Background: an optimization exercise with open tools, aiming at small area. Do not read the settings as production practice. At most, simulation tests tie the RTL to the original design; equivalence was not proved. The series may have gaps, and a smaller design here may also do less where the tests do not look. No functional check of the RTL was part of runs 3 to 6.

<file path="design/flow/config.mk">
export PLATFORM = sky130hd
export DESIGN_NAME = b12
export DESIGN_NICKNAME = b12
export VERILOG_FILES = /design/flow/design.v
export SDC_FILE = /design/flow/constraint.sdc
export NUM_CORES = 4
export LEC_CHECK = 0
export CAP_MARGIN = 20
export CORE_MARGIN = 2
export CORE_UTILIZATION = 40
export SLEW_MARGIN = 20
</file>
<file path="design/flow/constraint.sdc">
create_clock -name core_clock -period 5.0 [get_ports {clock}]
set_input_delay 1.0000 -clock core_clock [delete_from_list [all_inputs] [get_ports {clock}]]
set_output_delay 1.0000 -clock core_clock [all_outputs]
set_load 0.01 [all_outputs]
</file>
<file path="design/flow/design.v">
module b12(
	       input            clock,
	       input            reset,
	       input            start,
	       input [3:0]      k,
	       output reg           nloss,
	       output reg [3:0]      nl,
	       output reg           speaker
	       );
   parameter RED = 0;
   parameter GREEN = 1;
   parameter YELLOW = 2;
   parameter BLUE = 3;
   parameter LED_ON = 1'b1;
   parameter LED_OFF = 1'b0;
   parameter PLAY_ON = 1;
   parameter PLAY_OFF = 0;
   parameter KEY_ON = 1;
   parameter NUM_KEY = 4;
   parameter COD_COLOR = 2;
   parameter COD_SOUND = 3;
   parameter SIZE_ADDRESS = 5;
   parameter SIZE_MEM = 2**SIZE_ADDRESS; 
   parameter COUNT_KEY = 33;
   parameter COUNT_SEQ = 33;
   parameter DEC_SEQ = 1;
   parameter COUNT_FIN = 8;
   parameter ERROR_TONE = 1;
   parameter RED_TONE = 2;
   parameter GREEN_TONE = 3;
   parameter YELLOW_TONE = 4;
   parameter BLUE_TONE = 5;
   parameter WIN_TONE = 6;
   reg [0:0]                     wr;
   reg [(SIZE_ADDRESS-1):0] address;
   reg [(COD_COLOR-1):0]    data_in;
   reg [(COD_COLOR-1):0]    data_out;
   reg [(COD_COLOR-1):0]    num;
   reg [(COD_SOUND-1):0]    sound;
   reg [0:0]                   play;
   reg [0:0] s;
   reg [2:0] counter;
   always @ (posedge clock )
   begin
	    if (reset)
	      begin
		     s = 0;
		     speaker <= 0;
		     counter = 0;
	      end
	    else
	      begin
		     if (play)
		       begin
			      case (sound)
				    0:
				      begin
					     if (counter > RED_TONE)  
					       begin
						      s = ~s;
						      counter = 0;
						      speaker <= s;
					       end
					     else
						   counter = counter + 1;
				      end
				    1:
				      begin
					     if (counter > GREEN_TONE)  
					       begin
						      s = ~s;
						      speaker <= s;
						      counter = 0;
					       end
					     else
						   counter = counter + 1;
				      end
				    2:
				      begin
					     if (counter > YELLOW_TONE)  
					       begin
						      s = ~s;
						      speaker <= s;
						      counter = 0;
					       end
					     else
						   counter = counter + 1;
				      end
				    3:
				      begin
					     if (counter > BLUE_TONE)  
					       begin
						      s = ~s;
						      speaker <= s;
						      counter = 0;
					       end
					     else
						   counter = counter + 1;
				      end
				    4:  
				      begin
					     if (counter > WIN_TONE)  
					       begin
						      s = ~s;
						      speaker <= s;
						      counter = 0;
					       end
					     else
						   counter = counter + 1;
				      end
				    5:  
				      begin
					     if (counter > ERROR_TONE)  
					       begin
						      s = ~s;
						      speaker <= s;
						      counter = 0;
					       end
					     else
						   counter = counter + 1;
				      end
				    default:
					  counter = 0;
			      endcase
		       end
		     else
		       begin
			      counter = 0;
			      speaker <= 0;
		       end
	      end
     end
   reg [(COD_COLOR-1):0]    count;
   always @ (posedge clock )
     begin
	    if (reset)
	      begin
		     count = 0;
		     num <= 0;
	      end
	    else    
	      begin
		     count = (count + 1) % (2**COD_COLOR) ;
		     num <= count;
	      end
     end
   reg [(COD_COLOR-1):0]    memory [0:(SIZE_MEM-1)];
   integer mar;
   always @ (posedge clock )
     begin
	    if (reset)
	      begin
		     data_out <= 0;
		     for(mar = 0; mar <= SIZE_MEM - 1; mar = mar + 1)
		       memory[mar] = 0;
	      end
	    else
	      begin
		     data_out <= memory[address];
		     if (wr)
			   memory[address] = data_in;
	      end
     end
   reg [4:0]                gamma;
   reg [(COD_COLOR-1):0]    ind;
   reg [(SIZE_ADDRESS-1):0] scan;
   reg [(SIZE_ADDRESS-1):0] max;
   reg [5:0]                timebase;
   reg [5:0]                count2;
   always @ (posedge clock )
     begin
	    if (reset)
	      begin
		     nloss <= LED_OFF;
		     nl <=  {4{LED_OFF}};
		     play <= PLAY_OFF;
		     wr <= 0;
		     scan = 0;
		     max = 0;
		     ind = 0;
		     timebase = 0;
		     count2 = 0;
		     sound <= 0;
		     address <= 0;
		     data_in <= 0;
		     gamma = 0;
	      end
	    else
	      begin
		     if (start == 1'b1)
			   gamma = 1;
             else
			   gamma = gamma;
		     case (gamma)
			   0: 
			     begin
				    gamma = 0;
			     end
			   1:  
			     begin
				    nloss <= LED_OFF;
				    nl <= {4{LED_OFF}};
				    play <= PLAY_OFF;
				    wr <= 0;
				    max = 0;
				    timebase = COUNT_SEQ;  
				    gamma = 2;
			     end
			   2:
			     begin
				    scan = 0;
				    wr <= 1;  
				    address <= max;  
				    data_in <= num;  
				    gamma = 3;
			     end
			   3:
			     begin
				    wr <= 0;  
				    address <= scan;
				    gamma = 4;
			     end
			   4:
			     begin
				    gamma = 5;
			     end
			   5:
			     begin
				    nl[data_out] <= LED_ON;
				    count2 = timebase;
				    play <= PLAY_ON;
				    sound <= {1'b0,data_out};
				    gamma = 6;
			     end
			   6:
			     begin
				    if (count2 == 0)
				      begin
					     nl <= {4{LED_OFF}};
					     play <= PLAY_OFF;
					     count2 = timebase;
					     gamma = 7;
				      end
				    else
				      begin
					     count2 = count2 - 1;
					     gamma = 6;
				      end
			     end
			   7:
			     begin
				    if (count2 == 0)
				      begin
					     if (scan != max)
					       begin
						      scan = scan + 1;
						      gamma = 3;
					       end
					     else
					       begin
						      scan = 0;
						      gamma = 8;
					       end
				      end
				    else
				      begin
					     count2 = count2 - 1;
					     gamma = 7;
				      end
			     end
			   8:
			     begin
				    count2 = COUNT_KEY;
				    address <= scan;
				    gamma = 9;
			     end
			   9:
			     begin
				    gamma = 10;
			     end
			   10:
			     begin
				    if (count2 == 0)
				      begin
					     nloss <= LED_ON;
					     max = 0;
					     gamma = 17;
				      end
				    else
				      begin
					     count2 = count2 - 1;
					     if (k[0] == KEY_ON)
					       begin
						      ind = 0;
						      sound <= 0;
						      play <= PLAY_ON;
						      count2 = timebase;
						      if (data_out == 0)
							    gamma = 11;
						      else
						        begin
							       nloss <= LED_ON;
							       gamma = 14;
						        end
					       end
					     else if (k[1] == KEY_ON)
					       begin
						      ind = 1;
						      sound <= 1;
						      play <= PLAY_ON;
						      count2 = timebase;
						      if (data_out == 1)
							    gamma = 11;
						      else
						        begin
							       nloss <= LED_ON;
							       gamma = 14;
						        end
					       end
					     else if (k[2] == KEY_ON)
					       begin
						      ind = 2;
						      sound <= 2;
						      play <= PLAY_ON;
						      count2 = timebase;
						      if (data_out == 2)
							    gamma = 11;
						      else
						        begin
							       nloss <= LED_ON;
							       gamma = 14;
						        end
					       end
					     else if (k[3] == KEY_ON)
					       begin
						      ind = 3;
						      sound <= 3;
						      play <= PLAY_ON;
						      count2 = timebase;
						      if (data_out == 3)
							    gamma = 11;
						      else
						        begin
							       nloss <= LED_ON;
							       gamma = 14;
						        end
					       end
					     else
						   gamma = 10;
				      end
			     end
			   11:
			     begin
				    nl[ind] <= LED_ON;
				    gamma = 12;
			     end
			   12:
			     begin
				    if (count2 == 0)
				      begin
					     nl <= {4{LED_OFF}};
					     play <= PLAY_OFF;
					     count2 = timebase;
					     gamma = 13;
				      end
				    else
				      begin
					     count2 = count2 - 1;
					     gamma = 12;
				      end
			     end
			   13:
			     begin
				    if (count2 == 0)
				      begin
					     if (scan != max)
					       begin
						      scan = scan + 1;
						      gamma = 8;
					       end
					     else if (max != (SIZE_MEM - 1))
					       begin
						      max = max + 1;
						      timebase = timebase - DEC_SEQ;
						      gamma = 2;
					       end
					     else
					       begin
						      play <= PLAY_ON;
						      sound <= 4;
						      count2 = COUNT_FIN;
						      gamma = 24;
					       end
				      end
				    else
				      begin
					     count2 = count2 - 1;
					     gamma = 13;
				      end
			     end
			   14:
			     begin
				    nl[ind] <= LED_ON;
				    gamma = 15;
			     end
			   15:
			     begin
				    if (count2 == 0)
				      begin
					     nl <= {4{LED_OFF}};
					     play <= PLAY_OFF;
					     count2 = timebase;
					     gamma = 16;
				      end
				    else
				      begin
					     count2 = count2 - 1;
					     gamma = 15;
				      end
			     end
			   16:
			     begin
				    if (count2 == 0)
				      begin
					     max = 0;
					     gamma = 17;
				      end
				    else
				      begin
					     count2 = count2 - 1;
					     gamma = 16;
				      end
			     end
			   17:
			     begin
				    address <= max;
				    gamma = 18;
			     end
			   18:
			     begin
				    gamma = 19;
			     end
			   19:
			     begin
				    nl[data_out] <= LED_ON;
				    play <= PLAY_ON;
				    sound <= {1'b0,data_out};
				    count2 = timebase;
				    gamma = 20;
			     end
			   20:
			     begin
				    if (count2 == 0)
				      begin
					     nl <= {4{LED_OFF}};
					     play <= PLAY_OFF;
					     count2 = timebase;
					     gamma = 21;
				      end
				    else
				      begin
					     count2 = count2 - 1;
					     gamma = 20;
				      end
			     end
			   21:
			     begin
				    if (count2 == 0)
				      begin
					     if (max != scan)
					       begin
						      max = max + 1;
						      gamma = 17;
					       end
					     else
					       begin
						      nl[data_out] <= LED_ON;
						      play <= PLAY_ON;
						      sound <= 5;
						      count2 = COUNT_FIN;
						      gamma = 22;
					       end
				      end
				    else
				      begin
					     count2 = count2 - 1;
					     gamma = 21;
				      end
			     end
			   22:
			     begin
				    if (count2==0)
				      begin
					     nl <= {4{LED_OFF}};
					     play <= PLAY_OFF;
					     count2 = COUNT_FIN;
					     gamma = 23;
				      end
				    else
				      begin
					     count2 = count2 - 1;
					     gamma = 22;
				      end
			     end
			   23:
			     begin
				    if (count2==0)
				      begin
					     nl[data_out] <= LED_ON;
					     play <= PLAY_ON;
					     sound <= 5;
					     count2 = COUNT_FIN;
					     gamma = 22;
				      end
				    else
				      begin
					     count2 = count2 - 1;
					     gamma = 23;
				      end
			     end
			   24:
			     begin
				    if (count2==0)
				      begin
					     nl <= {4{LED_ON}};
					     play <= PLAY_OFF;
					     count2 = COUNT_FIN;
					     gamma = 25;
				      end
				    else
				      begin
					     count2 = count2 - 1;
					     gamma = 24;
				      end
			     end
			   25:
			     begin
				    if (count2==0)
				      begin
					     nl <= {4{LED_OFF}};
					     play <= PLAY_ON;
					     sound <= 4;
					     count2 = COUNT_FIN;
					     gamma = 24;
				      end
				    else
				      begin
					     count2 = count2 - 1;
					     gamma = 25;
				      end
			     end
			   default:
				 gamma = 1;
		     endcase
	      end
     end
endmodule
</file>
<file path="design/flow/run.sh">
#!/bin/bash
# synth_recipe.tcl (not shown) runs the flow's synth.tcl, then flattens the netlist and writes it again
# the make line also repeats each setting of config.mk as NAME=value (left out here)
make -C /OpenROAD-flow-scripts/flow DESIGN_CONFIG=/design/flow/config.mk WORK_HOME=/design/flow/orfs CLKGATE_MAP_FILE= SYNTH_SCRIPT=/design/flow/synth_recipe.tcl finish
</file>
==> run_1/metal_stack.png <==
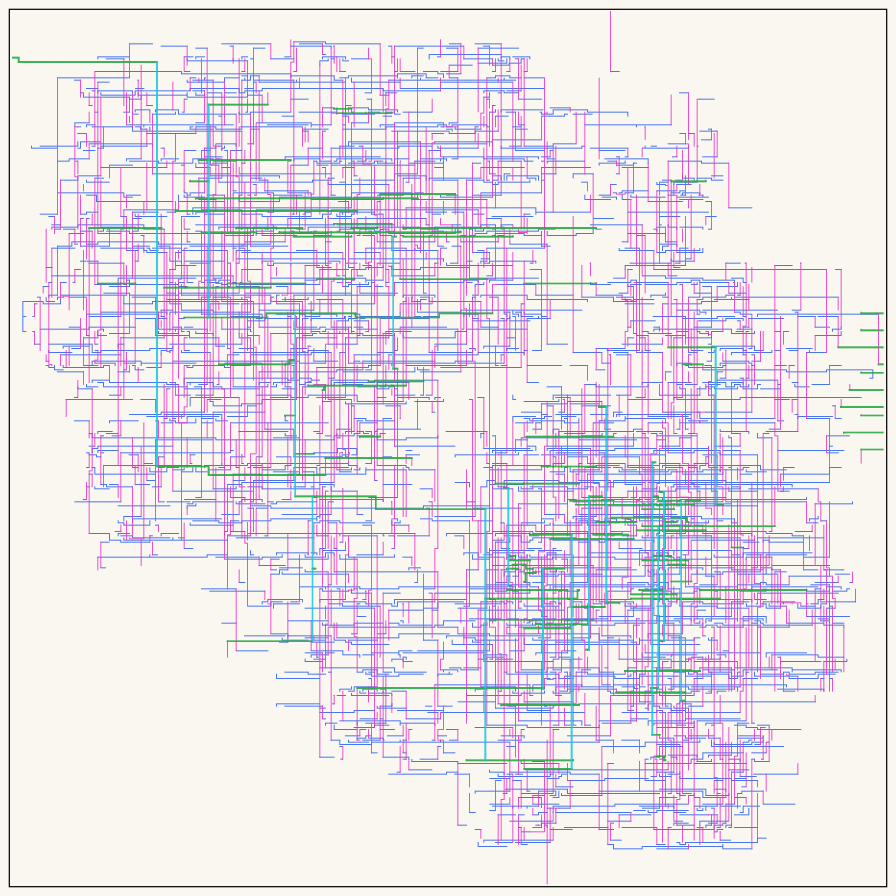
legend:
  blue:
    layer: met1
    wire_length: 9750 um
  green:
    layer: met3
    wire_length: 978 um
  cyan:
    layer: met4
    wire_length: 490 um
  magenta:
    layer: met2
    wire_length: 8890 um

==> run_1/pins.png <==
The bar under the picture is 50 um long. Pins as bars across the die edge, other pins in grey.
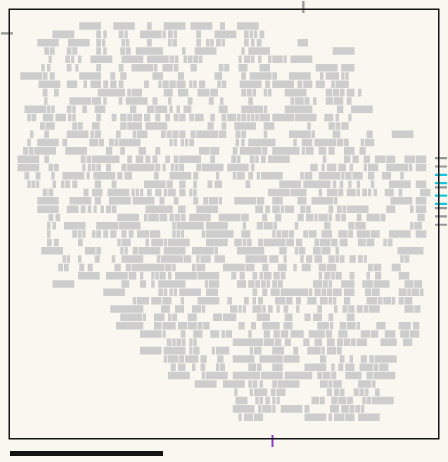
legend:
  purple:
    port: start
    pins: 1
    direction: input
    edge: bottom
  cyan:
    port: k
    pins: 4
    direction: input
    edge: right
all pins by edge: 10 right, 1 left, 1 top, 1 bottom

==> run_1/final_all.png <==
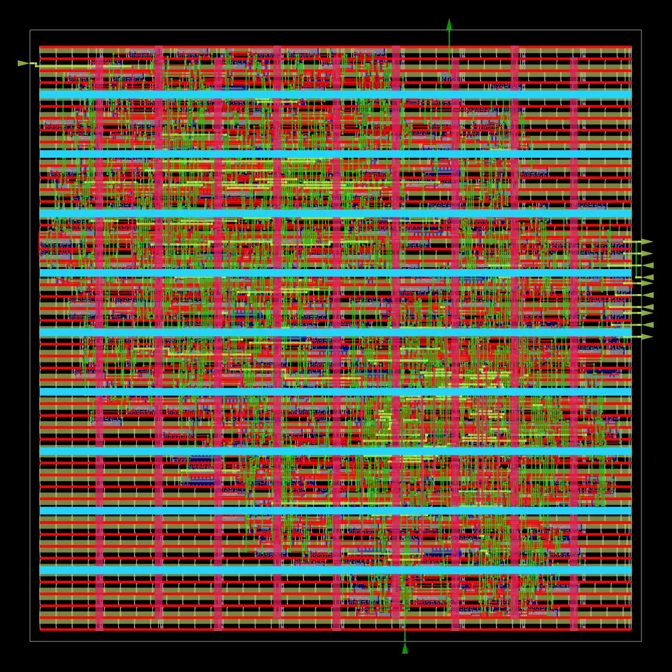
total wire length: 20100 um
post-route cell area: 0.00809 sq mm
chip height: 140 um
die area: 0.0196 sq mm

==> results.py, run 1 <==
metrics = {
    "synth": {
        "yosysTopAreaCell": "dfxtp_1",
        "syn_inst": 974,
        "synth_area_sq_mm": 0.00739,
        "ys_warn_count": 2,
        "syn_nets": 989,
        "yosysMostFrequentCell": "nand2_1",
        "ys.flop_type": "dfxtp_1",
        "ys_seq_area_frac": 0.323,
        "syn_area_per_cell_sq_um": 7.58,
        "synthTopCellsByArea": "dfxtp_1 32%, nand2_1 7.0%, a21oi_1 5.9%, o21ai_0 4.7%, nor2_1 4.5%",
        "synth_top_area_frac": 0.323,
        "ys_ff_latch": 119,
    },
    "place": {
        "placed_area_sq_mm": 0.00754,
        "dpl.cell_count": 1153,
        "dp_hpwl_um": 13400,
        "finalWeightedCongestion": 0.912,
        "port_buffers": 12,
    },
    "floorplan": {
        "die_w_um": 140,
        "core-area_sq_mm": 0.0180,
        "initial_utilization": 0.410,
        "row_count": 49,
        "taps": 229,
        "boundaryPins": 13,
    },
    "layout": {
        "largestClassByArea": "multi-input gates",
        "drive_gt1_frac": 0.0881,
        "seq-cell-share": 0.294,
        "final_core_util": 0.449,
        "num-nonclk-buffers": 28,
        "inv_count": 20,
        "fin_nets": 958,
        "clkbuf_count": 20,
        "regArea_sq_mm": 0.00238,
        "clockNetworkAreaShare": 0.0682,
        "multi_input_area_share": 0.563,
        "multi_input_cells": 757,
        "nFillCells": 1857,
        "multi_input_area_sq_mm": 0.00456,
        "area_delta_synth_final_pct": 9.59,
        "diodes": 0,
        "seq_cells": 119,
    },
    "setup_path": {
        "path_class": "primary input to register",
        "critPathLaunch": "start",
        "worstPathRequired_ps": 5270,
        "path_cells": "clkdlybuf4s50_1 > nor2b_1 > nand2_1 > o32a_1 > nand4_1 > mux2i_1 > nor2_1",
        "startpoint_type": "primary input",
        "worst-path-max-fanout": 22,
        "crit_path_end": "sound[2]",
        "timing.rr.end": "address[0]",
        "critPathTopFamily": "simple AND/OR/NAND/NOR gates",
        "slowest_delay_ps": 820,
        "r2r_start": "gamma[0]",
        "rrSetupSlack_ps": 2040,
        "critical-path-slowest-cell": "clkdlybuf4s50_1",
        "critical_path_arrival_ps": 3750,
        "rr_worst_depth": 7,
        "path_buf_inv": 1,
    },
    "route": {
        "met1_length_um": 9750,
        "vias_per_cell": 5.88,
        "ant_nets": 0,
        "firstDrtPassIters": 6,
        "drcViolationCount": 0,
        "vias": 6945,
        "wl_met3_um": 977,
        "routed.top_layer": "met4",
    },
    "timing": {
        "slew_headroom": 0.254,
        "finalSetupViolations": 0,
        "finalCriticalPeriod_ps": 3480,
        "slew_viol_final": 0,
        "worst_pin_slew_ps": 1120,
        "tns_ps": 0,
        "finalCritPeriodShare": 0.696,
    },
    "clock_tree": {
        "cts_setup_buffers": 0,
        "cts_sinks": 119,
        "hold_buffers": 0,
        "root_buffer": "clkbuf_16",
        "cts_resized": 0,
        "cts.reportedPaths.clkPinSlew_ps": 60,
        "cts_tree": "built",
        "htree_levels": 4,
        "clockBufferDepth": 2,
        "cts_buffers": 17,
        "worstSkewPairLatency_ps": 430,
    },
    "global_routing": {
        "grt_max_degree": 101,
        "grt_pass1_vias": 6391,
        "antenna_found_initial": 0,
        "use_met1": 0.296,
        "overflow": 0,
        "grt_first_pass_wirelength_um": 33600,
        "grt.busiest_layer": "met2",
        "grt_util_all_layers": 0.210,
    },
    "run_status": {
        "status": "finished clean",
    },
    "worst_hold_path": {
        "hold_path_depth": 2,
        "hold_start": "nl[2]",
        "min_path_type": "register to register",
        "min_to": "nl[2]",
    },
}
-- run 1: sequential cells by signal, summed over array words and instances, names as in the netlist, 2 cells and up --
register  flops
data_out      2
count2        6
scan          5
data_in       2
gamma         5
sound         3
address       5
memory       64
timebase      6
num           2
max           5
ind           2
nl            4
counter       3
-- run 1: per-stage QoR --
stage / hold WS [ps] / worst slack [ps]
detailed placement: 447 / 1220
global placement: 437 / 1280
global route: 484 / 1430
CTS: 455 / 1680
floorplan: 425 / 2540
finish: 449 / 1520
-- run 1: cell families after synthesis --
logic type               after synthesis  synth area share
AND/OR/NAND/NOR                      407             0.271
AO/OA/AOI/OAI                        278             0.247
flip-flops                           119             0.323
buffers and inverters                 98            0.0600
multiplexers                          40            0.0566
XOR/XNOR                              24            0.0295
adder cells (fa/ha/maj)                8            0.0136
-- run 1: cell usage in the layout (no fill, tap or decap), types with 13 or more instances in the layout --
cell	n
a21oi_1	87
a31oi_1	14
buf_4	17
clkbuf_16	17
dfxtp_1	119
inv_1	18
mux2i_1	29
nand2_1	138
nand3_1	58
nor2_1	89
nor2b_1	25
nor3_1	16
o21ai_0	69
xor2_1	13
==> run 2: changes to the inputs <==
==> design/flow/design.v (replaced) <==
module b12(
  input            clock,
  input            reset,
  input            start,
  input      [3:0] k,
  output reg       nloss,
  output reg [3:0] nl,
  output reg       speaker
);
  localparam [4:0]
    G0 = 5'd0,  G2 = 5'd1,  G3 = 5'd2,  G4 = 5'd3,  G5 = 5'd4,  G6 = 5'd5,
    G7 = 5'd6,  G8 = 5'd7,  G9 = 5'd8,  G10 = 5'd9, G10a = 5'd10, G11 = 5'd11,
    G12 = 5'd12, Ea = 5'd13, E0 = 5'd14, E1 = 5'd15, K0 = 5'd16, K1 = 5'd17,
    K2 = 5'd18, K3 = 5'd19, K4 = 5'd20, K5 = 5'd21, K6 = 5'd22, W0 = 5'd23,
    W1 = 5'd24;
  reg [4:0] st;
  reg [4:0] scan, mx, lvl;
  reg [5:0] cnt;
  reg [4:0] ph;
  reg [1:0] dout, din;
  reg [2:0] ctr;
  reg       s;
  reg [1:0] ring [0:31];
  wire cdone = (cnt == 6'd33);
  wire gphase = (st >= G3) && (st <= G12);
  wire [4:0] ridx = gphase ? scan : mx;
  wire [4:0] pidx = ridx - ph;
  wire [1:0] rdat = (gphase && scan == mx) ? din : ring[pidx];
  wire       kany = |k;
  wire [1:0] kidx = k[0] ? 2'd0 : k[1] ? 2'd1 : k[2] ? 2'd2 : 2'd3;
  integer i;
  always @(posedge clock) begin
    for (i = 0; i < 31; i = i + 1) ring[i] <= ring[i+1];
    ring[31] <= (gphase && ph == mx) ? din : ring[0];
  end
  always @(posedge clock) begin
    if (reset) ph <= 5'd0;
    else       ph <= ph + 5'd1;
  end
  always @(posedge clock) begin
    if (reset) begin
      st <= G0;
      scan <= 5'd0; mx <= 5'd0; lvl <= 5'd0; cnt <= 6'd0;
      dout <= 2'd0; din <= 2'd0;
    end else if (start) begin
      mx <= 5'd0; lvl <= 5'd0;
      st <= G2;
    end else begin
      case (st)
        G2: begin scan <= 5'd0; din <= ph[1:0]; st <= G3; end
        G3: st <= G4;
        G4: begin dout <= rdat; st <= G5; end
        G5: begin cnt <= {1'b0, lvl}; st <= G6; end
        G6: if (cdone) begin cnt <= {1'b0, lvl}; st <= G7; end
            else cnt <= cnt + 6'd1;
        G7: if (cdone) begin
              if (scan != mx) begin scan <= scan + 5'd1; st <= G3; end
              else begin scan <= 5'd0; st <= G8; end
            end else cnt <= cnt + 6'd1;
        G8: begin cnt <= 6'd0; st <= G9; end
        G9: begin dout <= rdat; st <= G10; end
        G10: if (cdone) begin mx <= 5'd0; st <= K0; end
             else if (kany) begin
               cnt <= {1'b0, lvl};
               dout <= kidx;
               st <= (dout == kidx) ? G10a : Ea;
             end else cnt <= cnt + 6'd1;
        G10a: st <= G11;
        G11: if (cdone) begin cnt <= {1'b0, lvl}; st <= G12; end
             else cnt <= cnt + 6'd1;
        G12: if (cdone) begin
               if (scan != mx) begin scan <= scan + 5'd1; st <= G8; end
               else if (mx != 5'd31) begin mx <= mx + 5'd1; lvl <= lvl + 5'd1; st <= G2; end
               else begin cnt <= 6'd25; st <= W0; end
             end else cnt <= cnt + 6'd1;
        Ea: st <= E0;
        E0: if (cdone) begin cnt <= {1'b0, lvl}; st <= E1; end
            else cnt <= cnt + 6'd1;
        E1: if (cdone) begin mx <= 5'd0; st <= K0; end
            else cnt <= cnt + 6'd1;
        K0: st <= K1;
        K1: begin dout <= rdat; st <= K2; end
        K2: begin cnt <= {1'b0, lvl}; st <= K3; end
        K3: if (cdone) begin cnt <= {1'b0, lvl}; st <= K4; end
            else cnt <= cnt + 6'd1;
        K4: if (cdone) begin
              if (mx != scan) begin mx <= mx + 5'd1; st <= K0; end
              else begin cnt <= 6'd25; st <= K5; end
            end else cnt <= cnt + 6'd1;
        K5: if (cdone) begin cnt <= 6'd25; st <= K6; end
            else cnt <= cnt + 6'd1;
        K6: if (cdone) begin cnt <= 6'd25; st <= K5; end
            else cnt <= cnt + 6'd1;
        W0: if (cdone) begin cnt <= 6'd25; st <= W1; end
            else cnt <= cnt + 6'd1;
        W1: if (cdone) begin cnt <= 6'd25; st <= W0; end
            else cnt <= cnt + 6'd1;
        default: st <= G0;
      endcase
    end
  end
  wire lit  = (st == G6) || (st == G11) || (st == E0) || (st == K3) || (st == K5);
  wire play = lit || (st == G10a) || (st == Ea) || (st == W0);
  wire [2:0] thr = (st == W0) ? 3'd6 : (st == K5) ? 3'd1 : {1'b0, dout} + 3'd2;
  always @(*) begin
    nloss = (st >= Ea) && (st <= K6);
    nl = (st == W1) ? 4'b1111 : lit ? (4'b0001 << dout) : 4'b0000;
  end
  always @(posedge clock) begin
    if (reset) begin
      s <= 1'b0; speaker <= 1'b0; ctr <= 3'd0;
    end else if (play) begin
      if (ctr > thr) begin s <= ~s; speaker <= ~s; ctr <= 3'd0; end
      else ctr <= ctr + 3'd1;
    end else begin
      ctr <= 3'd0; speaker <= 1'b0;
    end
  end
endmodule
==> run_2/gate_families.png <==
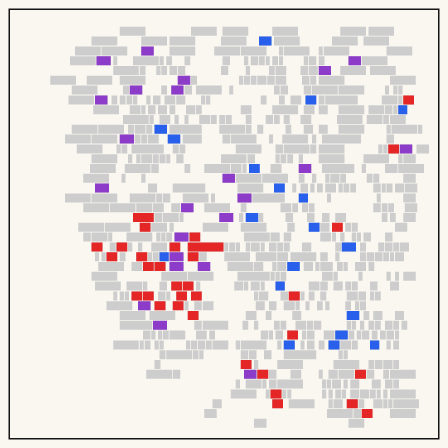
legend:
  purple:
    family: multiplexers
    cells: 23
    most_used: mux2i_1
  red:
    family: XOR/XNOR gates
    cells: 33
    most_used: xor2_1
  blue:
    family: AND-OR and OR-AND gates
    cells: 19

==> run_2/registers.png <==
Other sequential cells in the stronger grey, the rest of the logic in the fainter grey.
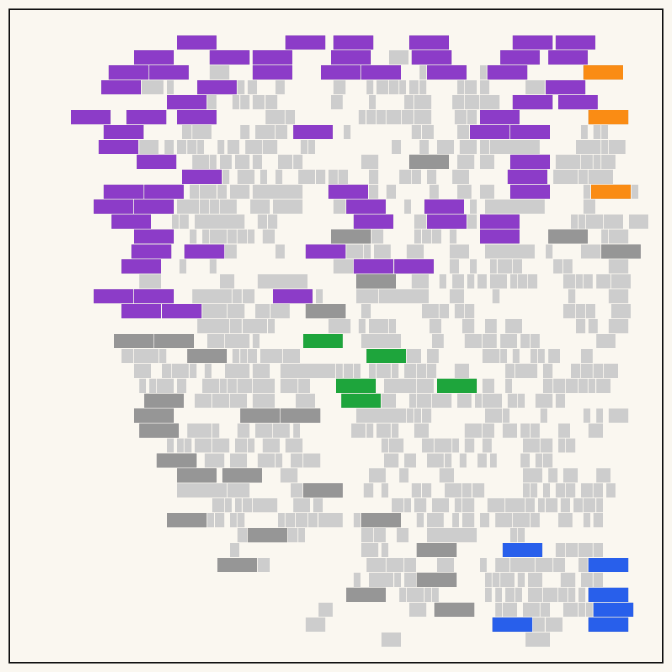
legend:
  blue:
    name_in_the_netlist: cnt
    flops: 6
    where: bottom right
  purple:
    name_in_the_netlist: ring
    flops: 64
  orange:
    name_in_the_netlist: ctr
    flops: 3
  green:
    name_in_the_netlist: st
    flops: 5
    where: middle
not coloured: 26

==> run_2/metal_stack.png <==
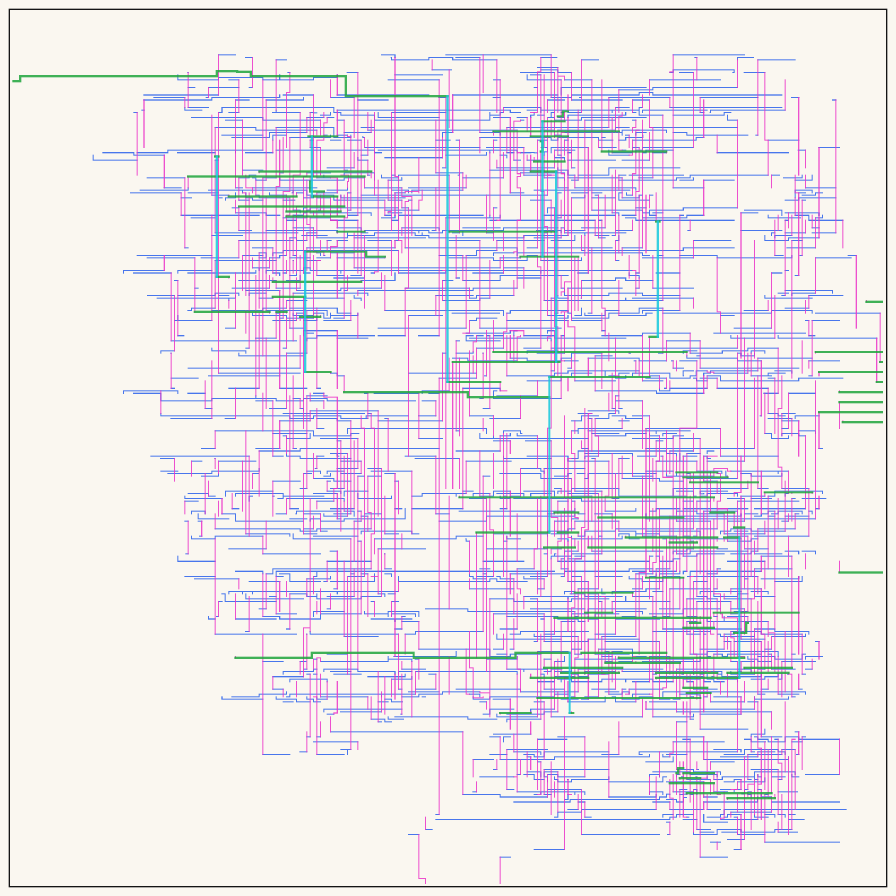
legend:
  green:
    layer: met3
    wire_length: 816 um
  blue:
    layer: met1
    wire_length: 6580 um
  cyan:
    layer: met4
    wire_length: 188 um
  magenta:
    layer: met2
    wire_length: 5720 um

==> results.py, run 2 <==
metrics = {
    "global_routing": {
        "grt_first_pass_wirelength_um": 22000,
        "antenna_found_initial": 0,
        "grt_max_degree": 36,
        "grt_util_all_layers": 0.191,
        "grt_pass1_vias": 4272,
    },
    "layout": {
        "area_delta_synth_final_pct": 10.4,
        "seq_cells": 104,
        "inv_count": 19,
        "clkbuf_count": 9,
        "final_cell_mix": "104 x dfxtp_1, 64 x nor2_1, 54 x nand2_1",
        "clockNetworkAreaShare": 0.0525,
        "multi_input_area_share": 0.508,
        "seq-cell-share": 0.358,
        "final_core_util": 0.458,
        "drive_gt1_frac": 0.0691,
    },
    "setup_path": {
        "slowest_delay_ps": 660,
        "critical-path-slowest-cell": "and2_1",
        "worstPathRequired_ps": 5220,
    },
    "worst_hold_path": {
        "min_path_type": "register to register",
    },
    "synth": {
        "ys.flop_type": "dfxtp_1",
        "synth_top_family_by_area": "simple AND/OR/NAND/NOR gates",
        "syn_area_per_cell_sq_um": 8.45,
        "ys_warn_count": 2,
        "synthTopCellsByArea": "dfxtp_1 39%, nor2_1 4.6%, nand2_1 3.8%, ha_1 3.6%, nand3_1 3.2%",
        "yosysMostFrequentCell": "dfxtp_1",
        "syn_nets": 647,
        "synthAdderAreaFrac": 0.0413,
    },
    "floorplan": {
        "initial_utilization": 0.414,
        "dieHeight_um": 119,
        "taps": 172,
    },
    "clock_tree": {
        "cts_setup_buffers": 0,
        "cts.reportedPaths.clkPinSlew_ps": 70,
        "cts_sinks": 104,
        "clockBufferDepth": 2,
        "root_buffer": "clkbuf_16",
    },
    "timing": {
        "worst_pin_slew_ps": 832,
        "slew_headroom": 0.440,
        "fin_ws_ps": 633,
        "slew_viol_final": 0,
    },
    "route": {
        "met1_length_um": 6580,
    },
    "run_status": {
        "status": "finished clean",
    },
    "place": {
        "port_buffers": 12,
        "dp_hpwl_um": 9210,
        "finalWeightedCongestion": 0.869,
        "pre_cts_ws_ps": 675,
    },
}
==> run 2: changes by cell type in the layout (fill, tap and decap cells not counted), moves of 11 or more <==
cell / change
nor2_1: -25
a21oi_1: -55
mux2i_1: -15
dfxtp_1: -15
nand3_1: -24
nand2_1: -84
o21ai_0: -36
nor2b_1: -11
==> run 2: worst paths after layout <==
| check | endpoint | cells after the start | slack [ps] | start |
|---|---|---|---|---|
| worst max-delay path | dout[0] | 12 | 630 | st[1] |
| worst min-delay path | ring[27][0] | 0 | 350 | ring[28][0] |
| worst max register to register | dout[0] | 12 | 630 | st[1] |
| worst min register to register | ring[27][0] | 0 | 350 | ring[28][0] |
==> run 2: kinds of logic (layout without fill, tap and decap cells) <==
logic type,after synthesis,count (layout)
AO/OA/AOI/OAI,146,146
XOR/XNOR,33,33
adder cells (fa/ha/maj),17,17
buffers and inverters,57,55
flip-flops,104,104
multiplexers,23,23
AND/OR/NAND/NOR,244,244
==> run 2: critical path: cells and delay by family (launching register included) <==
kind / cells / cell delay, ps
flip-flops: 1 / 330
AO/OA/AOI/OAI: 7 / 2170
multiplexers: 1 / 390
AND/OR/NAND/NOR: 3 / 970
adder cells (fa/ha/maj): 1 / 380
==> run 3: changes to the inputs <==
--- a/design/flow/design.v
+++ b/design/flow/design.v
@@ -23,9 +23,23 @@
   reg [1:0] ring [0:31];
   wire cdone = (cnt == 6'd33);
   wire gphase = (st >= G3) && (st <= G12);
-  wire [4:0] ridx = gphase ? scan : mx;
-  wire [4:0] pidx = ridx - ph;
-  wire [1:0] rdat = (gphase && scan == mx) ? din : ring[pidx];
+  wire kphase = (st >= K0) && (st <= K6);
+  wire lphase = (st >= Ea) && (st <= E1);
+  wire adv    = (st == G5) || (st == G6) || (st == G7) || (st == G10a) ||
+                (st == G11) || (st == G12) || (st == G10) ||
+                (st == K2) || (st == K3) || (st == K4);
+  wire late   = (st == G10) && (cnt >= 6'd27);
+  wire [4:0] fsrc = kphase ? mx : scan;
+  wire [4:0] finc = fsrc + 5'd1;
+  wire last   = (scan == mx);
+  wire [4:0] nidx = (!kphase && last) ? 5'd0 : finc;
+  wire [4:0] fidx = (lphase || late || st == G2) ? 5'd0 : adv ? nidx : fsrc;
+  wire       hit  = (fidx[2:0] == ph[2:0]);
+  wire [1:0] tsel = fidx[4:3] - ph[4:3];
+  reg  [1:0] nxt;
+  always @(posedge clock)
+    if (hit) nxt <= ring[{tsel, 3'b000}];
+  wire [1:0] rdat = (gphase && last) ? din : nxt;
   wire       kany = |k;
   wire [1:0] kidx = k[0] ? 2'd0 : k[1] ? 2'd1 : k[2] ? 2'd2 : 2'd3;
   integer i;
@@ -54,8 +68,7 @@
         G6: if (cdone) begin cnt <= {1'b0, lvl}; st <= G7; end
             else cnt <= cnt + 6'd1;
         G7: if (cdone) begin
-              if (scan != mx) begin scan <= scan + 5'd1; st <= G3; end
-              else begin scan <= 5'd0; st <= G8; end
+              scan <= nidx; st <= last ? G8 : G3;
             end else cnt <= cnt + 6'd1;
         G8: begin cnt <= 6'd0; st <= G9; end
         G9: begin dout <= rdat; st <= G10; end
@@ -69,7 +82,7 @@
         G11: if (cdone) begin cnt <= {1'b0, lvl}; st <= G12; end
              else cnt <= cnt + 6'd1;
         G12: if (cdone) begin
-               if (scan != mx) begin scan <= scan + 5'd1; st <= G8; end
+               if (!last) begin scan <= nidx; st <= G8; end
                else if (mx != 5'd31) begin mx <= mx + 5'd1; lvl <= lvl + 5'd1; st <= G2; end
                else begin cnt <= 6'd25; st <= W0; end
              end else cnt <= cnt + 6'd1;
@@ -84,7 +97,7 @@
         K3: if (cdone) begin cnt <= {1'b0, lvl}; st <= K4; end
             else cnt <= cnt + 6'd1;
         K4: if (cdone) begin
-              if (mx != scan) begin mx <= mx + 5'd1; st <= K0; end
+              if (!last) begin mx <= nidx; st <= K0; end
               else begin cnt <= 6'd25; st <= K5; end
             end else cnt <= cnt + 6'd1;
         K5: if (cdone) begin cnt <= 6'd25; st <= K6; end
--- a/design/flow/config.mk
+++ b/design/flow/config.mk
@@ -5,7 +5,9 @@
 export SDC_FILE = /design/flow/constraint.sdc
 export NUM_CORES = 4
 export LEC_CHECK = 0
+export ABC_AREA = 1
 export CAP_MARGIN = 20
 export CORE_MARGIN = 2
-export CORE_UTILIZATION = 40
+export CORE_UTILIZATION = 65
+export CTS_BUF_LIST = sky130_fd_sc_hd__clkbuf_4 sky130_fd_sc_hd__clkbuf_8
 export SLEW_MARGIN = 20
==> run_3/pins.png <==
The bar under the picture is 20 um long. Pins as bars across the die edge, other pins in grey.
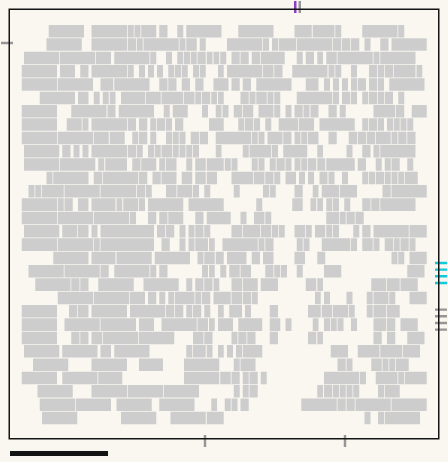
legend:
  purple:
    port: start
    pins: 1
    direction: input
    edge: top
  cyan:
    port: k
    pins: 4
    direction: input
    edge: right

==> run_3/gate_families.png <==
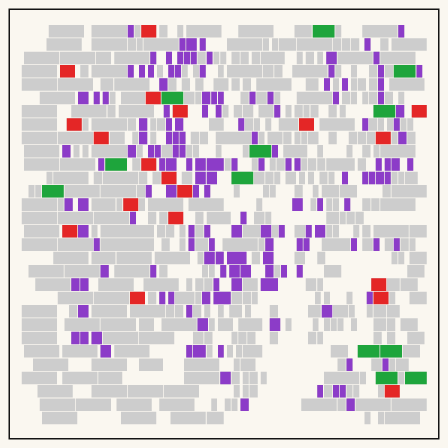
legend:
  red:
    family: XOR/XNOR gates
    cells: 19
    most_used: xor2_1
  purple:
    family: NAND gates
    cells: 152
    most_used: nand2_1
  green:
    family: adder and majority cells
    cells: 12
    most_used: ha_1
    where: spread over the die

==> results.py, run 3 <==
metrics = {
    "layout": {
        "final_core_util": 0.723,
        "diodes": 0,
        "design_area_sq_mm": 0.00488,
        "drive_gt1_frac": 0.0949,
        "area_delta_synth_final_pct": 8.32,
        "fin_cells": 670,
        "mostFrequentLayoutCell": "dfxtp_1",
        "largest_reg_flops": 64,
        "final_cell_mix": "104 x dfxtp_1, 98 x nand2_1, 63 x nor2_1",
    },
    "synth": {
        "ys_warn_count": 2,
        "synthTopCellsByArea": "dfxtp_1 46%, nand2_1 8.2%, nor2_1 5.2%, a21oi_1 5.1%, inv_1 4.8%",
        "syn_area_per_cell_sq_um": 7.94,
        "syn_nets": 587,
        "ys_ff_latch": 106,
        "synth_top_area_frac": 0.462,
        "synthAdderAreaFrac": 0.0333,
        "synth_area_sq_mm": 0.00451,
        "async_reset_ff_frac": 0,
        "ys.flop_type": "dfxtp_1",
        "synth_top_family_by_area": "simple AND/OR/NAND/NOR gates",
        "ys_seq_area_frac": 0.475,
        "synth_cell_types": 46,
        "yosysTopAreaCell": "dfxtp_1",
        "synth-compound-area-share": 0.145,
        "syn_inst": 568,
        "yosysMostFrequentCell": "dfxtp_1",
        "synth-edff-count": 2,
        "yosys.area_share.simple": 0.244,
        "yosys-top-cells-count": "104 x dfxtp_1, 98 x nand2_1, 63 x nor2_1, 58 x inv_1, 46 x a21oi_1",
        "synthMuxAreaShare": 0,
        "synth_xor_area_frac": 0.0369,
    },
    "setup_path": {
        "critical-path-slowest-cell": "dfxtp_1",
        "path_class": "register to output pin",
        "critPathTopFamily": "simple AND/OR/NAND/NOR gates",
        "cp_common_cell": "nor2_1",
        "startpoint_type": "register",
        "worst-path-max-fanout": 12,
        "path_buf_inv": 3,
        "cp-end-kind": "output pin",
        "path_cells": "inv_2 > nand3_2 > nor2_1 > nor3_2 > inv_1 > nor2_1 > o31ai_1 > clkdlybuf4s50_1",
        "worstPathRequired_ps": 4000,
        "critical_path_arrival_ps": 2710,
        "slowest_delay_ps": 630,
    },
    "timing": {
        "finalCriticalPeriod_ps": 3710,
        "finalCritPeriodShare": 0.742,
        "holdWs_ps": 314,
        "fin_ws_ps": 1290,
        "finalHoldViolations": 0,
        "slew_viol_final": 0,
        "clock_skew_ps": 22.2,
        "finalSetupViolations": 0,
        "grt_setup_unrepaired": "false",
        "slew_headroom": 0.515,
        "worst_pin_slew_ps": 726,
    },
    "global_routing": {
        "grt.busiest_layer": "met2",
        "use_met3": 0.0559,
        "grt_max_degree": 19,
        "use_met1": 0.384,
        "grt_pass1_vias": 3749,
        "antenna_found_initial": 0,
        "grt_util_all_layers": 0.314,
        "grt_first_pass_wirelength_um": 18300,
    },
    "run_status": {
        "status": "finished clean",
    },
    "clock_tree": {
        "clockBufferDepth": 2,
        "root_buffer": "clkbuf_8",
        "hold_buffers": 0,
        "htree_levels": 3,
        "cts_setup_buffers": 0,
        "cts_buffers": 9,
        "cts_resized": 0,
        "worstSkewPairLatency_ps": 380,
        "cts_sinks": 106,
        "cts.reportedPaths.clkPinSlew_ps": 120,
    },
    "run": {
        "max_cap_violations": 0,
    },
    "place": {
        "port_buffers": 12,
        "placed_area_sq_mm": 0.00471,
        "finalWeightedCongestion": 1.02,
        "pre_cts_ws_ps": 1730,
        "dp_hpwl_um": 8210,
        "dpl.cell_count": 655,
    },
    "route": {
        "vias_per_cell": 5.91,
        "wl_met2_um": 5660,
        "drcViolationCount": 0,
        "post_drt_wl_per_cell_um": 17.0,
        "wl_met3_um": 516,
        "wirelength_um": 11400,
        "met1_length_um": 4820,
        "routed.top_layer": "met4",
        "firstDrtPassIters": 5,
        "drt_iter0_markers": 332,
    },
    "floorplan": {
        "die-area_sq_mm": 0.00762,
        "die_w_um": 87.3,
        "core-area_sq_mm": 0.00676,
        "dieHeight_um": 87.3,
        "boundaryPins": 13,
        "initial_utilization": 0.667,
        "row_count": 30,
    },
    "worst_hold_path": {
        "min_path_type": "register to register",
    },
}
==> run_3/registers.png <==
Other sequential cells in the stronger grey, the rest of the logic in the fainter grey.
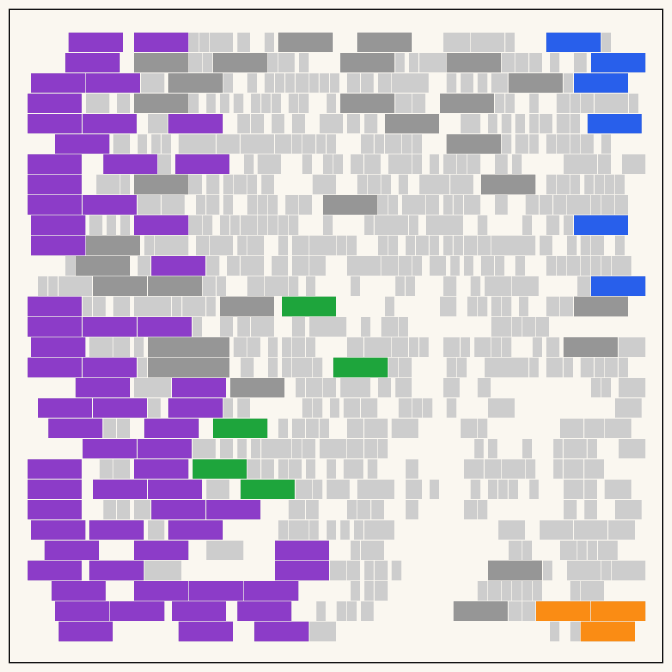
legend:
  purple:
    name_in_the_netlist: ring
    flops: 64
    where: a vertical strip on the left
  blue:
    name_in_the_netlist: cnt
    flops: 6
    where: top right
  green:
    name_in_the_netlist: st
    flops: 5
  orange:
    name_in_the_netlist: ctr
    flops: 3
not coloured: 28

[run 3: cell count changes after synthesis, moves of 13 or more]
cell      change
clkbuf_1     -24
nor2b_1      -14
inv_1        +39
inv_2        +13
nand2_1      +44
mux2i_1      -14
a21oi_1      +14
[run 3: area by class of cell]
| cell class | count | area [sq um] |
|---|---|---|
| Multi-Input combinational cell | 385 | 2070 |
| Clock inverter | 6 | 51.3 |
| Sequential cell | 106 | 2140 |
| Clock buffer | 9 | 124 |
| Tap cell | 80 | 100 |
| Timing Repair Buffer | 12 | 120 |
| Fill cell | 519 | 1870 |
| Inverter | 72 | 273 |
[run 3: path summary, 6_finish.rpt]
| path | from | to | slack, ps | depth (start not counted) |
|---|---|---|---|---|
| max | st[4] | nl[1] | 1290 | 8 |
| max reg2reg | st[0] | nxt[0] | 1490 | 15 |
| min | ring[27][0] | ring[26][0] | 310 | 0 |
| min reg2reg | ring[27][0] | ring[26][0] | 310 | 0 |
==> run 4: changes to the inputs <==
--- a/design/flow/config.mk
+++ b/design/flow/config.mk
@@ -8,6 +8,5 @@
 export ABC_AREA = 1
 export CAP_MARGIN = 20
 export CORE_MARGIN = 2
-export CORE_UTILIZATION = 65
-export CTS_BUF_LIST = sky130_fd_sc_hd__clkbuf_4 sky130_fd_sc_hd__clkbuf_8
+export CORE_UTILIZATION = 40
 export SLEW_MARGIN = 20
==> run_4/metal_stack.png <==
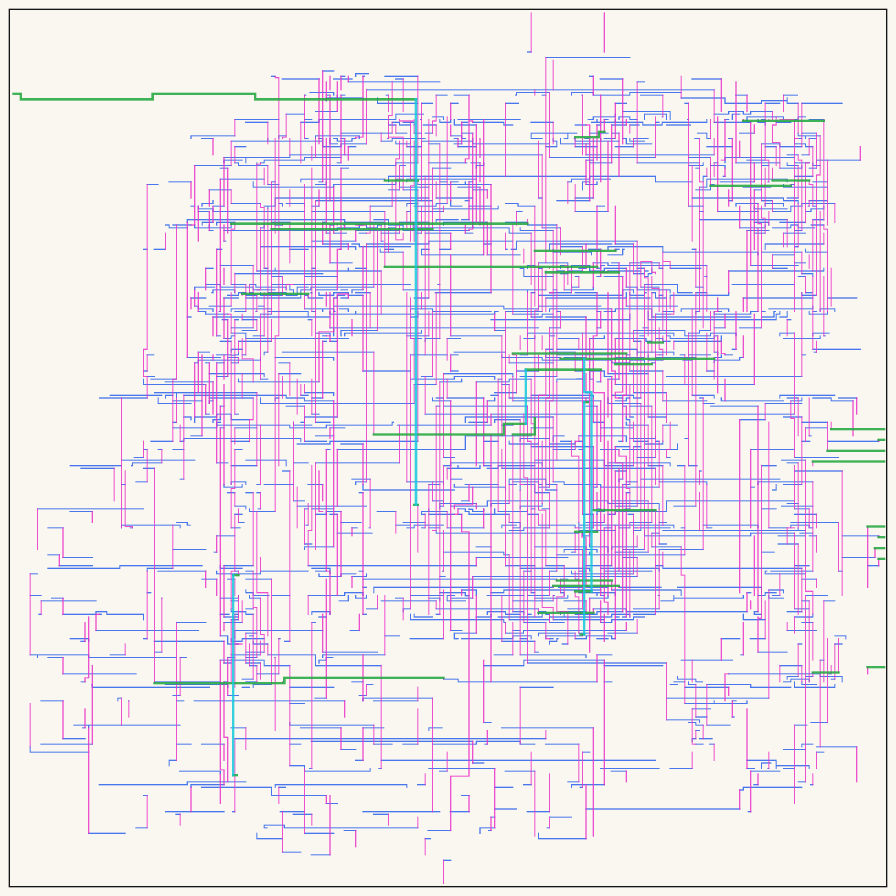
legend:
  cyan:
    layer: met4
    wire_length: 142 um
  blue:
    layer: met1
    wire_length: 5110 um
  green:
    layer: met3
    wire_length: 379 um
  magenta:
    layer: met2
    wire_length: 5050 um

==> run_4/final_all.png <==
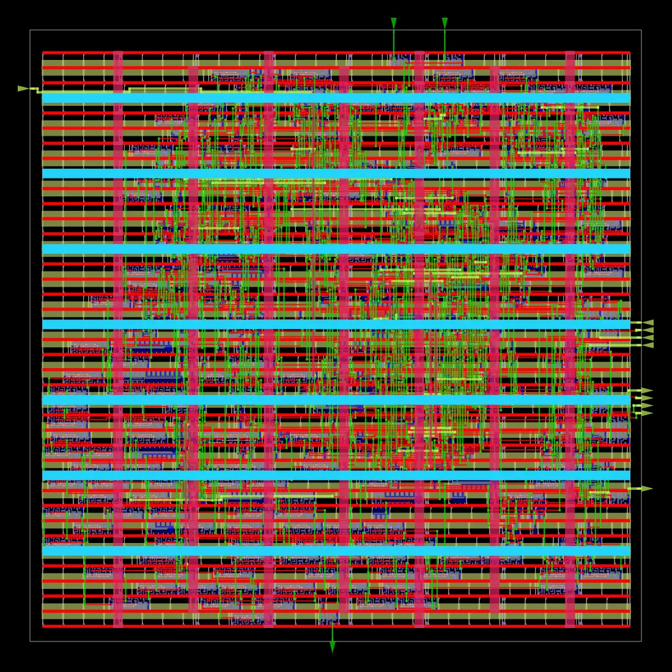
fin util: 0.468
non-filler instance count after layout: 731
row count: 38
total wire length: 10700 um

==> run_4/pins.png <==
The bar under the picture is 20 um long. Pins as bars across the die edge, other pins in grey.
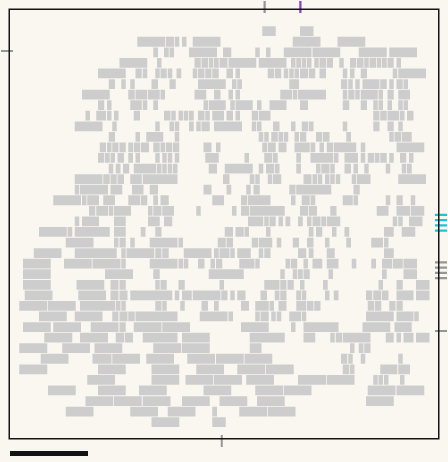
legend:
  cyan:
    port: k
    pins: 4
    direction: input
    edge: right
  purple:
    port: start
    pins: 1
    direction: input
    edge: top

==> results.py, run 4 <==
metrics = {
    "setup_path": {
        "r2r_start": "st[0]",
        "cp-end-kind": "output pin",
        "cp_common_cell": "nor2_1",
        "worst-path-max-fanout": 12,
        "critical-path-slowest-cell": "dfxtp_1",
        "path_class": "register to output pin",
        "startpoint_type": "register",
        "path_buf_inv": 3,
        "critPathTopFamily": "simple AND/OR/NAND/NOR gates",
        "critical_path_arrival_ps": 2680,
    },
    "timing": {
        "holdWs_ps": 325,
        "finalSetupViolations": 0,
        "clock_skew_ps": 5.24,
        "slew_headroom": 0.519,
        "fin_ws_ps": 1320,
        "finalCritPeriodShare": 0.737,
        "grt_setup_unrepaired": "false",
    },
    "layout": {
        "design_area_sq_mm": 0.00511,
        "drive_gt1_frac": 0.0964,
        "area_delta_synth_final_pct": 13.4,
        "mostFrequentLayoutCell": "dfxtp_1",
        "diodes": 0,
        "largest_reg_flops": 64,
        "nFillCells": 1102,
        "final_cell_mix": "104 x dfxtp_1, 98 x nand2_1, 63 x nor2_1",
    },
    "worst_hold_path": {
        "min_to": "ring[5][0]",
        "hold_start": "ring[6][0]",
        "hold_path_depth": 0,
    },
    "clock_tree": {
        "cts_buffers": 9,
        "htree_levels": 3,
        "worstSkewPairLatency_ps": 340,
        "hold_buffers": 0,
        "clockBufferDepth": 2,
        "cts_resized": 0,
    },
    "synth": {
        "ys_ff_latch": 106,
        "yosysMostFrequentCell": "dfxtp_1",
        "synth_top_area_frac": 0.462,
        "ys_warn_count": 2,
        "synthTopCellsByArea": "dfxtp_1 46%, nand2_1 8.2%, nor2_1 5.2%, a21oi_1 5.1%, inv_1 4.8%",
        "syn_area_per_cell_sq_um": 7.94,
        "yosysTopAreaCell": "dfxtp_1",
        "ys.flop_type": "dfxtp_1",
    },
    "run_status": {
        "status": "finished clean",
    },
    "place": {
        "pre_cts_ws_ps": 1680,
        "dp_hpwl_um": 7970,
        "placed_area_sq_mm": 0.00478,
    },
    "floorplan": {
        "die-area_sq_mm": 0.0121,
        "initial_utilization": 0.412,
        "die_w_um": 110,
        "core-area_sq_mm": 0.0109,
        "boundaryPins": 13,
    },
    "route": {
        "vias_per_cell": 5.19,
        "routed.top_layer": "met4",
        "met1_length_um": 5110,
        "drcViolationCount": 0,
        "wl_met2_um": 5050,
    },
    "global_routing": {
        "grt.busiest_layer": "met2",
        "grt_first_pass_wirelength_um": 17100,
        "use_met3": 0.0382,
        "use_met1": 0.237,
        "grt_pass1_vias": 3527,
        "grt_util_all_layers": 0.186,
    },
    "run": {
        "max_cap_violations": 0,
    },
}
run 4: cell count changes in the layout (fill, tap and decap cells not counted), sizes merged:
cell,before,now
bufinv,0,1
clkbuf,9,10
clkinv,4,3
run 4: worst max path at each step:
stage / startpoint / to / slack (ps) / cells after the start
floorplan: st[3] / nxt[0] / 2460 / 14
global placement: st[4] / nl[1] / 1790 / 8
detailed placement: st[4] / nl[0] / 1680 / 8
CTS: st[4] / nl[0] / 1290 / 8
global route: st[4] / nl[0] / 1080 / 8
finish: st[4] / nl[0] / 1320 / 8
run 4: cell type report:
type | instances | area [sq um] | area share
flip-flops and latches | 106 | 2140 | 0.419
multi-input cells | 385 | 2070 | 0.406
inverters | 72 | 273 | 0.0533
clock buffers | 10 | 239 | 0.0467
well taps | 140 | 175 | 0.0342
repair buffers | 12 | 120 | 0.0235
clock inverters | 6 | 91.3 | 0.0179
run 4: cell families (layout without fill, tap and decap cells):
kind of cell	after synthesis	in the layout	share of synthesized area
simple gates	240	240	0.244
compound gates	114	114	0.145
flops	106	106	0.475
buf+inv	77	100	0.0649
xor+xnor	19	19	0.0369
fa+ha+maj	12	12	0.0333
==> run 5: changes to the inputs <==
--- a/design/flow/config.mk
+++ b/design/flow/config.mk
@@ -8,5 +8,8 @@
 export ABC_AREA = 1
 export CAP_MARGIN = 20
 export CORE_MARGIN = 2
-export CORE_UTILIZATION = 40
+export CORE_UTILIZATION = 70
+export CTS_BUF_LIST = sky130_fd_sc_hd__clkbuf_16
+export CTS_CLUSTER_DIAMETER = 200
+export CTS_CLUSTER_SIZE = 50
 export SLEW_MARGIN = 20
==> results.py, run 5 <==
metrics = {
    "clock_tree": {
        "cts_tree": "built",
        "cts_buffers": 9,
        "worstSkewPairLatency_ps": 350,
        "hold_buffers": 0,
        "root_buffer": "clkbuf_16",
        "cts.reportedPaths.clkPinSlew_ps": 80,
        "clockBufferDepth": 2,
        "cts_resized": 0,
        "htree_levels": 3,
        "cts_sinks": 106,
        "cts_setup_buffers": 0,
    },
    "place": {
        "dp_hpwl_um": 8150,
        "finalWeightedCongestion": 0.985,
        "placed_area_sq_mm": 0.00471,
        "pre_cts_ws_ps": 1720,
        "port_buffers": 12,
        "dpl.cell_count": 652,
    },
    "setup_path": {
        "cp-end-kind": "output pin",
        "critPathLaunch": "st[4]",
        "worstPathRequired_ps": 4000,
        "path_class": "register to output pin",
        "startpoint_type": "register",
        "cp_common_cell": "nor2_1",
        "worst-path-max-fanout": 12,
        "critical-path-slowest-cell": "dfxtp_1",
        "r2r_start": "mx[3]",
        "slowest_delay_ps": 620,
        "critPathTopFamily": "simple AND/OR/NAND/NOR gates",
        "path_cells": "inv_2 > nand3_2 > nor2_1 > nor3_2 > inv_1 > nor2_1 > o31ai_1 > clkdlybuf4s50_1",
        "critical_path_arrival_ps": 2690,
        "path_buf_inv": 3,
    },
    "global_routing": {
        "antenna_found_initial": 0,
        "grt_first_pass_wirelength_um": 18600,
        "use_met1": 0.408,
        "grt_pass1_vias": 3921,
        "grt_util_all_layers": 0.329,
        "gr-usage-met2": 0.546,
        "overflow": 0,
        "grt_max_degree": 23,
        "use_met3": 0.0629,
        "grt.busiest_layer": "met2",
    },
    "timing": {
        "finalCriticalPeriod_ps": 3690,
        "finalCritPeriodShare": 0.738,
        "worst_pin_slew_ps": 726,
        "slew_viol_final": 0,
        "tns_ps": 0,
        "clock_skew_ps": 7.61,
        "fin_ws_ps": 1310,
        "finalSetupViolations": 0,
        "finalHoldViolations": 0,
        "slew_headroom": 0.515,
        "grt_setup_unrepaired": "false",
        "holdWs_ps": 330,
        "timing.fmax_ghz": 0.271,
    },
    "synth": {
        "ys.flop_type": "dfxtp_1",
        "yosys-top-cells-count": "104 x dfxtp_1, 98 x nand2_1, 63 x nor2_1, 58 x inv_1, 46 x a21oi_1",
        "yosysTopAreaCell": "dfxtp_1",
        "ys_seq_area_frac": 0.475,
        "syn_area_per_cell_sq_um": 7.94,
        "synth_cell_types": 46,
        "async_reset_ff_frac": 0,
        "syn_nets": 587,
        "syn_inst": 568,
        "ys_warn_count": 2,
        "yosysMostFrequentCell": "dfxtp_1",
        "ys_ff_latch": 106,
        "synthTopCellsByArea": "dfxtp_1 46%, nand2_1 8.2%, nor2_1 5.2%, a21oi_1 5.1%, inv_1 4.8%",
        "synth-edff-count": 2,
        "synth_area_sq_mm": 0.00451,
        "synth_top_area_frac": 0.462,
    },
    "layout": {
        "final_cell_mix": "104 x dfxtp_1, 98 x nand2_1, 63 x nor2_1",
        "diodes": 0,
        "mostFrequentLayoutCell": "dfxtp_1",
        "area_delta_synth_final_pct": 11.4,
        "fin_nets": 605,
        "drive_gt1_frac": 0.0964,
        "design_area_sq_mm": 0.00502,
        "largest_reg_flops": 64,
    },
    "run_status": {
        "status": "finished clean",
    },
    "route": {
        "firstDrtPassIters": 6,
        "drt_iter0_markers": 395,
        "vias_per_cell": 6.15,
        "vias": 4110,
        "post_drt_wl_per_cell_um": 17.3,
        "drcViolationCount": 0,
        "wl_met3_um": 921,
        "wirelength_um": 11600,
        "wl_met2_um": 5490,
        "routed.top_layer": "met4",
        "ant_nets": 0,
        "met1_length_um": 4590,
    },
    "floorplan": {
        "boundaryPins": 13,
        "initial_utilization": 0.718,
        "core-area_sq_mm": 0.00628,
    },
    "run": {
        "max_cap_violations": 0,
    },
    "worst_hold_path": {
        "hold_start": "ring[25][0]",
        "min_path_type": "register to register",
    },
}
-- run 5: cell counts after synthesis --
Identical to the previous run, type by type.
-- run 5: worst paths after layout --
check	cells past startpoint	slack, ps	end
min	0	330	ring[24][0]
max	8	1310	nl[2]
max reg2reg	15	1570	nxt[1]
min reg2reg	0	330	ring[24][0]
-- run 5: cell families (layout without fill, tap and decap cells) --
family	after synthesis	in the layout	synth area share
DFF	106	106	0.475
buffers and inverters	77	100	0.0649
and+or+nand+nor	240	240	0.244
adders and majority gates	12	12	0.0333
AOI/OAI and AO/OA	114	114	0.145
xor gates and xnor gates	19	19	0.0369
-- run 5: final cells by class --
type,instances,area [sq um]
sequential,106,2140
multi-input combinational,385,2070
fill,377,1250
inverter,72,273
clock buffer,9,225
timing repair buffer,12,120
tap,77,96.3
clock inverter,7,93.8
==> run_5/pins.png <==
The bar under the picture is 20 um long. Pins as bars across the die edge, other pins in grey.
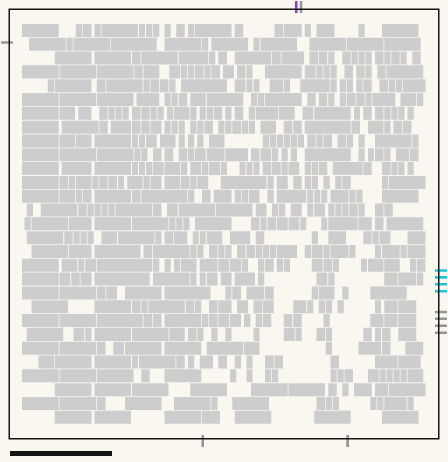
legend:
  cyan:
    port: k
    pins: 4
    direction: input
    edge: right
  purple:
    port: start
    pins: 1
    direction: input
    edge: top
all pins by edge: 8 right, 2 bottom, 2 top, 1 left

==> run_5/final_all.png <==
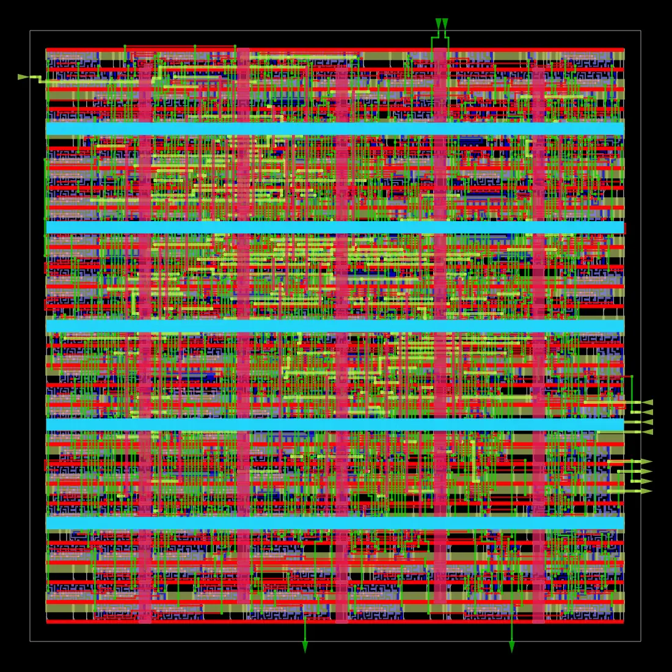
die area: 0.00710 sq mm
fin util: 0.800
Die Width: 84.3 um
row count: 29
non-filler instance count after layout: 668

==> run_5/metal_stack.png <==
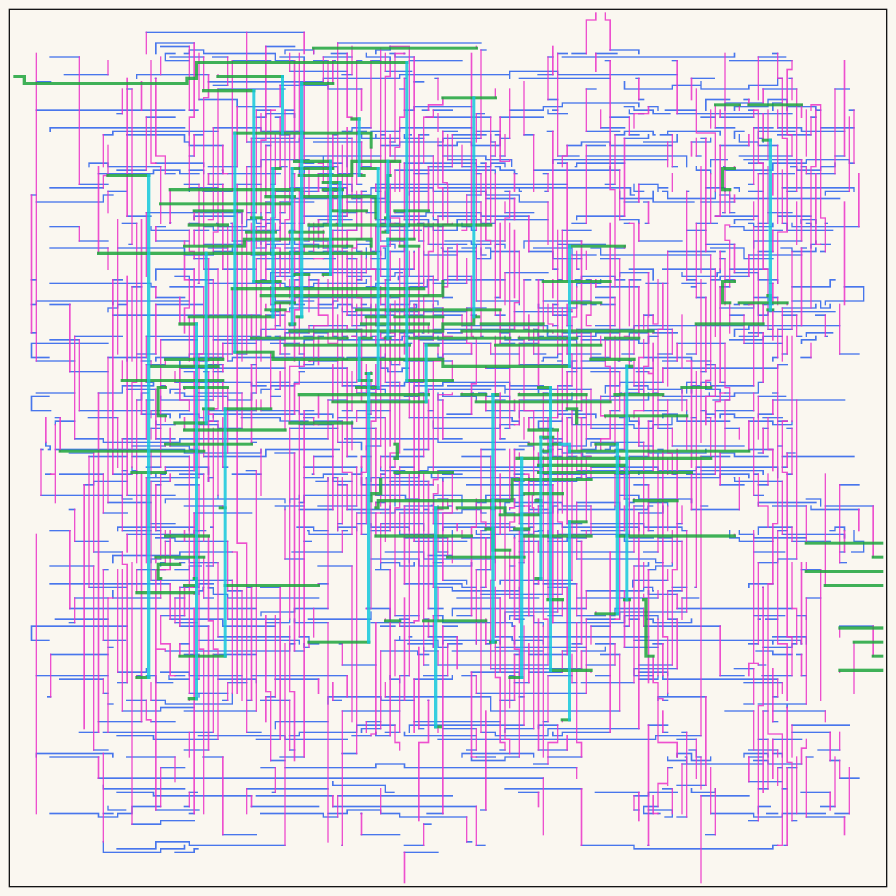
legend:
  cyan:
    layer: met4
    wire_length: 560 um
  blue:
    layer: met1
    wire_length: 4590 um
  green:
    layer: met3
    wire_length: 921 um
  magenta:
    layer: met2
    wire_length: 5490 um

==> run 6: changes to the inputs <==
==> design/flow/config.mk (replaced) <==
export PLATFORM = sky130hd
export DESIGN_NAME = b12
export DESIGN_NICKNAME = b12
export VERILOG_FILES = /design/flow/design.v
export SDC_FILE = /design/flow/constraint.sdc
export NUM_CORES = 4
export LEC_CHECK = 0
export ABC_AREA = 1
export CAP_MARGIN = 20
export CORE_MARGIN = 2
export CORE_UTILIZATION = 80
export CTS_BUF_LIST = sky130_fd_sc_hd__clkbuf_8
export CTS_CLUSTER_SIZE = 30
export SLEW_MARGIN = 20
==> results.py, run 6 <==
metrics = {
    "layout": {
        "multi_input_cells": 385,
        "nonClkBufAreaFrac": 0.0245,
        "seq_cells": 106,
        "nFillCells": 238,
        "inv_count": 72,
        "largest_reg_flops": 64,
        "diodes": 0,
        "clockNetworkAreaShare": 0.0423,
        "final_cell_mix": "104 x dfxtp_1, 98 x nand2_1, 63 x nor2_1",
        "num-nonclk-buffers": 12,
        "multi_input_area_share": 0.423,
        "area_delta_synth_final_pct": 8.82,
        "clkbuf_count": 11,
        "fin_nets": 605,
        "largestClassByArea": "flip-flops and latches",
        "mostFrequentLayoutCell": "dfxtp_1",
        "design_area_sq_mm": 0.00491,
    },
    "synth": {
        "synth_area_sq_mm": 0.00451,
        "ys_warn_count": 2,
        "ys_seq_area_frac": 0.475,
        "synth_top_family_by_area": "simple AND/OR/NAND/NOR gates",
        "ys_ff_latch": 106,
        "synth_cell_types": 46,
        "syn_nets": 587,
        "synth-compound-area-share": 0.145,
        "yosys.area_share.simple": 0.244,
        "synthMuxAreaShare": 0,
        "synth-edff-count": 2,
        "synth_top_area_frac": 0.462,
        "async_reset_ff_frac": 0,
        "syn_inst": 568,
        "syn_area_per_cell_sq_um": 7.94,
        "yosysMostFrequentCell": "dfxtp_1",
        "ys.flop_type": "dfxtp_1",
        "synthTopCellsByArea": "dfxtp_1 46%, nand2_1 8.2%, nor2_1 5.2%, a21oi_1 5.1%, inv_1 4.8%",
        "yosys-top-cells-count": "104 x dfxtp_1, 98 x nand2_1, 63 x nor2_1, 58 x inv_1, 46 x a21oi_1",
    },
    "global_routing": {
        "grt_util_all_layers": 0.427,
        "use_met3": 0.0852,
        "antenna_found_initial": 0,
        "use_met1": 0.489,
        "grt_pass1_vias": 4142,
        "grt_max_degree": 20,
        "grt.busiest_layer": "met2",
    },
    "route": {
        "post_drt_wl_per_cell_um": 19.4,
        "wl_met2_um": 6080,
        "ant_nets": 0,
        "drt_iter0_markers": 605,
        "vias_per_cell": 6.58,
        "vias": 4361,
        "firstDrtPassIters": 7,
        "drcViolationCount": 0,
    },
    "run": {
        "max_cap_violations": 0,
    },
    "timing": {
        "tns_ps": 0,
        "finalCritPeriodShare": 0.763,
        "finalHoldViolations": 0,
        "worst_pin_slew_ps": 759,
        "grt_setup_unrepaired": "false",
        "clock_skew_ps": 14.0,
        "timing.fmax_ghz": 0.262,
        "finalCriticalPeriod_ps": 3820,
        "finalSetupViolations": 0,
        "slew_headroom": 0.492,
        "slew_viol_final": 0,
    },
    "worst_hold_path": {
        "hold_start": "ring[28][0]",
        "min_to": "ring[27][0]",
        "hold_path_depth": 0,
    },
    "setup_path": {
        "timing.rr.end": "nxt[1]",
        "cp-end-kind": "register",
        "path_cells": "nand3_2 > o21ai_0 > nand3_1 > a31oi_1 > o21ai_0 > ha_1 > xnor2_1 > inv_1 > nand2_1 > nand2_1 > nand3_1 > nand4_1",
        "path_buf_inv": 1,
        "slowest_delay_ps": 670,
        "rrSetupSlack_ps": 1180,
        "critical-path-slowest-cell": "dfxtp_1",
        "critical_path_arrival_ps": 3930,
        "critPathTopFamily": "compound AO/OA/AOI/OAI gates",
        "r2r_start": "st[4]",
    },
    "floorplan": {
        "initial_utilization": 0.824,
        "die_w_um": 79.1,
    },
    "place": {
        "dp_hpwl_um": 8260,
        "finalWeightedCongestion": 1.09,
        "port_buffers": 12,
    },
    "run_status": {
        "status": "finished clean",
    },
    "clock_tree": {
        "cts_sinks": 106,
        "worstSkewPairLatency_ps": 380,
        "clockBufferDepth": 2,
        "cts_buffers": 9,
        "cts_setup_buffers": 0,
        "root_buffer": "clkbuf_8",
        "cts.reportedPaths.clkPinSlew_ps": 110,
        "cts_resized": 0,
    },
}
## run 6: cell families after synthesis
group | count (synthesis)
XOR/XNOR | 19
buffers and inverters | 77
AND/OR/NAND/NOR | 240
AO/OA/AOI/OAI | 114
adder cells (fa/ha/maj) | 12
flip-flops | 106
## run 6: how the worst max path moves through the flow
stage	start	end	slack (ps)	cells past startpoint
floorplan	st[3]	nxt[0]	2460	14
finish	st[4]	nxt[1]	1180	12
CTS	st[4]	nl[1]	1300	8
global placement	st[4]	nl[0]	1890	8
detailed placement	st[0]	nxt[1]	1580	15
global route	st[4]	nl[1]	1060	8
## run 6: metrics by stage
stage	hold slack (ps)	setup WS, ps	cells
after floorplan	310	2460	568
after global placement	312	1890	647
after detailed placement	314	1580	647
after CTS	333	1300	663
after global routing	338	1060	663
final	331	1180	663
==> run_6/final_all.png <==
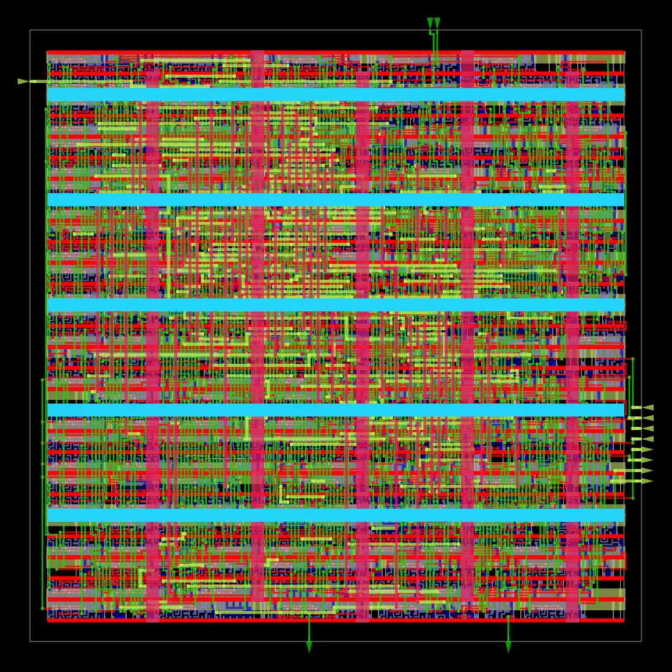
row count: 27
die area: 0.00625 sq mm
non-filler instance count after layout: 663
fin util: 0.897
I/O pin total: 13

==> run_6/registers.png <==
Other sequential cells in the stronger grey, the rest of the logic in the fainter grey.
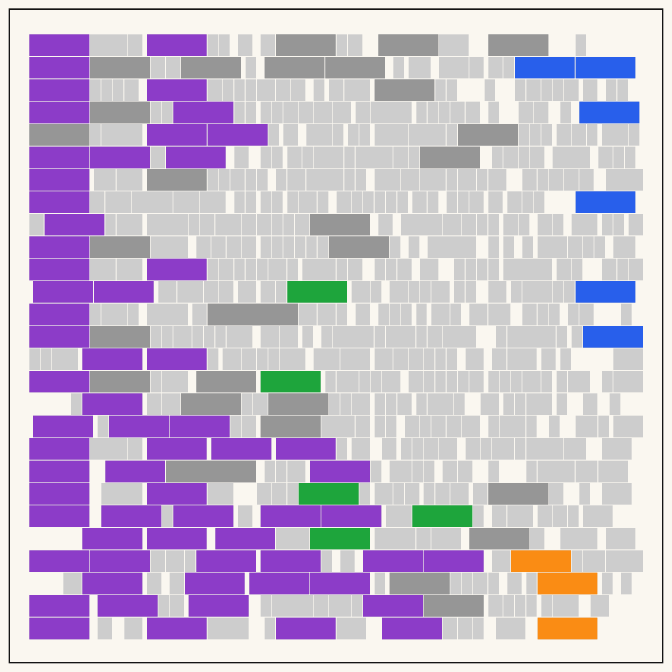
legend:
  blue:
    name_in_the_netlist: cnt
    flops: 6
  purple:
    name_in_the_netlist: ring
    flops: 64
  green:
    name_in_the_netlist: st
    flops: 5
  orange:
    name_in_the_netlist: ctr
    flops: 3
not coloured: 28

==> run_6/gate_families.png <==
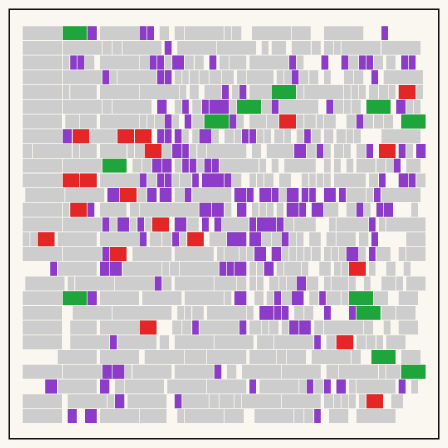
legend:
  green:
    family: adder and majority cells
    cells: 12
    most_used: ha_1
    where: spread over the die
  purple:
    family: NAND gates
    cells: 152
    most_used: nand2_1
    where: spread over the die
  red:
    family: XOR/XNOR gates
    cells: 19
    most_used: xor2_1

==> run 7: changes to the inputs <==
==> design/flow/design.v (replaced) <==
module b12(
  input            clock,
  input            reset,
  input            start,
  input      [3:0] k,
  output           nloss,
  output     [3:0] nl,
  output reg       speaker
);
  localparam [3:0]
    C_G0 = 4'd0,  C_G2 = 4'd1,  C_G3 = 4'd2,  C_G4 = 4'd3,  C_G5 = 4'd4,
    C_G8 = 4'd5,  C_G9 = 4'd6,
    C_G6 = 4'd8,  C_G11 = 4'd9, C_G10a = 4'd10, C_W0 = 4'd11,
    C_G7 = 4'd12, C_G12 = 4'd13, C_W1 = 4'd14, C_G10 = 4'd15;
  reg       L;           
  reg [3:0] c;           
  reg [4:0] scan, mx, lvl;
  reg [5:0] cnt;
  reg [4:0] ph;
  reg [1:0] dout, din, nxt;
  reg [2:0] ctr;
  reg       s;
  reg [1:0] ring [0:31];
  wire cdone = (cnt == 6'd33);
  wire last  = (scan == mx);
  wire sG2  = (c == C_G2),  sG5 = (c == C_G5), sG6 = (c == C_G6), sG7 = (c == C_G7);
  wire sG9  = (c == C_G9),  sG10 = (c == C_G10), sG10a = (c == C_G10a);
  wire sG11 = (c == C_G11), sG12 = (c == C_G12), sW0 = (c == C_W0), sW1 = (c == C_W1);
  wire       kany = |k;
  wire [1:0] kidx = k[0] ? 2'd0 : k[1] ? 2'd1 : k[2] ? 2'd2 : 2'd3;
  wire       key  = sG10 && !cdone && kany;
  wire [4:0] fsrc = L ? mx : scan;
  wire [4:0] finc = fsrc + 5'd1;
  wire adv  = sG5 || sG6 || sG7 || sG10a || sG11 || sG12 || sG10;
  wire zero = sG2 || (L && (sG10a || sG11 || sG12)) ||
              (sG10 && cnt >= 6'd27) || (!L && adv && last);
  wire [4:0] fidx = zero ? 5'd0 : adv ? finc : fsrc;
  integer i;
  always @(posedge clock) begin
    for (i = 0; i < 31; i = i + 1) ring[i] <= ring[i+1];
    ring[31] <= (!L && ph == mx) ? din : ring[0];
  end
  always @(posedge clock)
    if (fidx[2:0] == ph[2:0]) nxt <= ring[{fidx[4:3] - ph[4:3], 3'b000}];
  always @(posedge clock)
    if (reset) ph <= 5'd0;
    else       ph <= ph + 5'd1;
  wire [1:0] rdat = (!L && last) ? din : nxt;
  always @(posedge clock) begin
    if (sG5 || sG10a || (cdone && (sG6 || sG11)))   cnt <= {1'b0, lvl};
    else if (sG9)                                   cnt <= 6'd0;
    else if (cdone && (sG7 || sG12 || sW0 || sW1))  cnt <= 6'd25;
    else                                            cnt <= cnt + 6'd1;
    if (!c[3] && !sG5) dout <= rdat;
    else if (key)      dout <= kidx;
    if (sG2 || (cdone && !L && (sG7 || sG12))) scan <= fidx;
    if (start || (cdone && (sG10 || (L && sG12)))) mx <= 5'd0;
    else if (cdone && ((L && sG7) || (!L && sG12 && last))) mx <= finc;
    if (start) lvl <= 5'd0;
    else if (cdone && !L && sG12 && last) lvl <= finc;
    if (sG2) din <= ph[1:0];
  end
  always @(posedge clock) begin
    if (reset) begin
      L <= 1'b0; c <= C_G0;
    end else if (start) begin
      L <= 1'b0; c <= C_G2;
    end else begin
      if (sG10 && cdone) L <= 1'b1;
      else if (key)      L <= (dout != kidx);
      case (c)
        C_G0:   ;
        C_G2:   c <= C_G3;
        C_G3:   c <= C_G4;
        C_G4:   c <= C_G5;
        C_G5:   c <= C_G6;
        C_G6:   if (cdone) c <= C_G7;
        C_G7:   if (cdone) c <= !last ? C_G3 : L ? C_W0 : C_G8;
        C_G8:   c <= C_G9;
        C_G9:   c <= C_G10;
        C_G10:  if (cdone) c <= C_G3; else if (kany) c <= C_G10a;
        C_G10a: c <= C_G11;
        C_G11:  if (cdone) c <= C_G12;
        C_G12:  if (cdone) c <= L ? C_G3 : !last ? C_G8 : (mx != 5'd31) ? C_G2 : C_W0;
        C_W0:   if (cdone) c <= C_W1;
        C_W1:   if (cdone) c <= C_W0;
        default: c <= C_G0;
      endcase
    end
  end
  wire play = c[3] & ~c[2];
  wire lit  = sG6 || sG11 || (L && sW0);
  wire [2:0] thr = sW0 ? (L ? 3'd1 : 3'd6) : {1'b0, dout} + 3'd2;
  assign nloss = L;
  assign nl = (!L && sW1) ? 4'b1111 : lit ? (4'b0001 << dout) : 4'b0000;
  always @(posedge clock) begin
    if (reset) begin
      s <= 1'b0; speaker <= 1'b0;
    end else if (play && ctr > thr) begin
      s <= ~s; speaker <= ~s;
    end else if (!play)
      speaker <= 1'b0;
    if (play && !(ctr > thr)) ctr <= ctr + 3'd1;
    else                      ctr <= 3'd0;
  end
endmodule
--- a/design/flow/config.mk
+++ b/design/flow/config.mk
@@ -8,7 +8,6 @@
 export ABC_AREA = 1
 export CAP_MARGIN = 20
 export CORE_MARGIN = 2
-export CORE_UTILIZATION = 80
+export CORE_UTILIZATION = 75
 export CTS_BUF_LIST = sky130_fd_sc_hd__clkbuf_8
-export CTS_CLUSTER_SIZE = 30
 export SLEW_MARGIN = 20
==> results.py, run 7 <==
metrics = {
    "timing": {
        "finalCriticalPeriod_ps": 3480,
        "clock_skew_ps": 6.25,
        "finalCritPeriodShare": 0.695,
        "slew_headroom": 0.595,
        "finalSetupViolations": 0,
        "slew_viol_final": 0,
        "timing.fmax_ghz": 0.288,
    },
    "synth": {
        "yosys-top-cells-count": "95 x dfxtp_1, 72 x nand2_1, 52 x inv_1, 40 x nor2_1",
        "syn_nets": 460,
        "ys.flop_type": "dfxtp_1",
        "synthTopCellsByArea": "dfxtp_1 47%, edfxtp_1 8.1%, nand2_1 6.6%, inv_1 4.8%, nor2_1 3.7%",
        "yosysMostFrequentCell": "dfxtp_1",
        "ys_seq_area_frac": 0.549,
        "syn_area_per_cell_sq_um": 9.16,
        "async_reset_ff_frac": 0,
        "synth-edff-count": 11,
    },
    "route": {
        "vias": 3249,
        "firstDrtPassIters": 5,
        "post_drt_wl_per_cell_um": 17.6,
        "wl_met2_um": 4650,
    },
    "setup_path": {
        "cp-end-kind": "output pin",
        "path_cells": "nand2_2 > nor2_1 > nand2_1 > nand2_1 > inv_1 > o31ai_1 > clkdlybuf4s50_1",
        "timing.rr.end": "nxt[1]",
        "rrSetupSlack_ps": 1860,
        "critPathTopFamily": "simple AND/OR/NAND/NOR gates",
    },
    "layout": {
        "num-nonclk-buffers": 12,
        "area_delta_synth_final_pct": 9.81,
        "nonClkBufAreaFrac": 0.0269,
        "final_cell_mix": "95 x dfxtp_1, 72 x nand2_1, 52 x inv_1",
        "final_core_util": 0.864,
        "clkbuf_count": 9,
        "diodes": 0,
        "largest_reg_flops": 64,
        "multi_input_area_share": 0.358,
    },
    "run_status": {
        "status": "finished clean",
    },
    "clock_tree": {
        "clockBufferDepth": 2,
        "cts_sinks": 106,
    },
    "global_routing": {
        "grt_util_all_layers": 0.333,
        "grt_max_degree": 20,
        "use_met1": 0.393,
        "use_met3": 0.0593,
        "grt.busiest_layer": "met2",
    },
    "place": {
        "port_buffers": 12,
        "dp_hpwl_um": 6570,
        "pre_cts_ws_ps": 1950,
        "finalWeightedCongestion": 1.01,
    },
    "run": {
        "max_cap_violations": 0,
    },
    "worst_hold_path": {
        "hold_path_depth": 0,
        "hold_start": "ring[6][0]",
    },
    "floorplan": {
        "row_count": 26,
        "die-area_sq_mm": 0.00603,
    },
}
run 7: how the worst max path moves through the flow:
stage          startpoint  endpoint  slack, ps  cells past startpoint
2_1_floorplan           L    nxt[0]       2470                     15
3_3_place_gp         c[1]     nl[3]       1990                      7
6_report             c[1]     nl[1]       1520                      7
3_5_place_dp         c[1]     nl[1]       1950                      7
5_1_grt              c[1]     nl[1]       1400                      7
4_1_cts              c[1]     nl[1]       1540                      7
run 7: cells by family (layout without fill, tap and decap cells):
kind of cell	after synthesis	after routing	synth area share
compound gates	78	78	0.110
xor+xnor	15	15	0.0323
fa+ha+maj	9	9	0.0277
buf+inv	60	86	0.0581
flops	106	106	0.549
mux	2	2	0.00553
simple gates	174	174	0.217
run 7: through the flow:
step	area, sq um	std cells
2_1_floorplan	4070	444
3_3_place_gp	4260	524
3_5_place_dp	4260	524
4_1_cts	4470	540
5_1_grt	4470	540
6_report	4470	540
==> run_7/gate_families.png <==
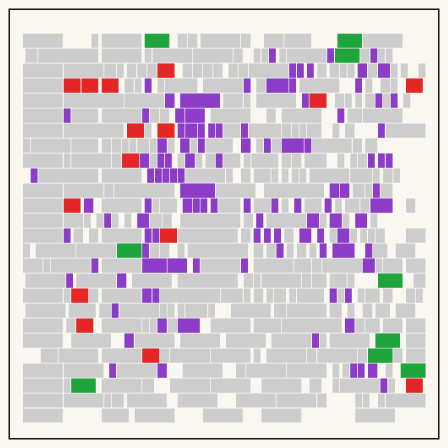
legend:
  red:
    family: XOR/XNOR gates
    cells: 15
    most_used: xor2_1
    where: spread over the die
  green:
    family: adder and majority cells
    cells: 9
    most_used: ha_1
    where: spread over the die
  purple:
    family: NAND gates
    cells: 110
    most_used: nand2_1

==> run_7/metal_stack.png <==
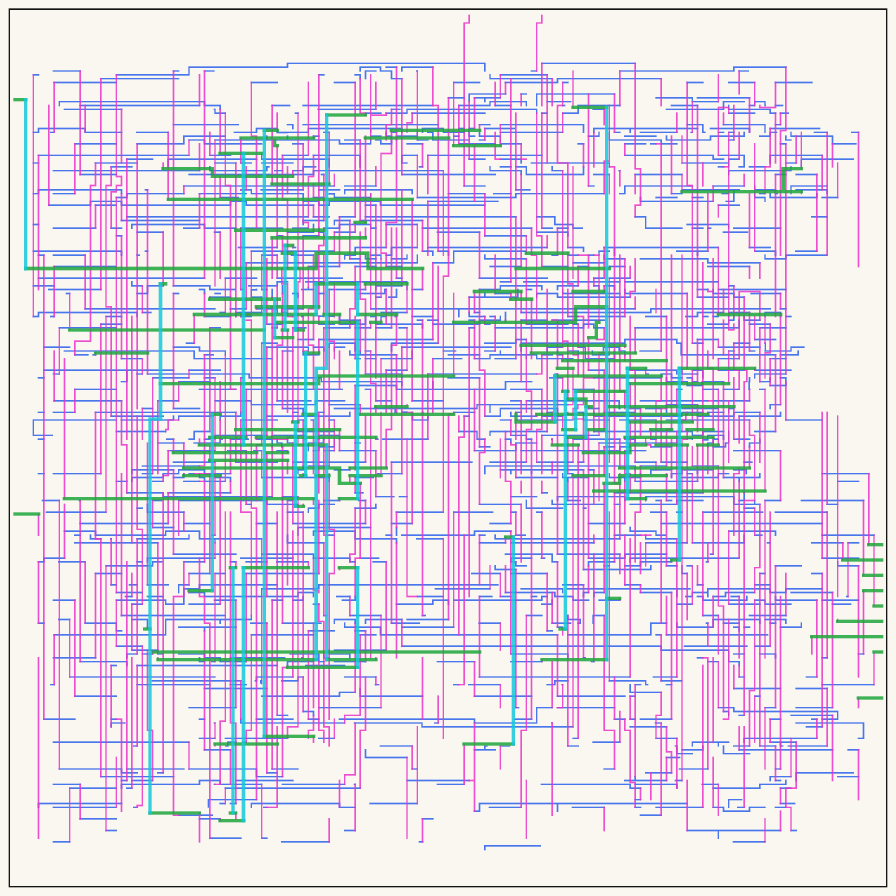
legend:
  green:
    layer: met3
    wire_length: 683 um
  blue:
    layer: met1
    wire_length: 3680 um
  magenta:
    layer: met2
    wire_length: 4650 um
  cyan:
    layer: met4
    wire_length: 464 um

==> run_7/final_all.png <==
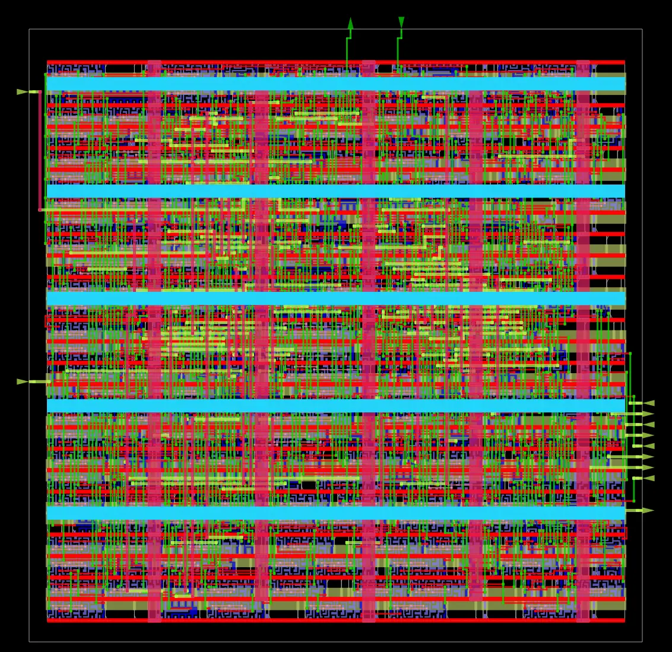
chip height: 77.7 um
post-route cell area: 0.00447 sq mm
Die Width: 77.7 um

==> run 8: changes to the inputs <==
--- a/design/flow/config.mk
+++ b/design/flow/config.mk
@@ -8,6 +8,5 @@
 export ABC_AREA = 1
 export CAP_MARGIN = 20
 export CORE_MARGIN = 2
-export CORE_UTILIZATION = 75
-export CTS_BUF_LIST = sky130_fd_sc_hd__clkbuf_8
+export CORE_UTILIZATION = 70
 export SLEW_MARGIN = 20
==> results.py, run 8 <==
metrics = {
    "global_routing": {
        "grt_first_pass_wirelength_um": 13700,
        "grt_max_degree": 21,
        "grt_util_all_layers": 0.287,
    },
    "synth": {
        "synthMuxAreaShare": 0.00554,
        "syn_area_per_cell_sq_um": 9.16,
        "syn_nets": 460,
        "yosysMostFrequentCell": "dfxtp_1",
        "yosys.area_share.simple": 0.217,
        "synth-edff-count": 11,
        "yosys-top-cells-count": "95 x dfxtp_1, 72 x nand2_1, 52 x inv_1, 40 x nor2_1",
        "async_reset_ff_frac": 0,
        "synth_xor_area_frac": 0.0323,
        "synth_area_sq_mm": 0.00407,
        "synth-compound-area-share": 0.110,
        "synthTopCellsByArea": "dfxtp_1 47%, edfxtp_1 8.1%, nand2_1 6.6%, inv_1 4.8%, nor2_1 3.7%",
        "synthAdderAreaFrac": 0.0277,
        "ys_seq_area_frac": 0.549,
        "ys.flop_type": "dfxtp_1",
        "synth_top_family_by_area": "simple AND/OR/NAND/NOR gates",
    },
    "setup_path": {
        "path_cells": "nand2_2 > nor2_1 > nand2_1 > nand2_1 > inv_1 > o31ai_1 > clkdlybuf4s50_1",
        "timing.rr.end": "nxt[0]",
        "r2r_start": "L",
        "slowest_delay_ps": 590,
        "critical_path_arrival_ps": 2400,
        "critPathTopFamily": "buffers and inverters",
        "path_class": "register to output pin",
        "cp-end-kind": "output pin",
        "cp_common_cell": "nand2_1",
        "rrSetupSlack_ps": 2090,
    },
    "layout": {
        "nonClkBufAreaFrac": 0.0270,
        "area_delta_synth_final_pct": 9.38,
        "final_cell_mix": "95 x dfxtp_1, 72 x nand2_1, 52 x inv_1",
        "nFillCells": 367,
        "multi_input_area_share": 0.360,
        "drive_gt1_frac": 0.119,
        "final_core_util": 0.798,
        "clkbuf_count": 10,
        "seq_cells": 106,
        "diodes": 0,
        "num-nonclk-buffers": 12,
        "largestClassByArea": "flip-flops and latches",
        "design_area_sq_mm": 0.00445,
        "clockNetworkAreaShare": 0.0422,
        "fin_cells": 542,
        "largest_reg_flops": 64,
    },
    "run": {
        "max_cap_violations": 0,
    },
    "timing": {
        "slew_viol_final": 0,
        "tns_ps": 0,
        "finalCriticalPeriod_ps": 3400,
        "finalSetupViolations": 0,
        "slew_headroom": 0.593,
        "holdWs_ps": 330,
        "finalHoldViolations": 0,
        "finalCritPeriodShare": 0.679,
        "clock_skew_ps": 14.5,
        "timing.fmax_ghz": 0.294,
        "fin_ws_ps": 1600,
    },
    "place": {
        "pre_cts_ws_ps": 2030,
        "finalWeightedCongestion": 0.997,
        "placed_area_sq_mm": 0.00426,
        "port_buffers": 12,
        "dpl.cell_count": 526,
        "dp_hpwl_um": 6120,
    },
    "route": {
        "firstDrtPassIters": 5,
        "post_drt_wl_per_cell_um": 15.3,
        "vias": 2964,
        "drcViolationCount": 0,
    },
    "worst_hold_path": {
        "hold_path_depth": 0,
        "hold_start": "ring[5][1]",
    },
    "floorplan": {
        "die_w_um": 80.2,
        "dieHeight_um": 80.2,
        "die-area_sq_mm": 0.00644,
        "row_count": 27,
    },
    "clock_tree": {
        "clockBufferDepth": 2,
        "cts_buffers": 9,
        "cts_sinks": 106,
    },
    "run_status": {
        "status": "finished clean",
    },
}
-- run 8: cell counts after synthesis --
Identical to the previous run, type by type.
-- run 8: worst max-delay path by stage --
stage	startpoint	end	slack (ps)	cells after the start
after detailed placement	c[1]	nl[1]	2030	7
after floorplan	L	nxt[0]	2470	15
final	c[1]	nl[0]	1600	7
after CTS	c[1]	nl[1]	1610	7
after global routing	c[1]	nl[3]	1460	7
after global placement	c[1]	nl[2]	2000	7
-- run 8: cells by family after synthesis --
group | count (synthesis)
DFF | 106
muxes | 2
buffers and inverters | 60
and+or+nand+nor | 174
adders and majority gates | 9
xor gates and xnor gates | 15
AOI/OAI and AO/OA | 78
-- run 8: layer usage --
| metal | track usage | part of all wire |
|---|---|---|
| met3 | 0.0764 | 0.063 |
| met5 | 0 | 0 |
| met2 | 0.479 | 0.47 |
| met4 | 0.102 | 0.017 |
| met1 | 0.359 | 0.45 |
==> run_8/gate_families.png <==
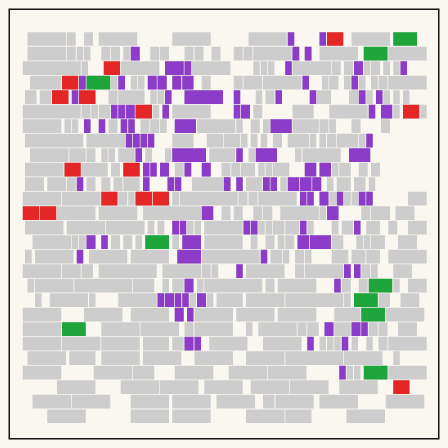
legend:
  green:
    family: adder and majority cells
    cells: 9
    most_used: ha_1
    where: spread over the die
  red:
    family: XOR/XNOR gates
    cells: 15
    most_used: xor2_1
  purple:
    family: NAND gates
    cells: 110
    most_used: nand2_1

==> run_8/pins.png <==
The bar under the picture is 20 um long. Pins as bars across the die edge, other pins in grey.
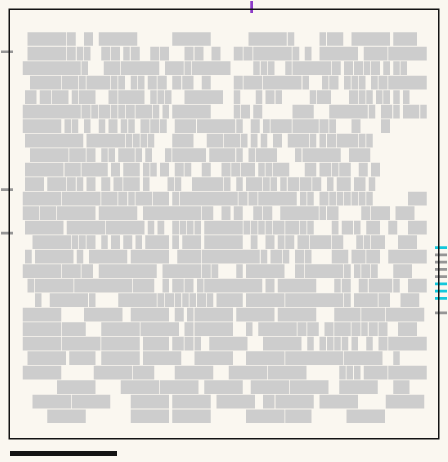
legend:
  purple:
    port: start
    pins: 1
    direction: input
    edge: top
  cyan:
    port: k
    pins: 4
    direction: input
    edge: right
all pins by edge: 9 right, 3 left, 1 top

==> run_8/registers.png <==
Other sequential cells in the stronger grey, the rest of the logic in the fainter grey.
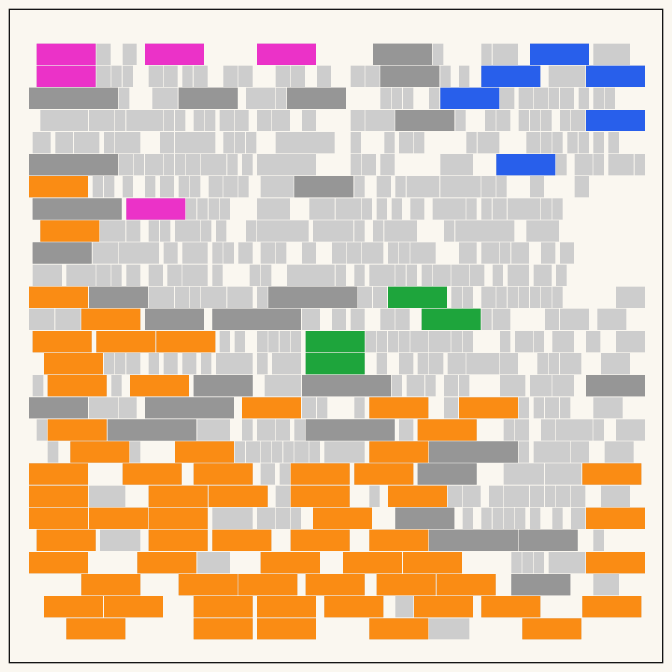
legend:
  magenta:
    name_in_the_netlist: mx
    flops: 5
    where: top left
  green:
    name_in_the_netlist: c
    flops: 4
    where: middle
  orange:
    name_in_the_netlist: ring
    flops: 64
  blue:
    name_in_the_netlist: cnt
    flops: 6
    where: top right
not coloured: 27

==> run 9: changes to the inputs <==
--- a/design/flow/design.v
+++ b/design/flow/design.v
@@ -8,10 +8,10 @@
   output reg       speaker
 );
   localparam [3:0]
-    C_G0 = 4'd0,  C_G2 = 4'd1,  C_G3 = 4'd2,  C_G4 = 4'd3,  C_G5 = 4'd4,
-    C_G8 = 4'd5,  C_G9 = 4'd6,
-    C_G6 = 4'd8,  C_G11 = 4'd9, C_G10a = 4'd10, C_W0 = 4'd11,
-    C_G7 = 4'd12, C_G12 = 4'd13, C_W1 = 4'd14, C_G10 = 4'd15;
+    C_G0 = 4'd4,  C_G2 = 4'd3,  C_G3 = 4'd0,  C_G4 = 4'd9,  C_G5 = 4'd7,
+    C_G8 = 4'd2,  C_G9 = 4'd1,
+    C_G6 = 4'd5,  C_G11 = 4'd12, C_G10a = 4'd11, C_W0 = 4'd10,
+    C_G7 = 4'd13, C_G12 = 4'd8, C_W1 = 4'd14, C_G10 = 4'd15;
   reg       L;           
   reg [3:0] c;           
   reg [4:0] scan, mx, lvl;
@@ -31,9 +31,8 @@
   wire       key  = sG10 && !cdone && kany;
   wire [4:0] fsrc = L ? mx : scan;
   wire [4:0] finc = fsrc + 5'd1;
-  wire adv  = sG5 || sG6 || sG7 || sG10a || sG11 || sG12 || sG10;
-  wire zero = sG2 || (L && (sG10a || sG11 || sG12)) ||
-              (sG10 && cnt >= 6'd27) || (!L && adv && last);
+  wire adv  = sG5 || sG6 || sG7 || sG10a || sG11 || sG12;
+  wire zero = sG2 || sG10 || (L && (sG10a || sG11 || sG12)) || (!L && adv && last);
   wire [4:0] fidx = zero ? 5'd0 : adv ? finc : fsrc;
   integer i;
   always @(posedge clock) begin
@@ -51,7 +50,7 @@
     else if (sG9)                                   cnt <= 6'd0;
     else if (cdone && (sG7 || sG12 || sW0 || sW1))  cnt <= 6'd25;
     else                                            cnt <= cnt + 6'd1;
-    if (!c[3] && !sG5) dout <= rdat;
+    if (c == C_G0 || sG2 || c == C_G3 || c == C_G4 || c == C_G8 || sG9) dout <= rdat;
     else if (key)      dout <= kidx;
     if (sG2 || (cdone && !L && (sG7 || sG12))) scan <= fidx;
     if (start || (cdone && (sG10 || (L && sG12)))) mx <= 5'd0;
@@ -88,7 +87,7 @@
       endcase
     end
   end
-  wire play = c[3] & ~c[2];
+  wire play = sG6 || sG11 || sG10a || sW0;
   wire lit  = sG6 || sG11 || (L && sW0);
   wire [2:0] thr = sW0 ? (L ? 3'd1 : 3'd6) : {1'b0, dout} + 3'd2;
   assign nloss = L;
==> run_9/registers.png <==
Other sequential cells in the stronger grey, the rest of the logic in the fainter grey.
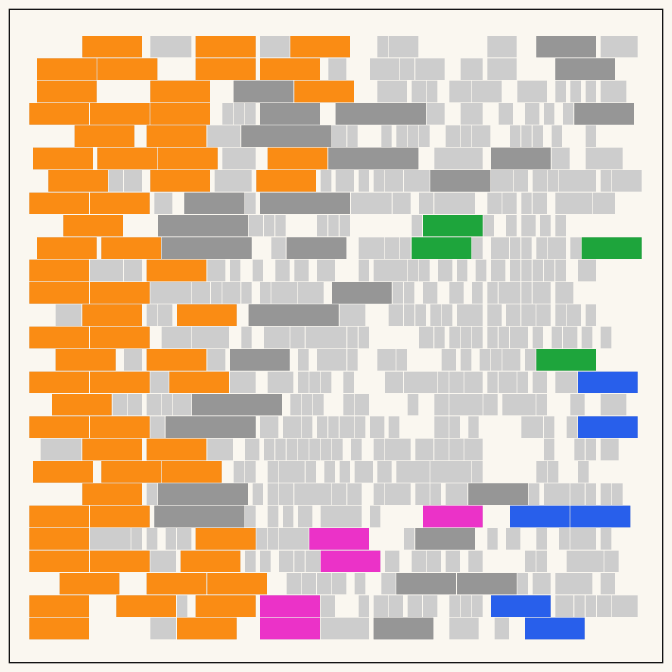
legend:
  blue:
    name_in_the_netlist: cnt
    flops: 6
    where: bottom right
  orange:
    name_in_the_netlist: ring
    flops: 64
  green:
    name_in_the_netlist: c
    flops: 4
  magenta:
    name_in_the_netlist: mx
    flops: 5
    where: bottom middle
not coloured: 27

==> run_9/metal_stack.png <==
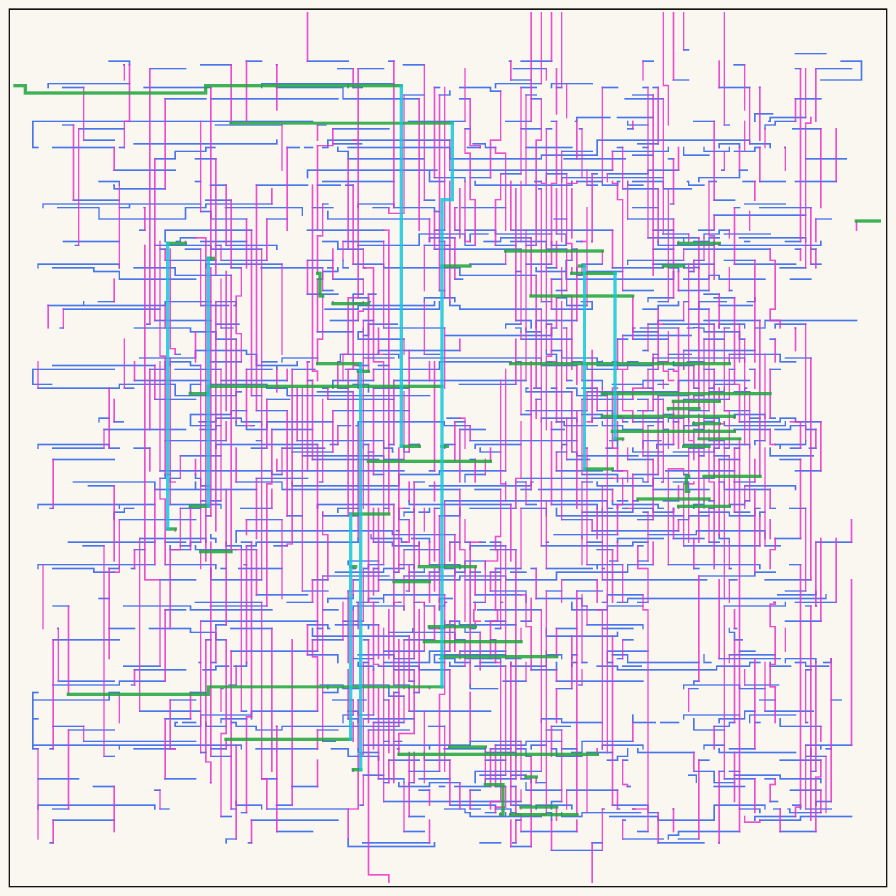
legend:
  cyan:
    layer: met4
    wire_length: 223 um
  green:
    layer: met3
    wire_length: 354 um
  magenta:
    layer: met2
    wire_length: 3910 um
  blue:
    layer: met1
    wire_length: 3420 um

==> results.py, run 9 <==
metrics = {
    "timing": {
        "slew_viol_final": 0,
        "finalCritPeriodShare": 0.687,
        "clock_skew_ps": 8.97,
        "timing.fmax_ghz": 0.291,
        "worst_pin_slew_ps": 799,
        "finalCriticalPeriod_ps": 3440,
        "finalHoldViolations": 0,
        "holdWs_ps": 333,
        "slew_headroom": 0.462,
        "tns_ps": 0,
    },
    "synth": {
        "yosys-top-cells-count": "95 x dfxtp_1, 71 x nand2_1, 61 x inv_1, 36 x nor2_1, 28 x o21ai_0",
        "syn_area_per_cell_sq_um": 8.93,
        "yosysTopAreaCell": "dfxtp_1",
        "synth-compound-area-share": 0.109,
        "synth-edff-count": 11,
        "synth_top_family_by_area": "simple AND/OR/NAND/NOR gates",
        "yosysMostFrequentCell": "dfxtp_1",
        "synth_xor_area_frac": 0.0309,
        "ys_seq_area_frac": 0.563,
        "yosys.area_share.simple": 0.195,
        "synthAdderAreaFrac": 0.0284,
        "synth_top_area_frac": 0.480,
        "synth_area_sq_mm": 0.00397,
        "async_reset_ff_frac": 0,
        "synthTopCellsByArea": "dfxtp_1 48%, edfxtp_1 8.3%, nand2_1 6.7%, inv_1 5.8%, o21ai_0 3.5%",
        "syn_nets": 460,
        "synthMuxAreaShare": 0.00568,
        "ys.flop_type": "dfxtp_1",
    },
    "setup_path": {
        "rrSetupSlack_ps": 1700,
        "slowest_delay_ps": 580,
        "cp-end-kind": "output pin",
        "critical_path_arrival_ps": 2440,
        "timing.rr.end": "nxt[1]",
        "critPathLaunch": "c[3]",
        "path_cells": "nand2_1 > nor3_1 > a21oi_1 > o31ai_1 > clkdlybuf4s50_1",
        "r2r_start": "L",
        "critPathTopFamily": "buffers and inverters",
        "path_class": "register to output pin",
    },
    "run": {
        "max_cap_violations": 0,
    },
    "worst_hold_path": {
        "min_path_type": "register to register",
        "hold_start": "ring[1][0]",
        "hold_path_depth": 0,
    },
    "global_routing": {
        "use_met3": 0.0739,
        "grt_max_degree": 21,
        "gr-usage-met2": 0.471,
        "grt_util_all_layers": 0.277,
        "use_met1": 0.332,
        "grt_first_pass_wirelength_um": 13100,
        "grt.busiest_layer": "met2",
        "grt_pass1_vias": 2829,
    },
    "route": {
        "wl_met3_um": 354,
        "drcViolationCount": 0,
        "drt_iter0_markers": 190,
        "wirelength_um": 7910,
        "wl_met2_um": 3910,
        "met1_length_um": 3420,
        "post_drt_wl_per_cell_um": 14.7,
        "vias_per_cell": 5.54,
        "firstDrtPassIters": 5,
    },
    "clock_tree": {
        "cts_buffers": 9,
        "cts_setup_buffers": 0,
        "hold_buffers": 0,
        "htree_levels": 3,
        "clockBufferDepth": 2,
    },
    "floorplan": {
        "die-area_sq_mm": 0.00628,
        "row_count": 27,
        "die_w_um": 79.3,
        "dieHeight_um": 79.3,
    },
    "layout": {
        "diodes": 0,
        "largest_reg_flops": 64,
        "area_delta_synth_final_pct": 9.81,
        "nFillCells": 363,
        "drive_gt1_frac": 0.0983,
    },
    "place": {
        "port_buffers": 12,
        "dp_hpwl_um": 5710,
        "finalWeightedCongestion": 1.03,
    },
    "run_status": {
        "status": "finished clean",
    },
}
==> run_9/gate_families.png <==
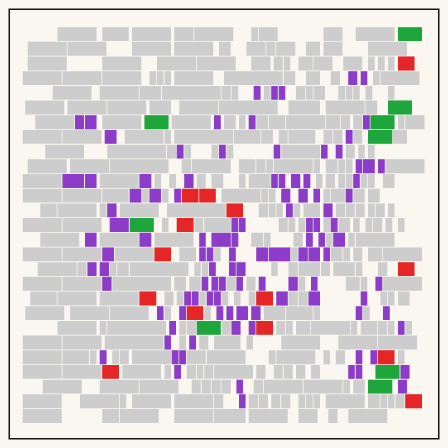
legend:
  purple:
    family: NAND gates
    cells: 109
    most_used: nand2_1
  red:
    family: XOR/XNOR gates
    cells: 14
    most_used: xor2_1
  green:
    family: adder and majority cells
    cells: 9
    most_used: ha_1

run 9: layout make-up:
| cell class | count | share of cell area |
|---|---|---|
| clock buffers | 9 | 0.0284 |
| multi-input cells | 268 | 0.336 |
| flip-flops and latches | 106 | 0.513 |
| well taps | 72 | 0.0207 |
| clock inverters | 7 | 0.0172 |
| repair buffers | 12 | 0.0276 |
| inverters | 66 | 0.0569 |
run 9: logic make-up (layout without fill, tap and decap cells):
kind of cell | Yosys count | count (layout)
simple gates | 166 | 166
flops | 106 | 106
compound gates | 77 | 77
buf+inv | 70 | 94
xor+xnor | 14 | 14
fa+ha+maj | 9 | 9
mux | 2 | 2
run 9: metrics by stage:
step / setup WS, ps / utilization / std cells / cell area [sq um]
after detailed placement: 1880 / 0.759 / 524 / 4160
final: 1560 / 0.796 / 540 / 4350
after CTS: 1600 / 0.796 / 540 / 4350
after global placement: 2060 / 0.759 / 524 / 4160
after global routing: 1360 / 0.796 / 540 / 4350
after floorplan: 2440 / - / 444 / 3970
==> run 10: changes to the inputs <==
--- a/design/flow/design.v
+++ b/design/flow/design.v
@@ -29,11 +29,10 @@
   wire       kany = |k;
   wire [1:0] kidx = k[0] ? 2'd0 : k[1] ? 2'd1 : k[2] ? 2'd2 : 2'd3;
   wire       key  = sG10 && !cdone && kany;
-  wire [4:0] fsrc = L ? mx : scan;
-  wire [4:0] finc = fsrc + 5'd1;
+  wire [4:0] finc = scan + 5'd1;
   wire adv  = sG5 || sG6 || sG7 || sG10a || sG11 || sG12;
   wire zero = sG2 || sG10 || (L && (sG10a || sG11 || sG12)) || (!L && adv && last);
-  wire [4:0] fidx = zero ? 5'd0 : adv ? finc : fsrc;
+  wire [4:0] fidx = zero ? 5'd0 : adv ? finc : scan;
   integer i;
   always @(posedge clock) begin
     for (i = 0; i < 31; i = i + 1) ring[i] <= ring[i+1];
@@ -52,9 +51,10 @@
     else                                            cnt <= cnt + 6'd1;
     if (c == C_G0 || sG2 || c == C_G3 || c == C_G4 || c == C_G8 || sG9) dout <= rdat;
     else if (key)      dout <= kidx;
-    if (sG2 || (cdone && !L && (sG7 || sG12))) scan <= fidx;
-    if (start || (cdone && (sG10 || (L && sG12)))) mx <= 5'd0;
-    else if (cdone && ((L && sG7) || (!L && sG12 && last))) mx <= finc;
+    if (sG2 || (cdone && (sG7 || sG12 || sG10))) scan <= fidx;
+    if (start) mx <= 5'd0;
+    else if (cdone && (sG10 || (L && sG12))) mx <= scan;
+    else if (cdone && !L && sG12 && last) mx <= finc;
     if (start) lvl <= 5'd0;
     else if (cdone && !L && sG12 && last) lvl <= finc;
     if (sG2) din <= ph[1:0];
==> run_10/pins.png <==
The bar under the picture is 20 um long. Pins as bars across the die edge, other pins in grey.
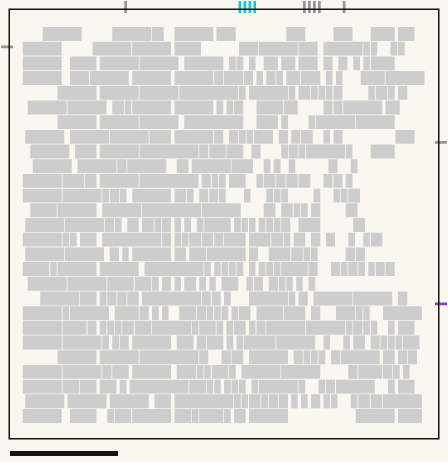
legend:
  purple:
    port: start
    pins: 1
    direction: input
    edge: right
  cyan:
    port: k
    pins: 4
    direction: input
    edge: top
all pins by edge: 10 top, 2 right, 1 left

==> run_10/gate_families.png <==
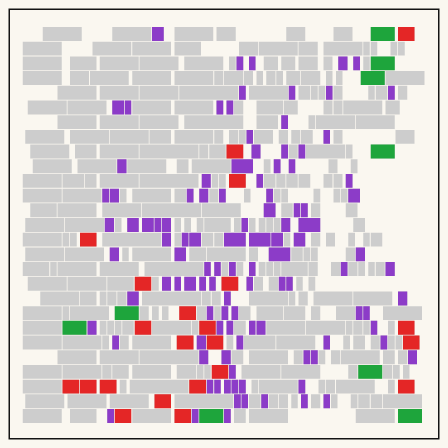
legend:
  green:
    family: adder and majority cells
    cells: 9
    most_used: ha_1
    where: spread over the die
  red:
    family: XOR/XNOR gates
    cells: 22
    most_used: xor2_1
  purple:
    family: NAND gates
    cells: 108
    most_used: nand2_1

==> results.py, run 10 <==
metrics = {
    "route": {
        "drt_iter0_markers": 244,
        "vias_per_cell": 5.54,
        "wl_met3_um": 536,
        "met1_length_um": 3470,
        "wl_met2_um": 4270,
        "wirelength_um": 8570,
        "post_drt_wl_per_cell_um": 16.4,
        "drcViolationCount": 0,
        "firstDrtPassIters": 5,
    },
    "global_routing": {
        "gr-usage-met2": 0.514,
        "grt_first_pass_wirelength_um": 14000,
        "use_met1": 0.350,
        "grt_pass1_vias": 2951,
        "grt.busiest_layer": "met2",
    },
    "worst_hold_path": {
        "min_path_type": "register to register",
        "hold_start": "ring[10][0]",
    },
    "synth": {
        "syn_nets": 446,
        "synthTopCellsByArea": "dfxtp_1 48%, edfxtp_1 8.3%, nand2_1 6.6%, inv_1 4.4%, a21oi_1 3.3%",
        "async_reset_ff_frac": 0,
        "synth_top_family_by_area": "simple AND/OR/NAND/NOR gates",
        "synth_area_sq_mm": 0.00396,
        "syn_area_per_cell_sq_um": 9.22,
        "synth-compound-area-share": 0.0982,
        "synthMuxAreaShare": 0.00568,
        "yosysMostFrequentCell": "dfxtp_1",
        "synth_top_area_frac": 0.480,
        "yosysTopAreaCell": "dfxtp_1",
        "ys_seq_area_frac": 0.563,
        "synthAdderAreaFrac": 0.0284,
    },
    "run": {
        "max_cap_violations": 0,
    },
    "layout": {
        "largest_reg_flops": 64,
        "drive_gt1_frac": 0.105,
    },
    "floorplan": {
        "dieHeight_um": 79.2,
        "row_count": 27,
        "die-area_sq_mm": 0.00628,
        "die_w_um": 79.2,
    },
    "setup_path": {
        "cp-end-kind": "output pin",
        "critPathTopFamily": "simple AND/OR/NAND/NOR gates",
        "path_cells": "nand2_1 > nor3_1 > a21oi_1 > o31ai_1 > clkdlybuf4s50_1",
        "path_class": "register to output pin",
        "r2r_start": "c[3]",
        "critPathLaunch": "c[3]",
        "slowest_delay_ps": 590,
        "timing.rr.end": "nxt[1]",
        "critical_path_arrival_ps": 2590,
    },
    "timing": {
        "slew_headroom": 0.573,
        "tns_ps": 0,
        "worst_pin_slew_ps": 634,
        "finalHoldViolations": 0,
        "slew_viol_final": 0,
        "clock_skew_ps": 13.4,
        "finalCritPeriodShare": 0.719,
        "timing.fmax_ghz": 0.278,
    },
    "clock_tree": {
        "hold_buffers": 0,
        "htree_levels": 3,
        "clockBufferDepth": 2,
    },
    "place": {
        "finalWeightedCongestion": 0.950,
        "pre_cts_ws_ps": 1840,
        "dp_hpwl_um": 6370,
        "port_buffers": 12,
    },
    "run_status": {
        "status": "finished clean",
    },
}
==> run_10/registers.png <==
Other sequential cells in the stronger grey, the rest of the logic in the fainter grey.
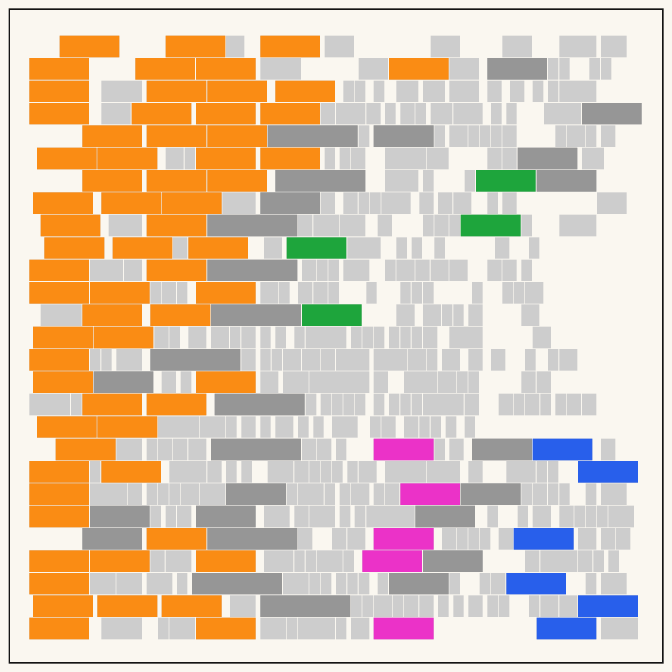
legend:
  magenta:
    name_in_the_netlist: mx
    flops: 5
    where: bottom middle
  green:
    name_in_the_netlist: c
    flops: 4
  orange:
    name_in_the_netlist: ring
    flops: 64
  blue:
    name_in_the_netlist: cnt
    flops: 6
    where: bottom right

-- run 10: cell types whose count changed after synthesis, moves of 4 or more --
cell     previous run  this run
buf_6               0         4
nand4_1            10         5
a31oi_1             3         7
inv_1              61        46
xnor2_1             5        10
o21ai_0            28        19
-- run 10: final cells by class --
cell class | count | area (sq um)
multi-input combinational | 262 | 1470
fill | 338 | 1160
tap | 72 | 90.1
clock inverter | 6 | 65.1
sequential | 106 | 2230
inverter | 53 | 199
timing repair buffer | 12 | 120
clock buffer | 10 | 138
-- run 10: through the flow --
stage / hold slack (ps) / instances / utilization
finish: 334 / 521 / 0.787
global route: 335 / 521 / 0.787
CTS: 334 / 521 / 0.787
detailed placement: 312 / 505 / 0.750
global placement: 311 / 505 / 0.750
floorplan: 310 / 430 / -
-- run 10: worst reg2reg max path: stages, from the launching register on --
cell,delay [ps]
dfxtp_1,560
inv_2,110
nand2_1,140
nor2_1,80
nor2_1,160
nand2_2,130
o21ai_0,200
nand3_1,130
ha_1,210
xor2_1,160
inv_1,70
nand4_1,180
nand2_2,170
nor2_1,80
nand2_1,80
nand4_1,100

==> screenshots <==
Selected gate families.
picture 1
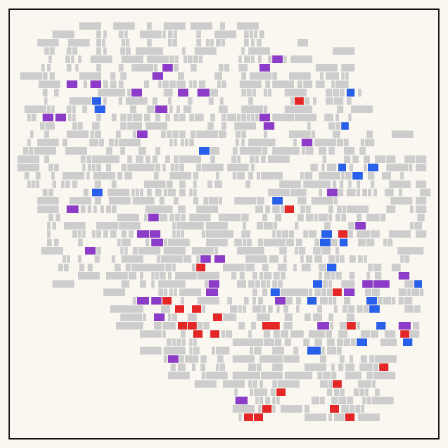
picture 2
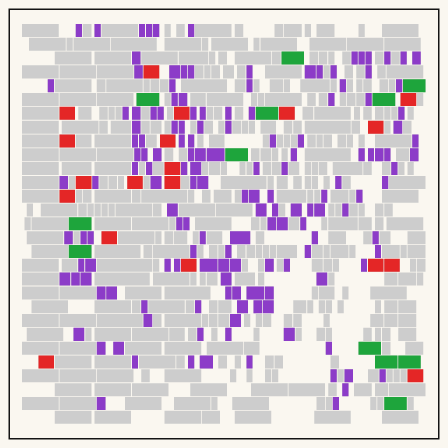
picture 3
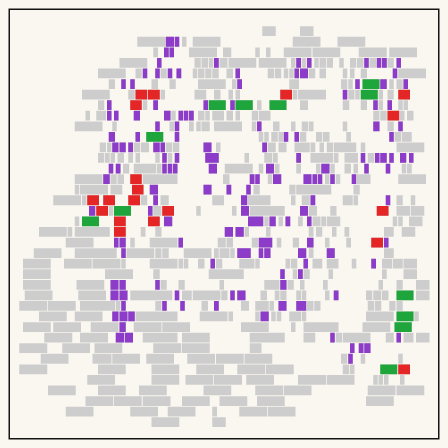
| from | picture |
|---|---|
| run 5 | picture 2 |
| run 1 | picture 1 |
| run 4 | picture 3 |


==> screenshots <==
The whole layout, all layers.
(a)
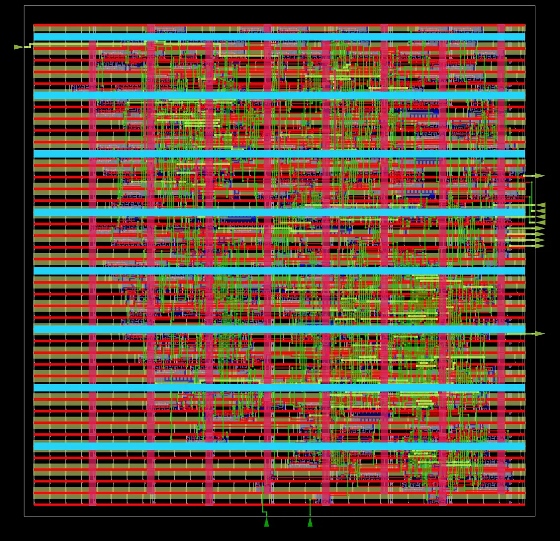
(b)
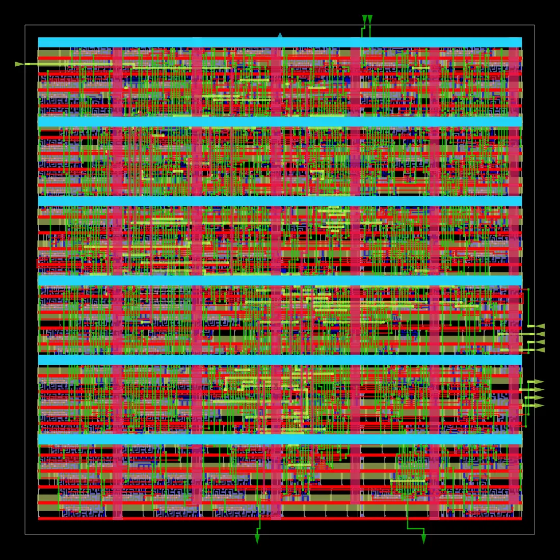
(c)
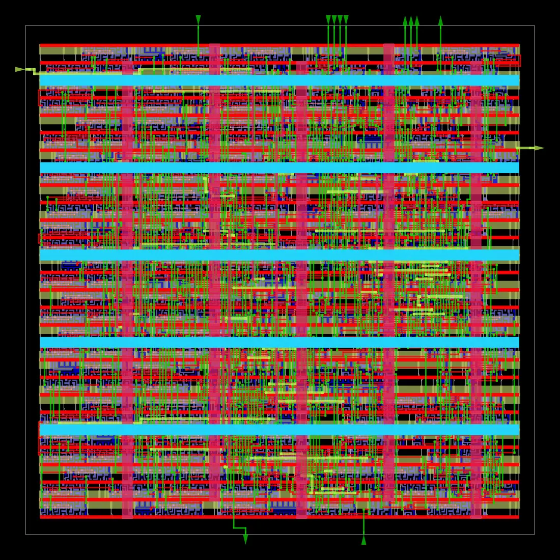
(d)
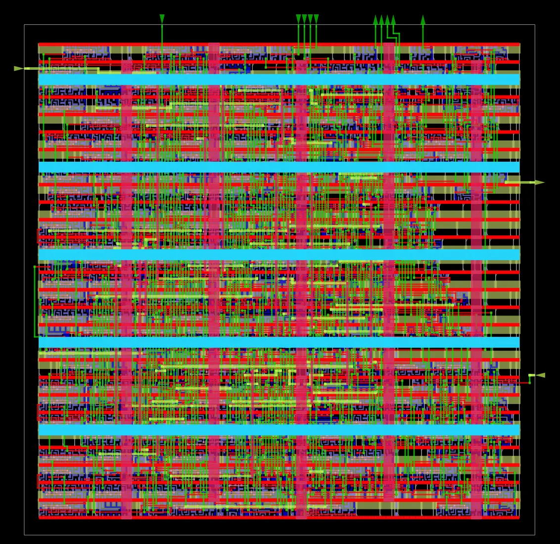
(e)
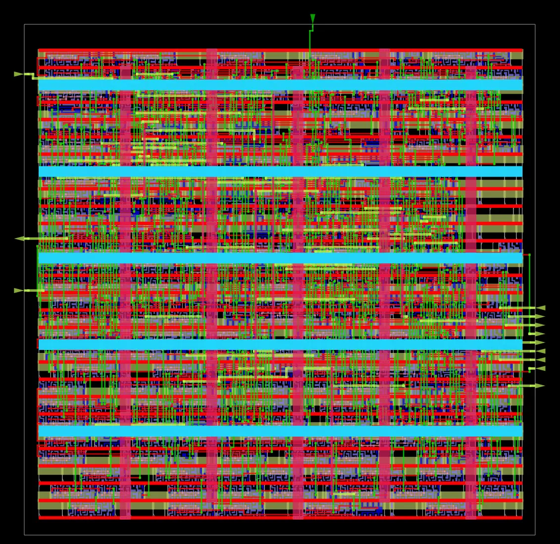
The one with the most cells is (a).
The one with the largest die is (a).
(a) -> run 2
(c) -> run 9
(b) -> run 3
(e) -> run 8
(d) -> run 10

separate check: timing with driven ports:
The results above use ideal ports. As a check the final layouts listed here were re-extracted and re-timed, cells and wires unchanged.
Step 1, drivers: a clkbuf_16 drives clock and a buf_2 each remaining input, both assumed.
Step 2 also shifts input and output timing later by t, the mid clock arrival at the registers, as if the neighbouring blocks saw the same clock.
Slacks: ideal / step 1 / step 2; pairs: ideal / step 1.
| run | t, ns | setup WS [ns] | latest minus earliest clock arrival (ns) | worst data-port slew with drivers (ns) | cell pins on the clock port's net |
|---|---|---|---|---|---|
| run 1 | 0.467 | 1.520 / 1.534 / 1.067 | 0.012 / 0.013 | 0.04 | 1 |
| run 2 | 0.389 | 0.633 / 0.633 / 0.633 | 0.011 / 0.011 | 0.04 | 1 |
| run 3 | 0.407 | 1.290 / 1.256 / 1.493 | 0.023 / 0.022 | 0.03 | 1 |
| run 4 | 0.381 | 1.315 / 1.274 / 1.655 | 0.005 / 0.006 | 0.03 | 1 |
| run 5 | 0.382 | 1.310 / 1.273 / 1.569 | 0.009 / 0.009 | 0.03 | 1 |
| run 6 | 0.402 | 1.184 / 1.184 / 1.184 | 0.014 / 0.014 | 0.03 | 1 |
| run 7 | 0.398 | 1.523 / 1.495 / 1.856 | 0.007 / 0.007 | 0.03 | 1 |
| run 8 | 0.403 | 1.604 / 1.571 / 1.974 | 0.014 / 0.015 | 0.03 | 1 |
| run 9 | 0.398 | 1.564 / 1.534 / 1.702 | 0.009 / 0.010 | 0.03 | 1 |
| run 10 | 0.400 | 1.407 / 1.376 / 1.776 | 0.014 / 0.014 | 0.04 | 1 |
After both steps setup and hold are still met in every run listed. For run 1, which loses most, drivers alone change the setup slack by +0.014 ns; drivers and shift together by -0.453 ns.
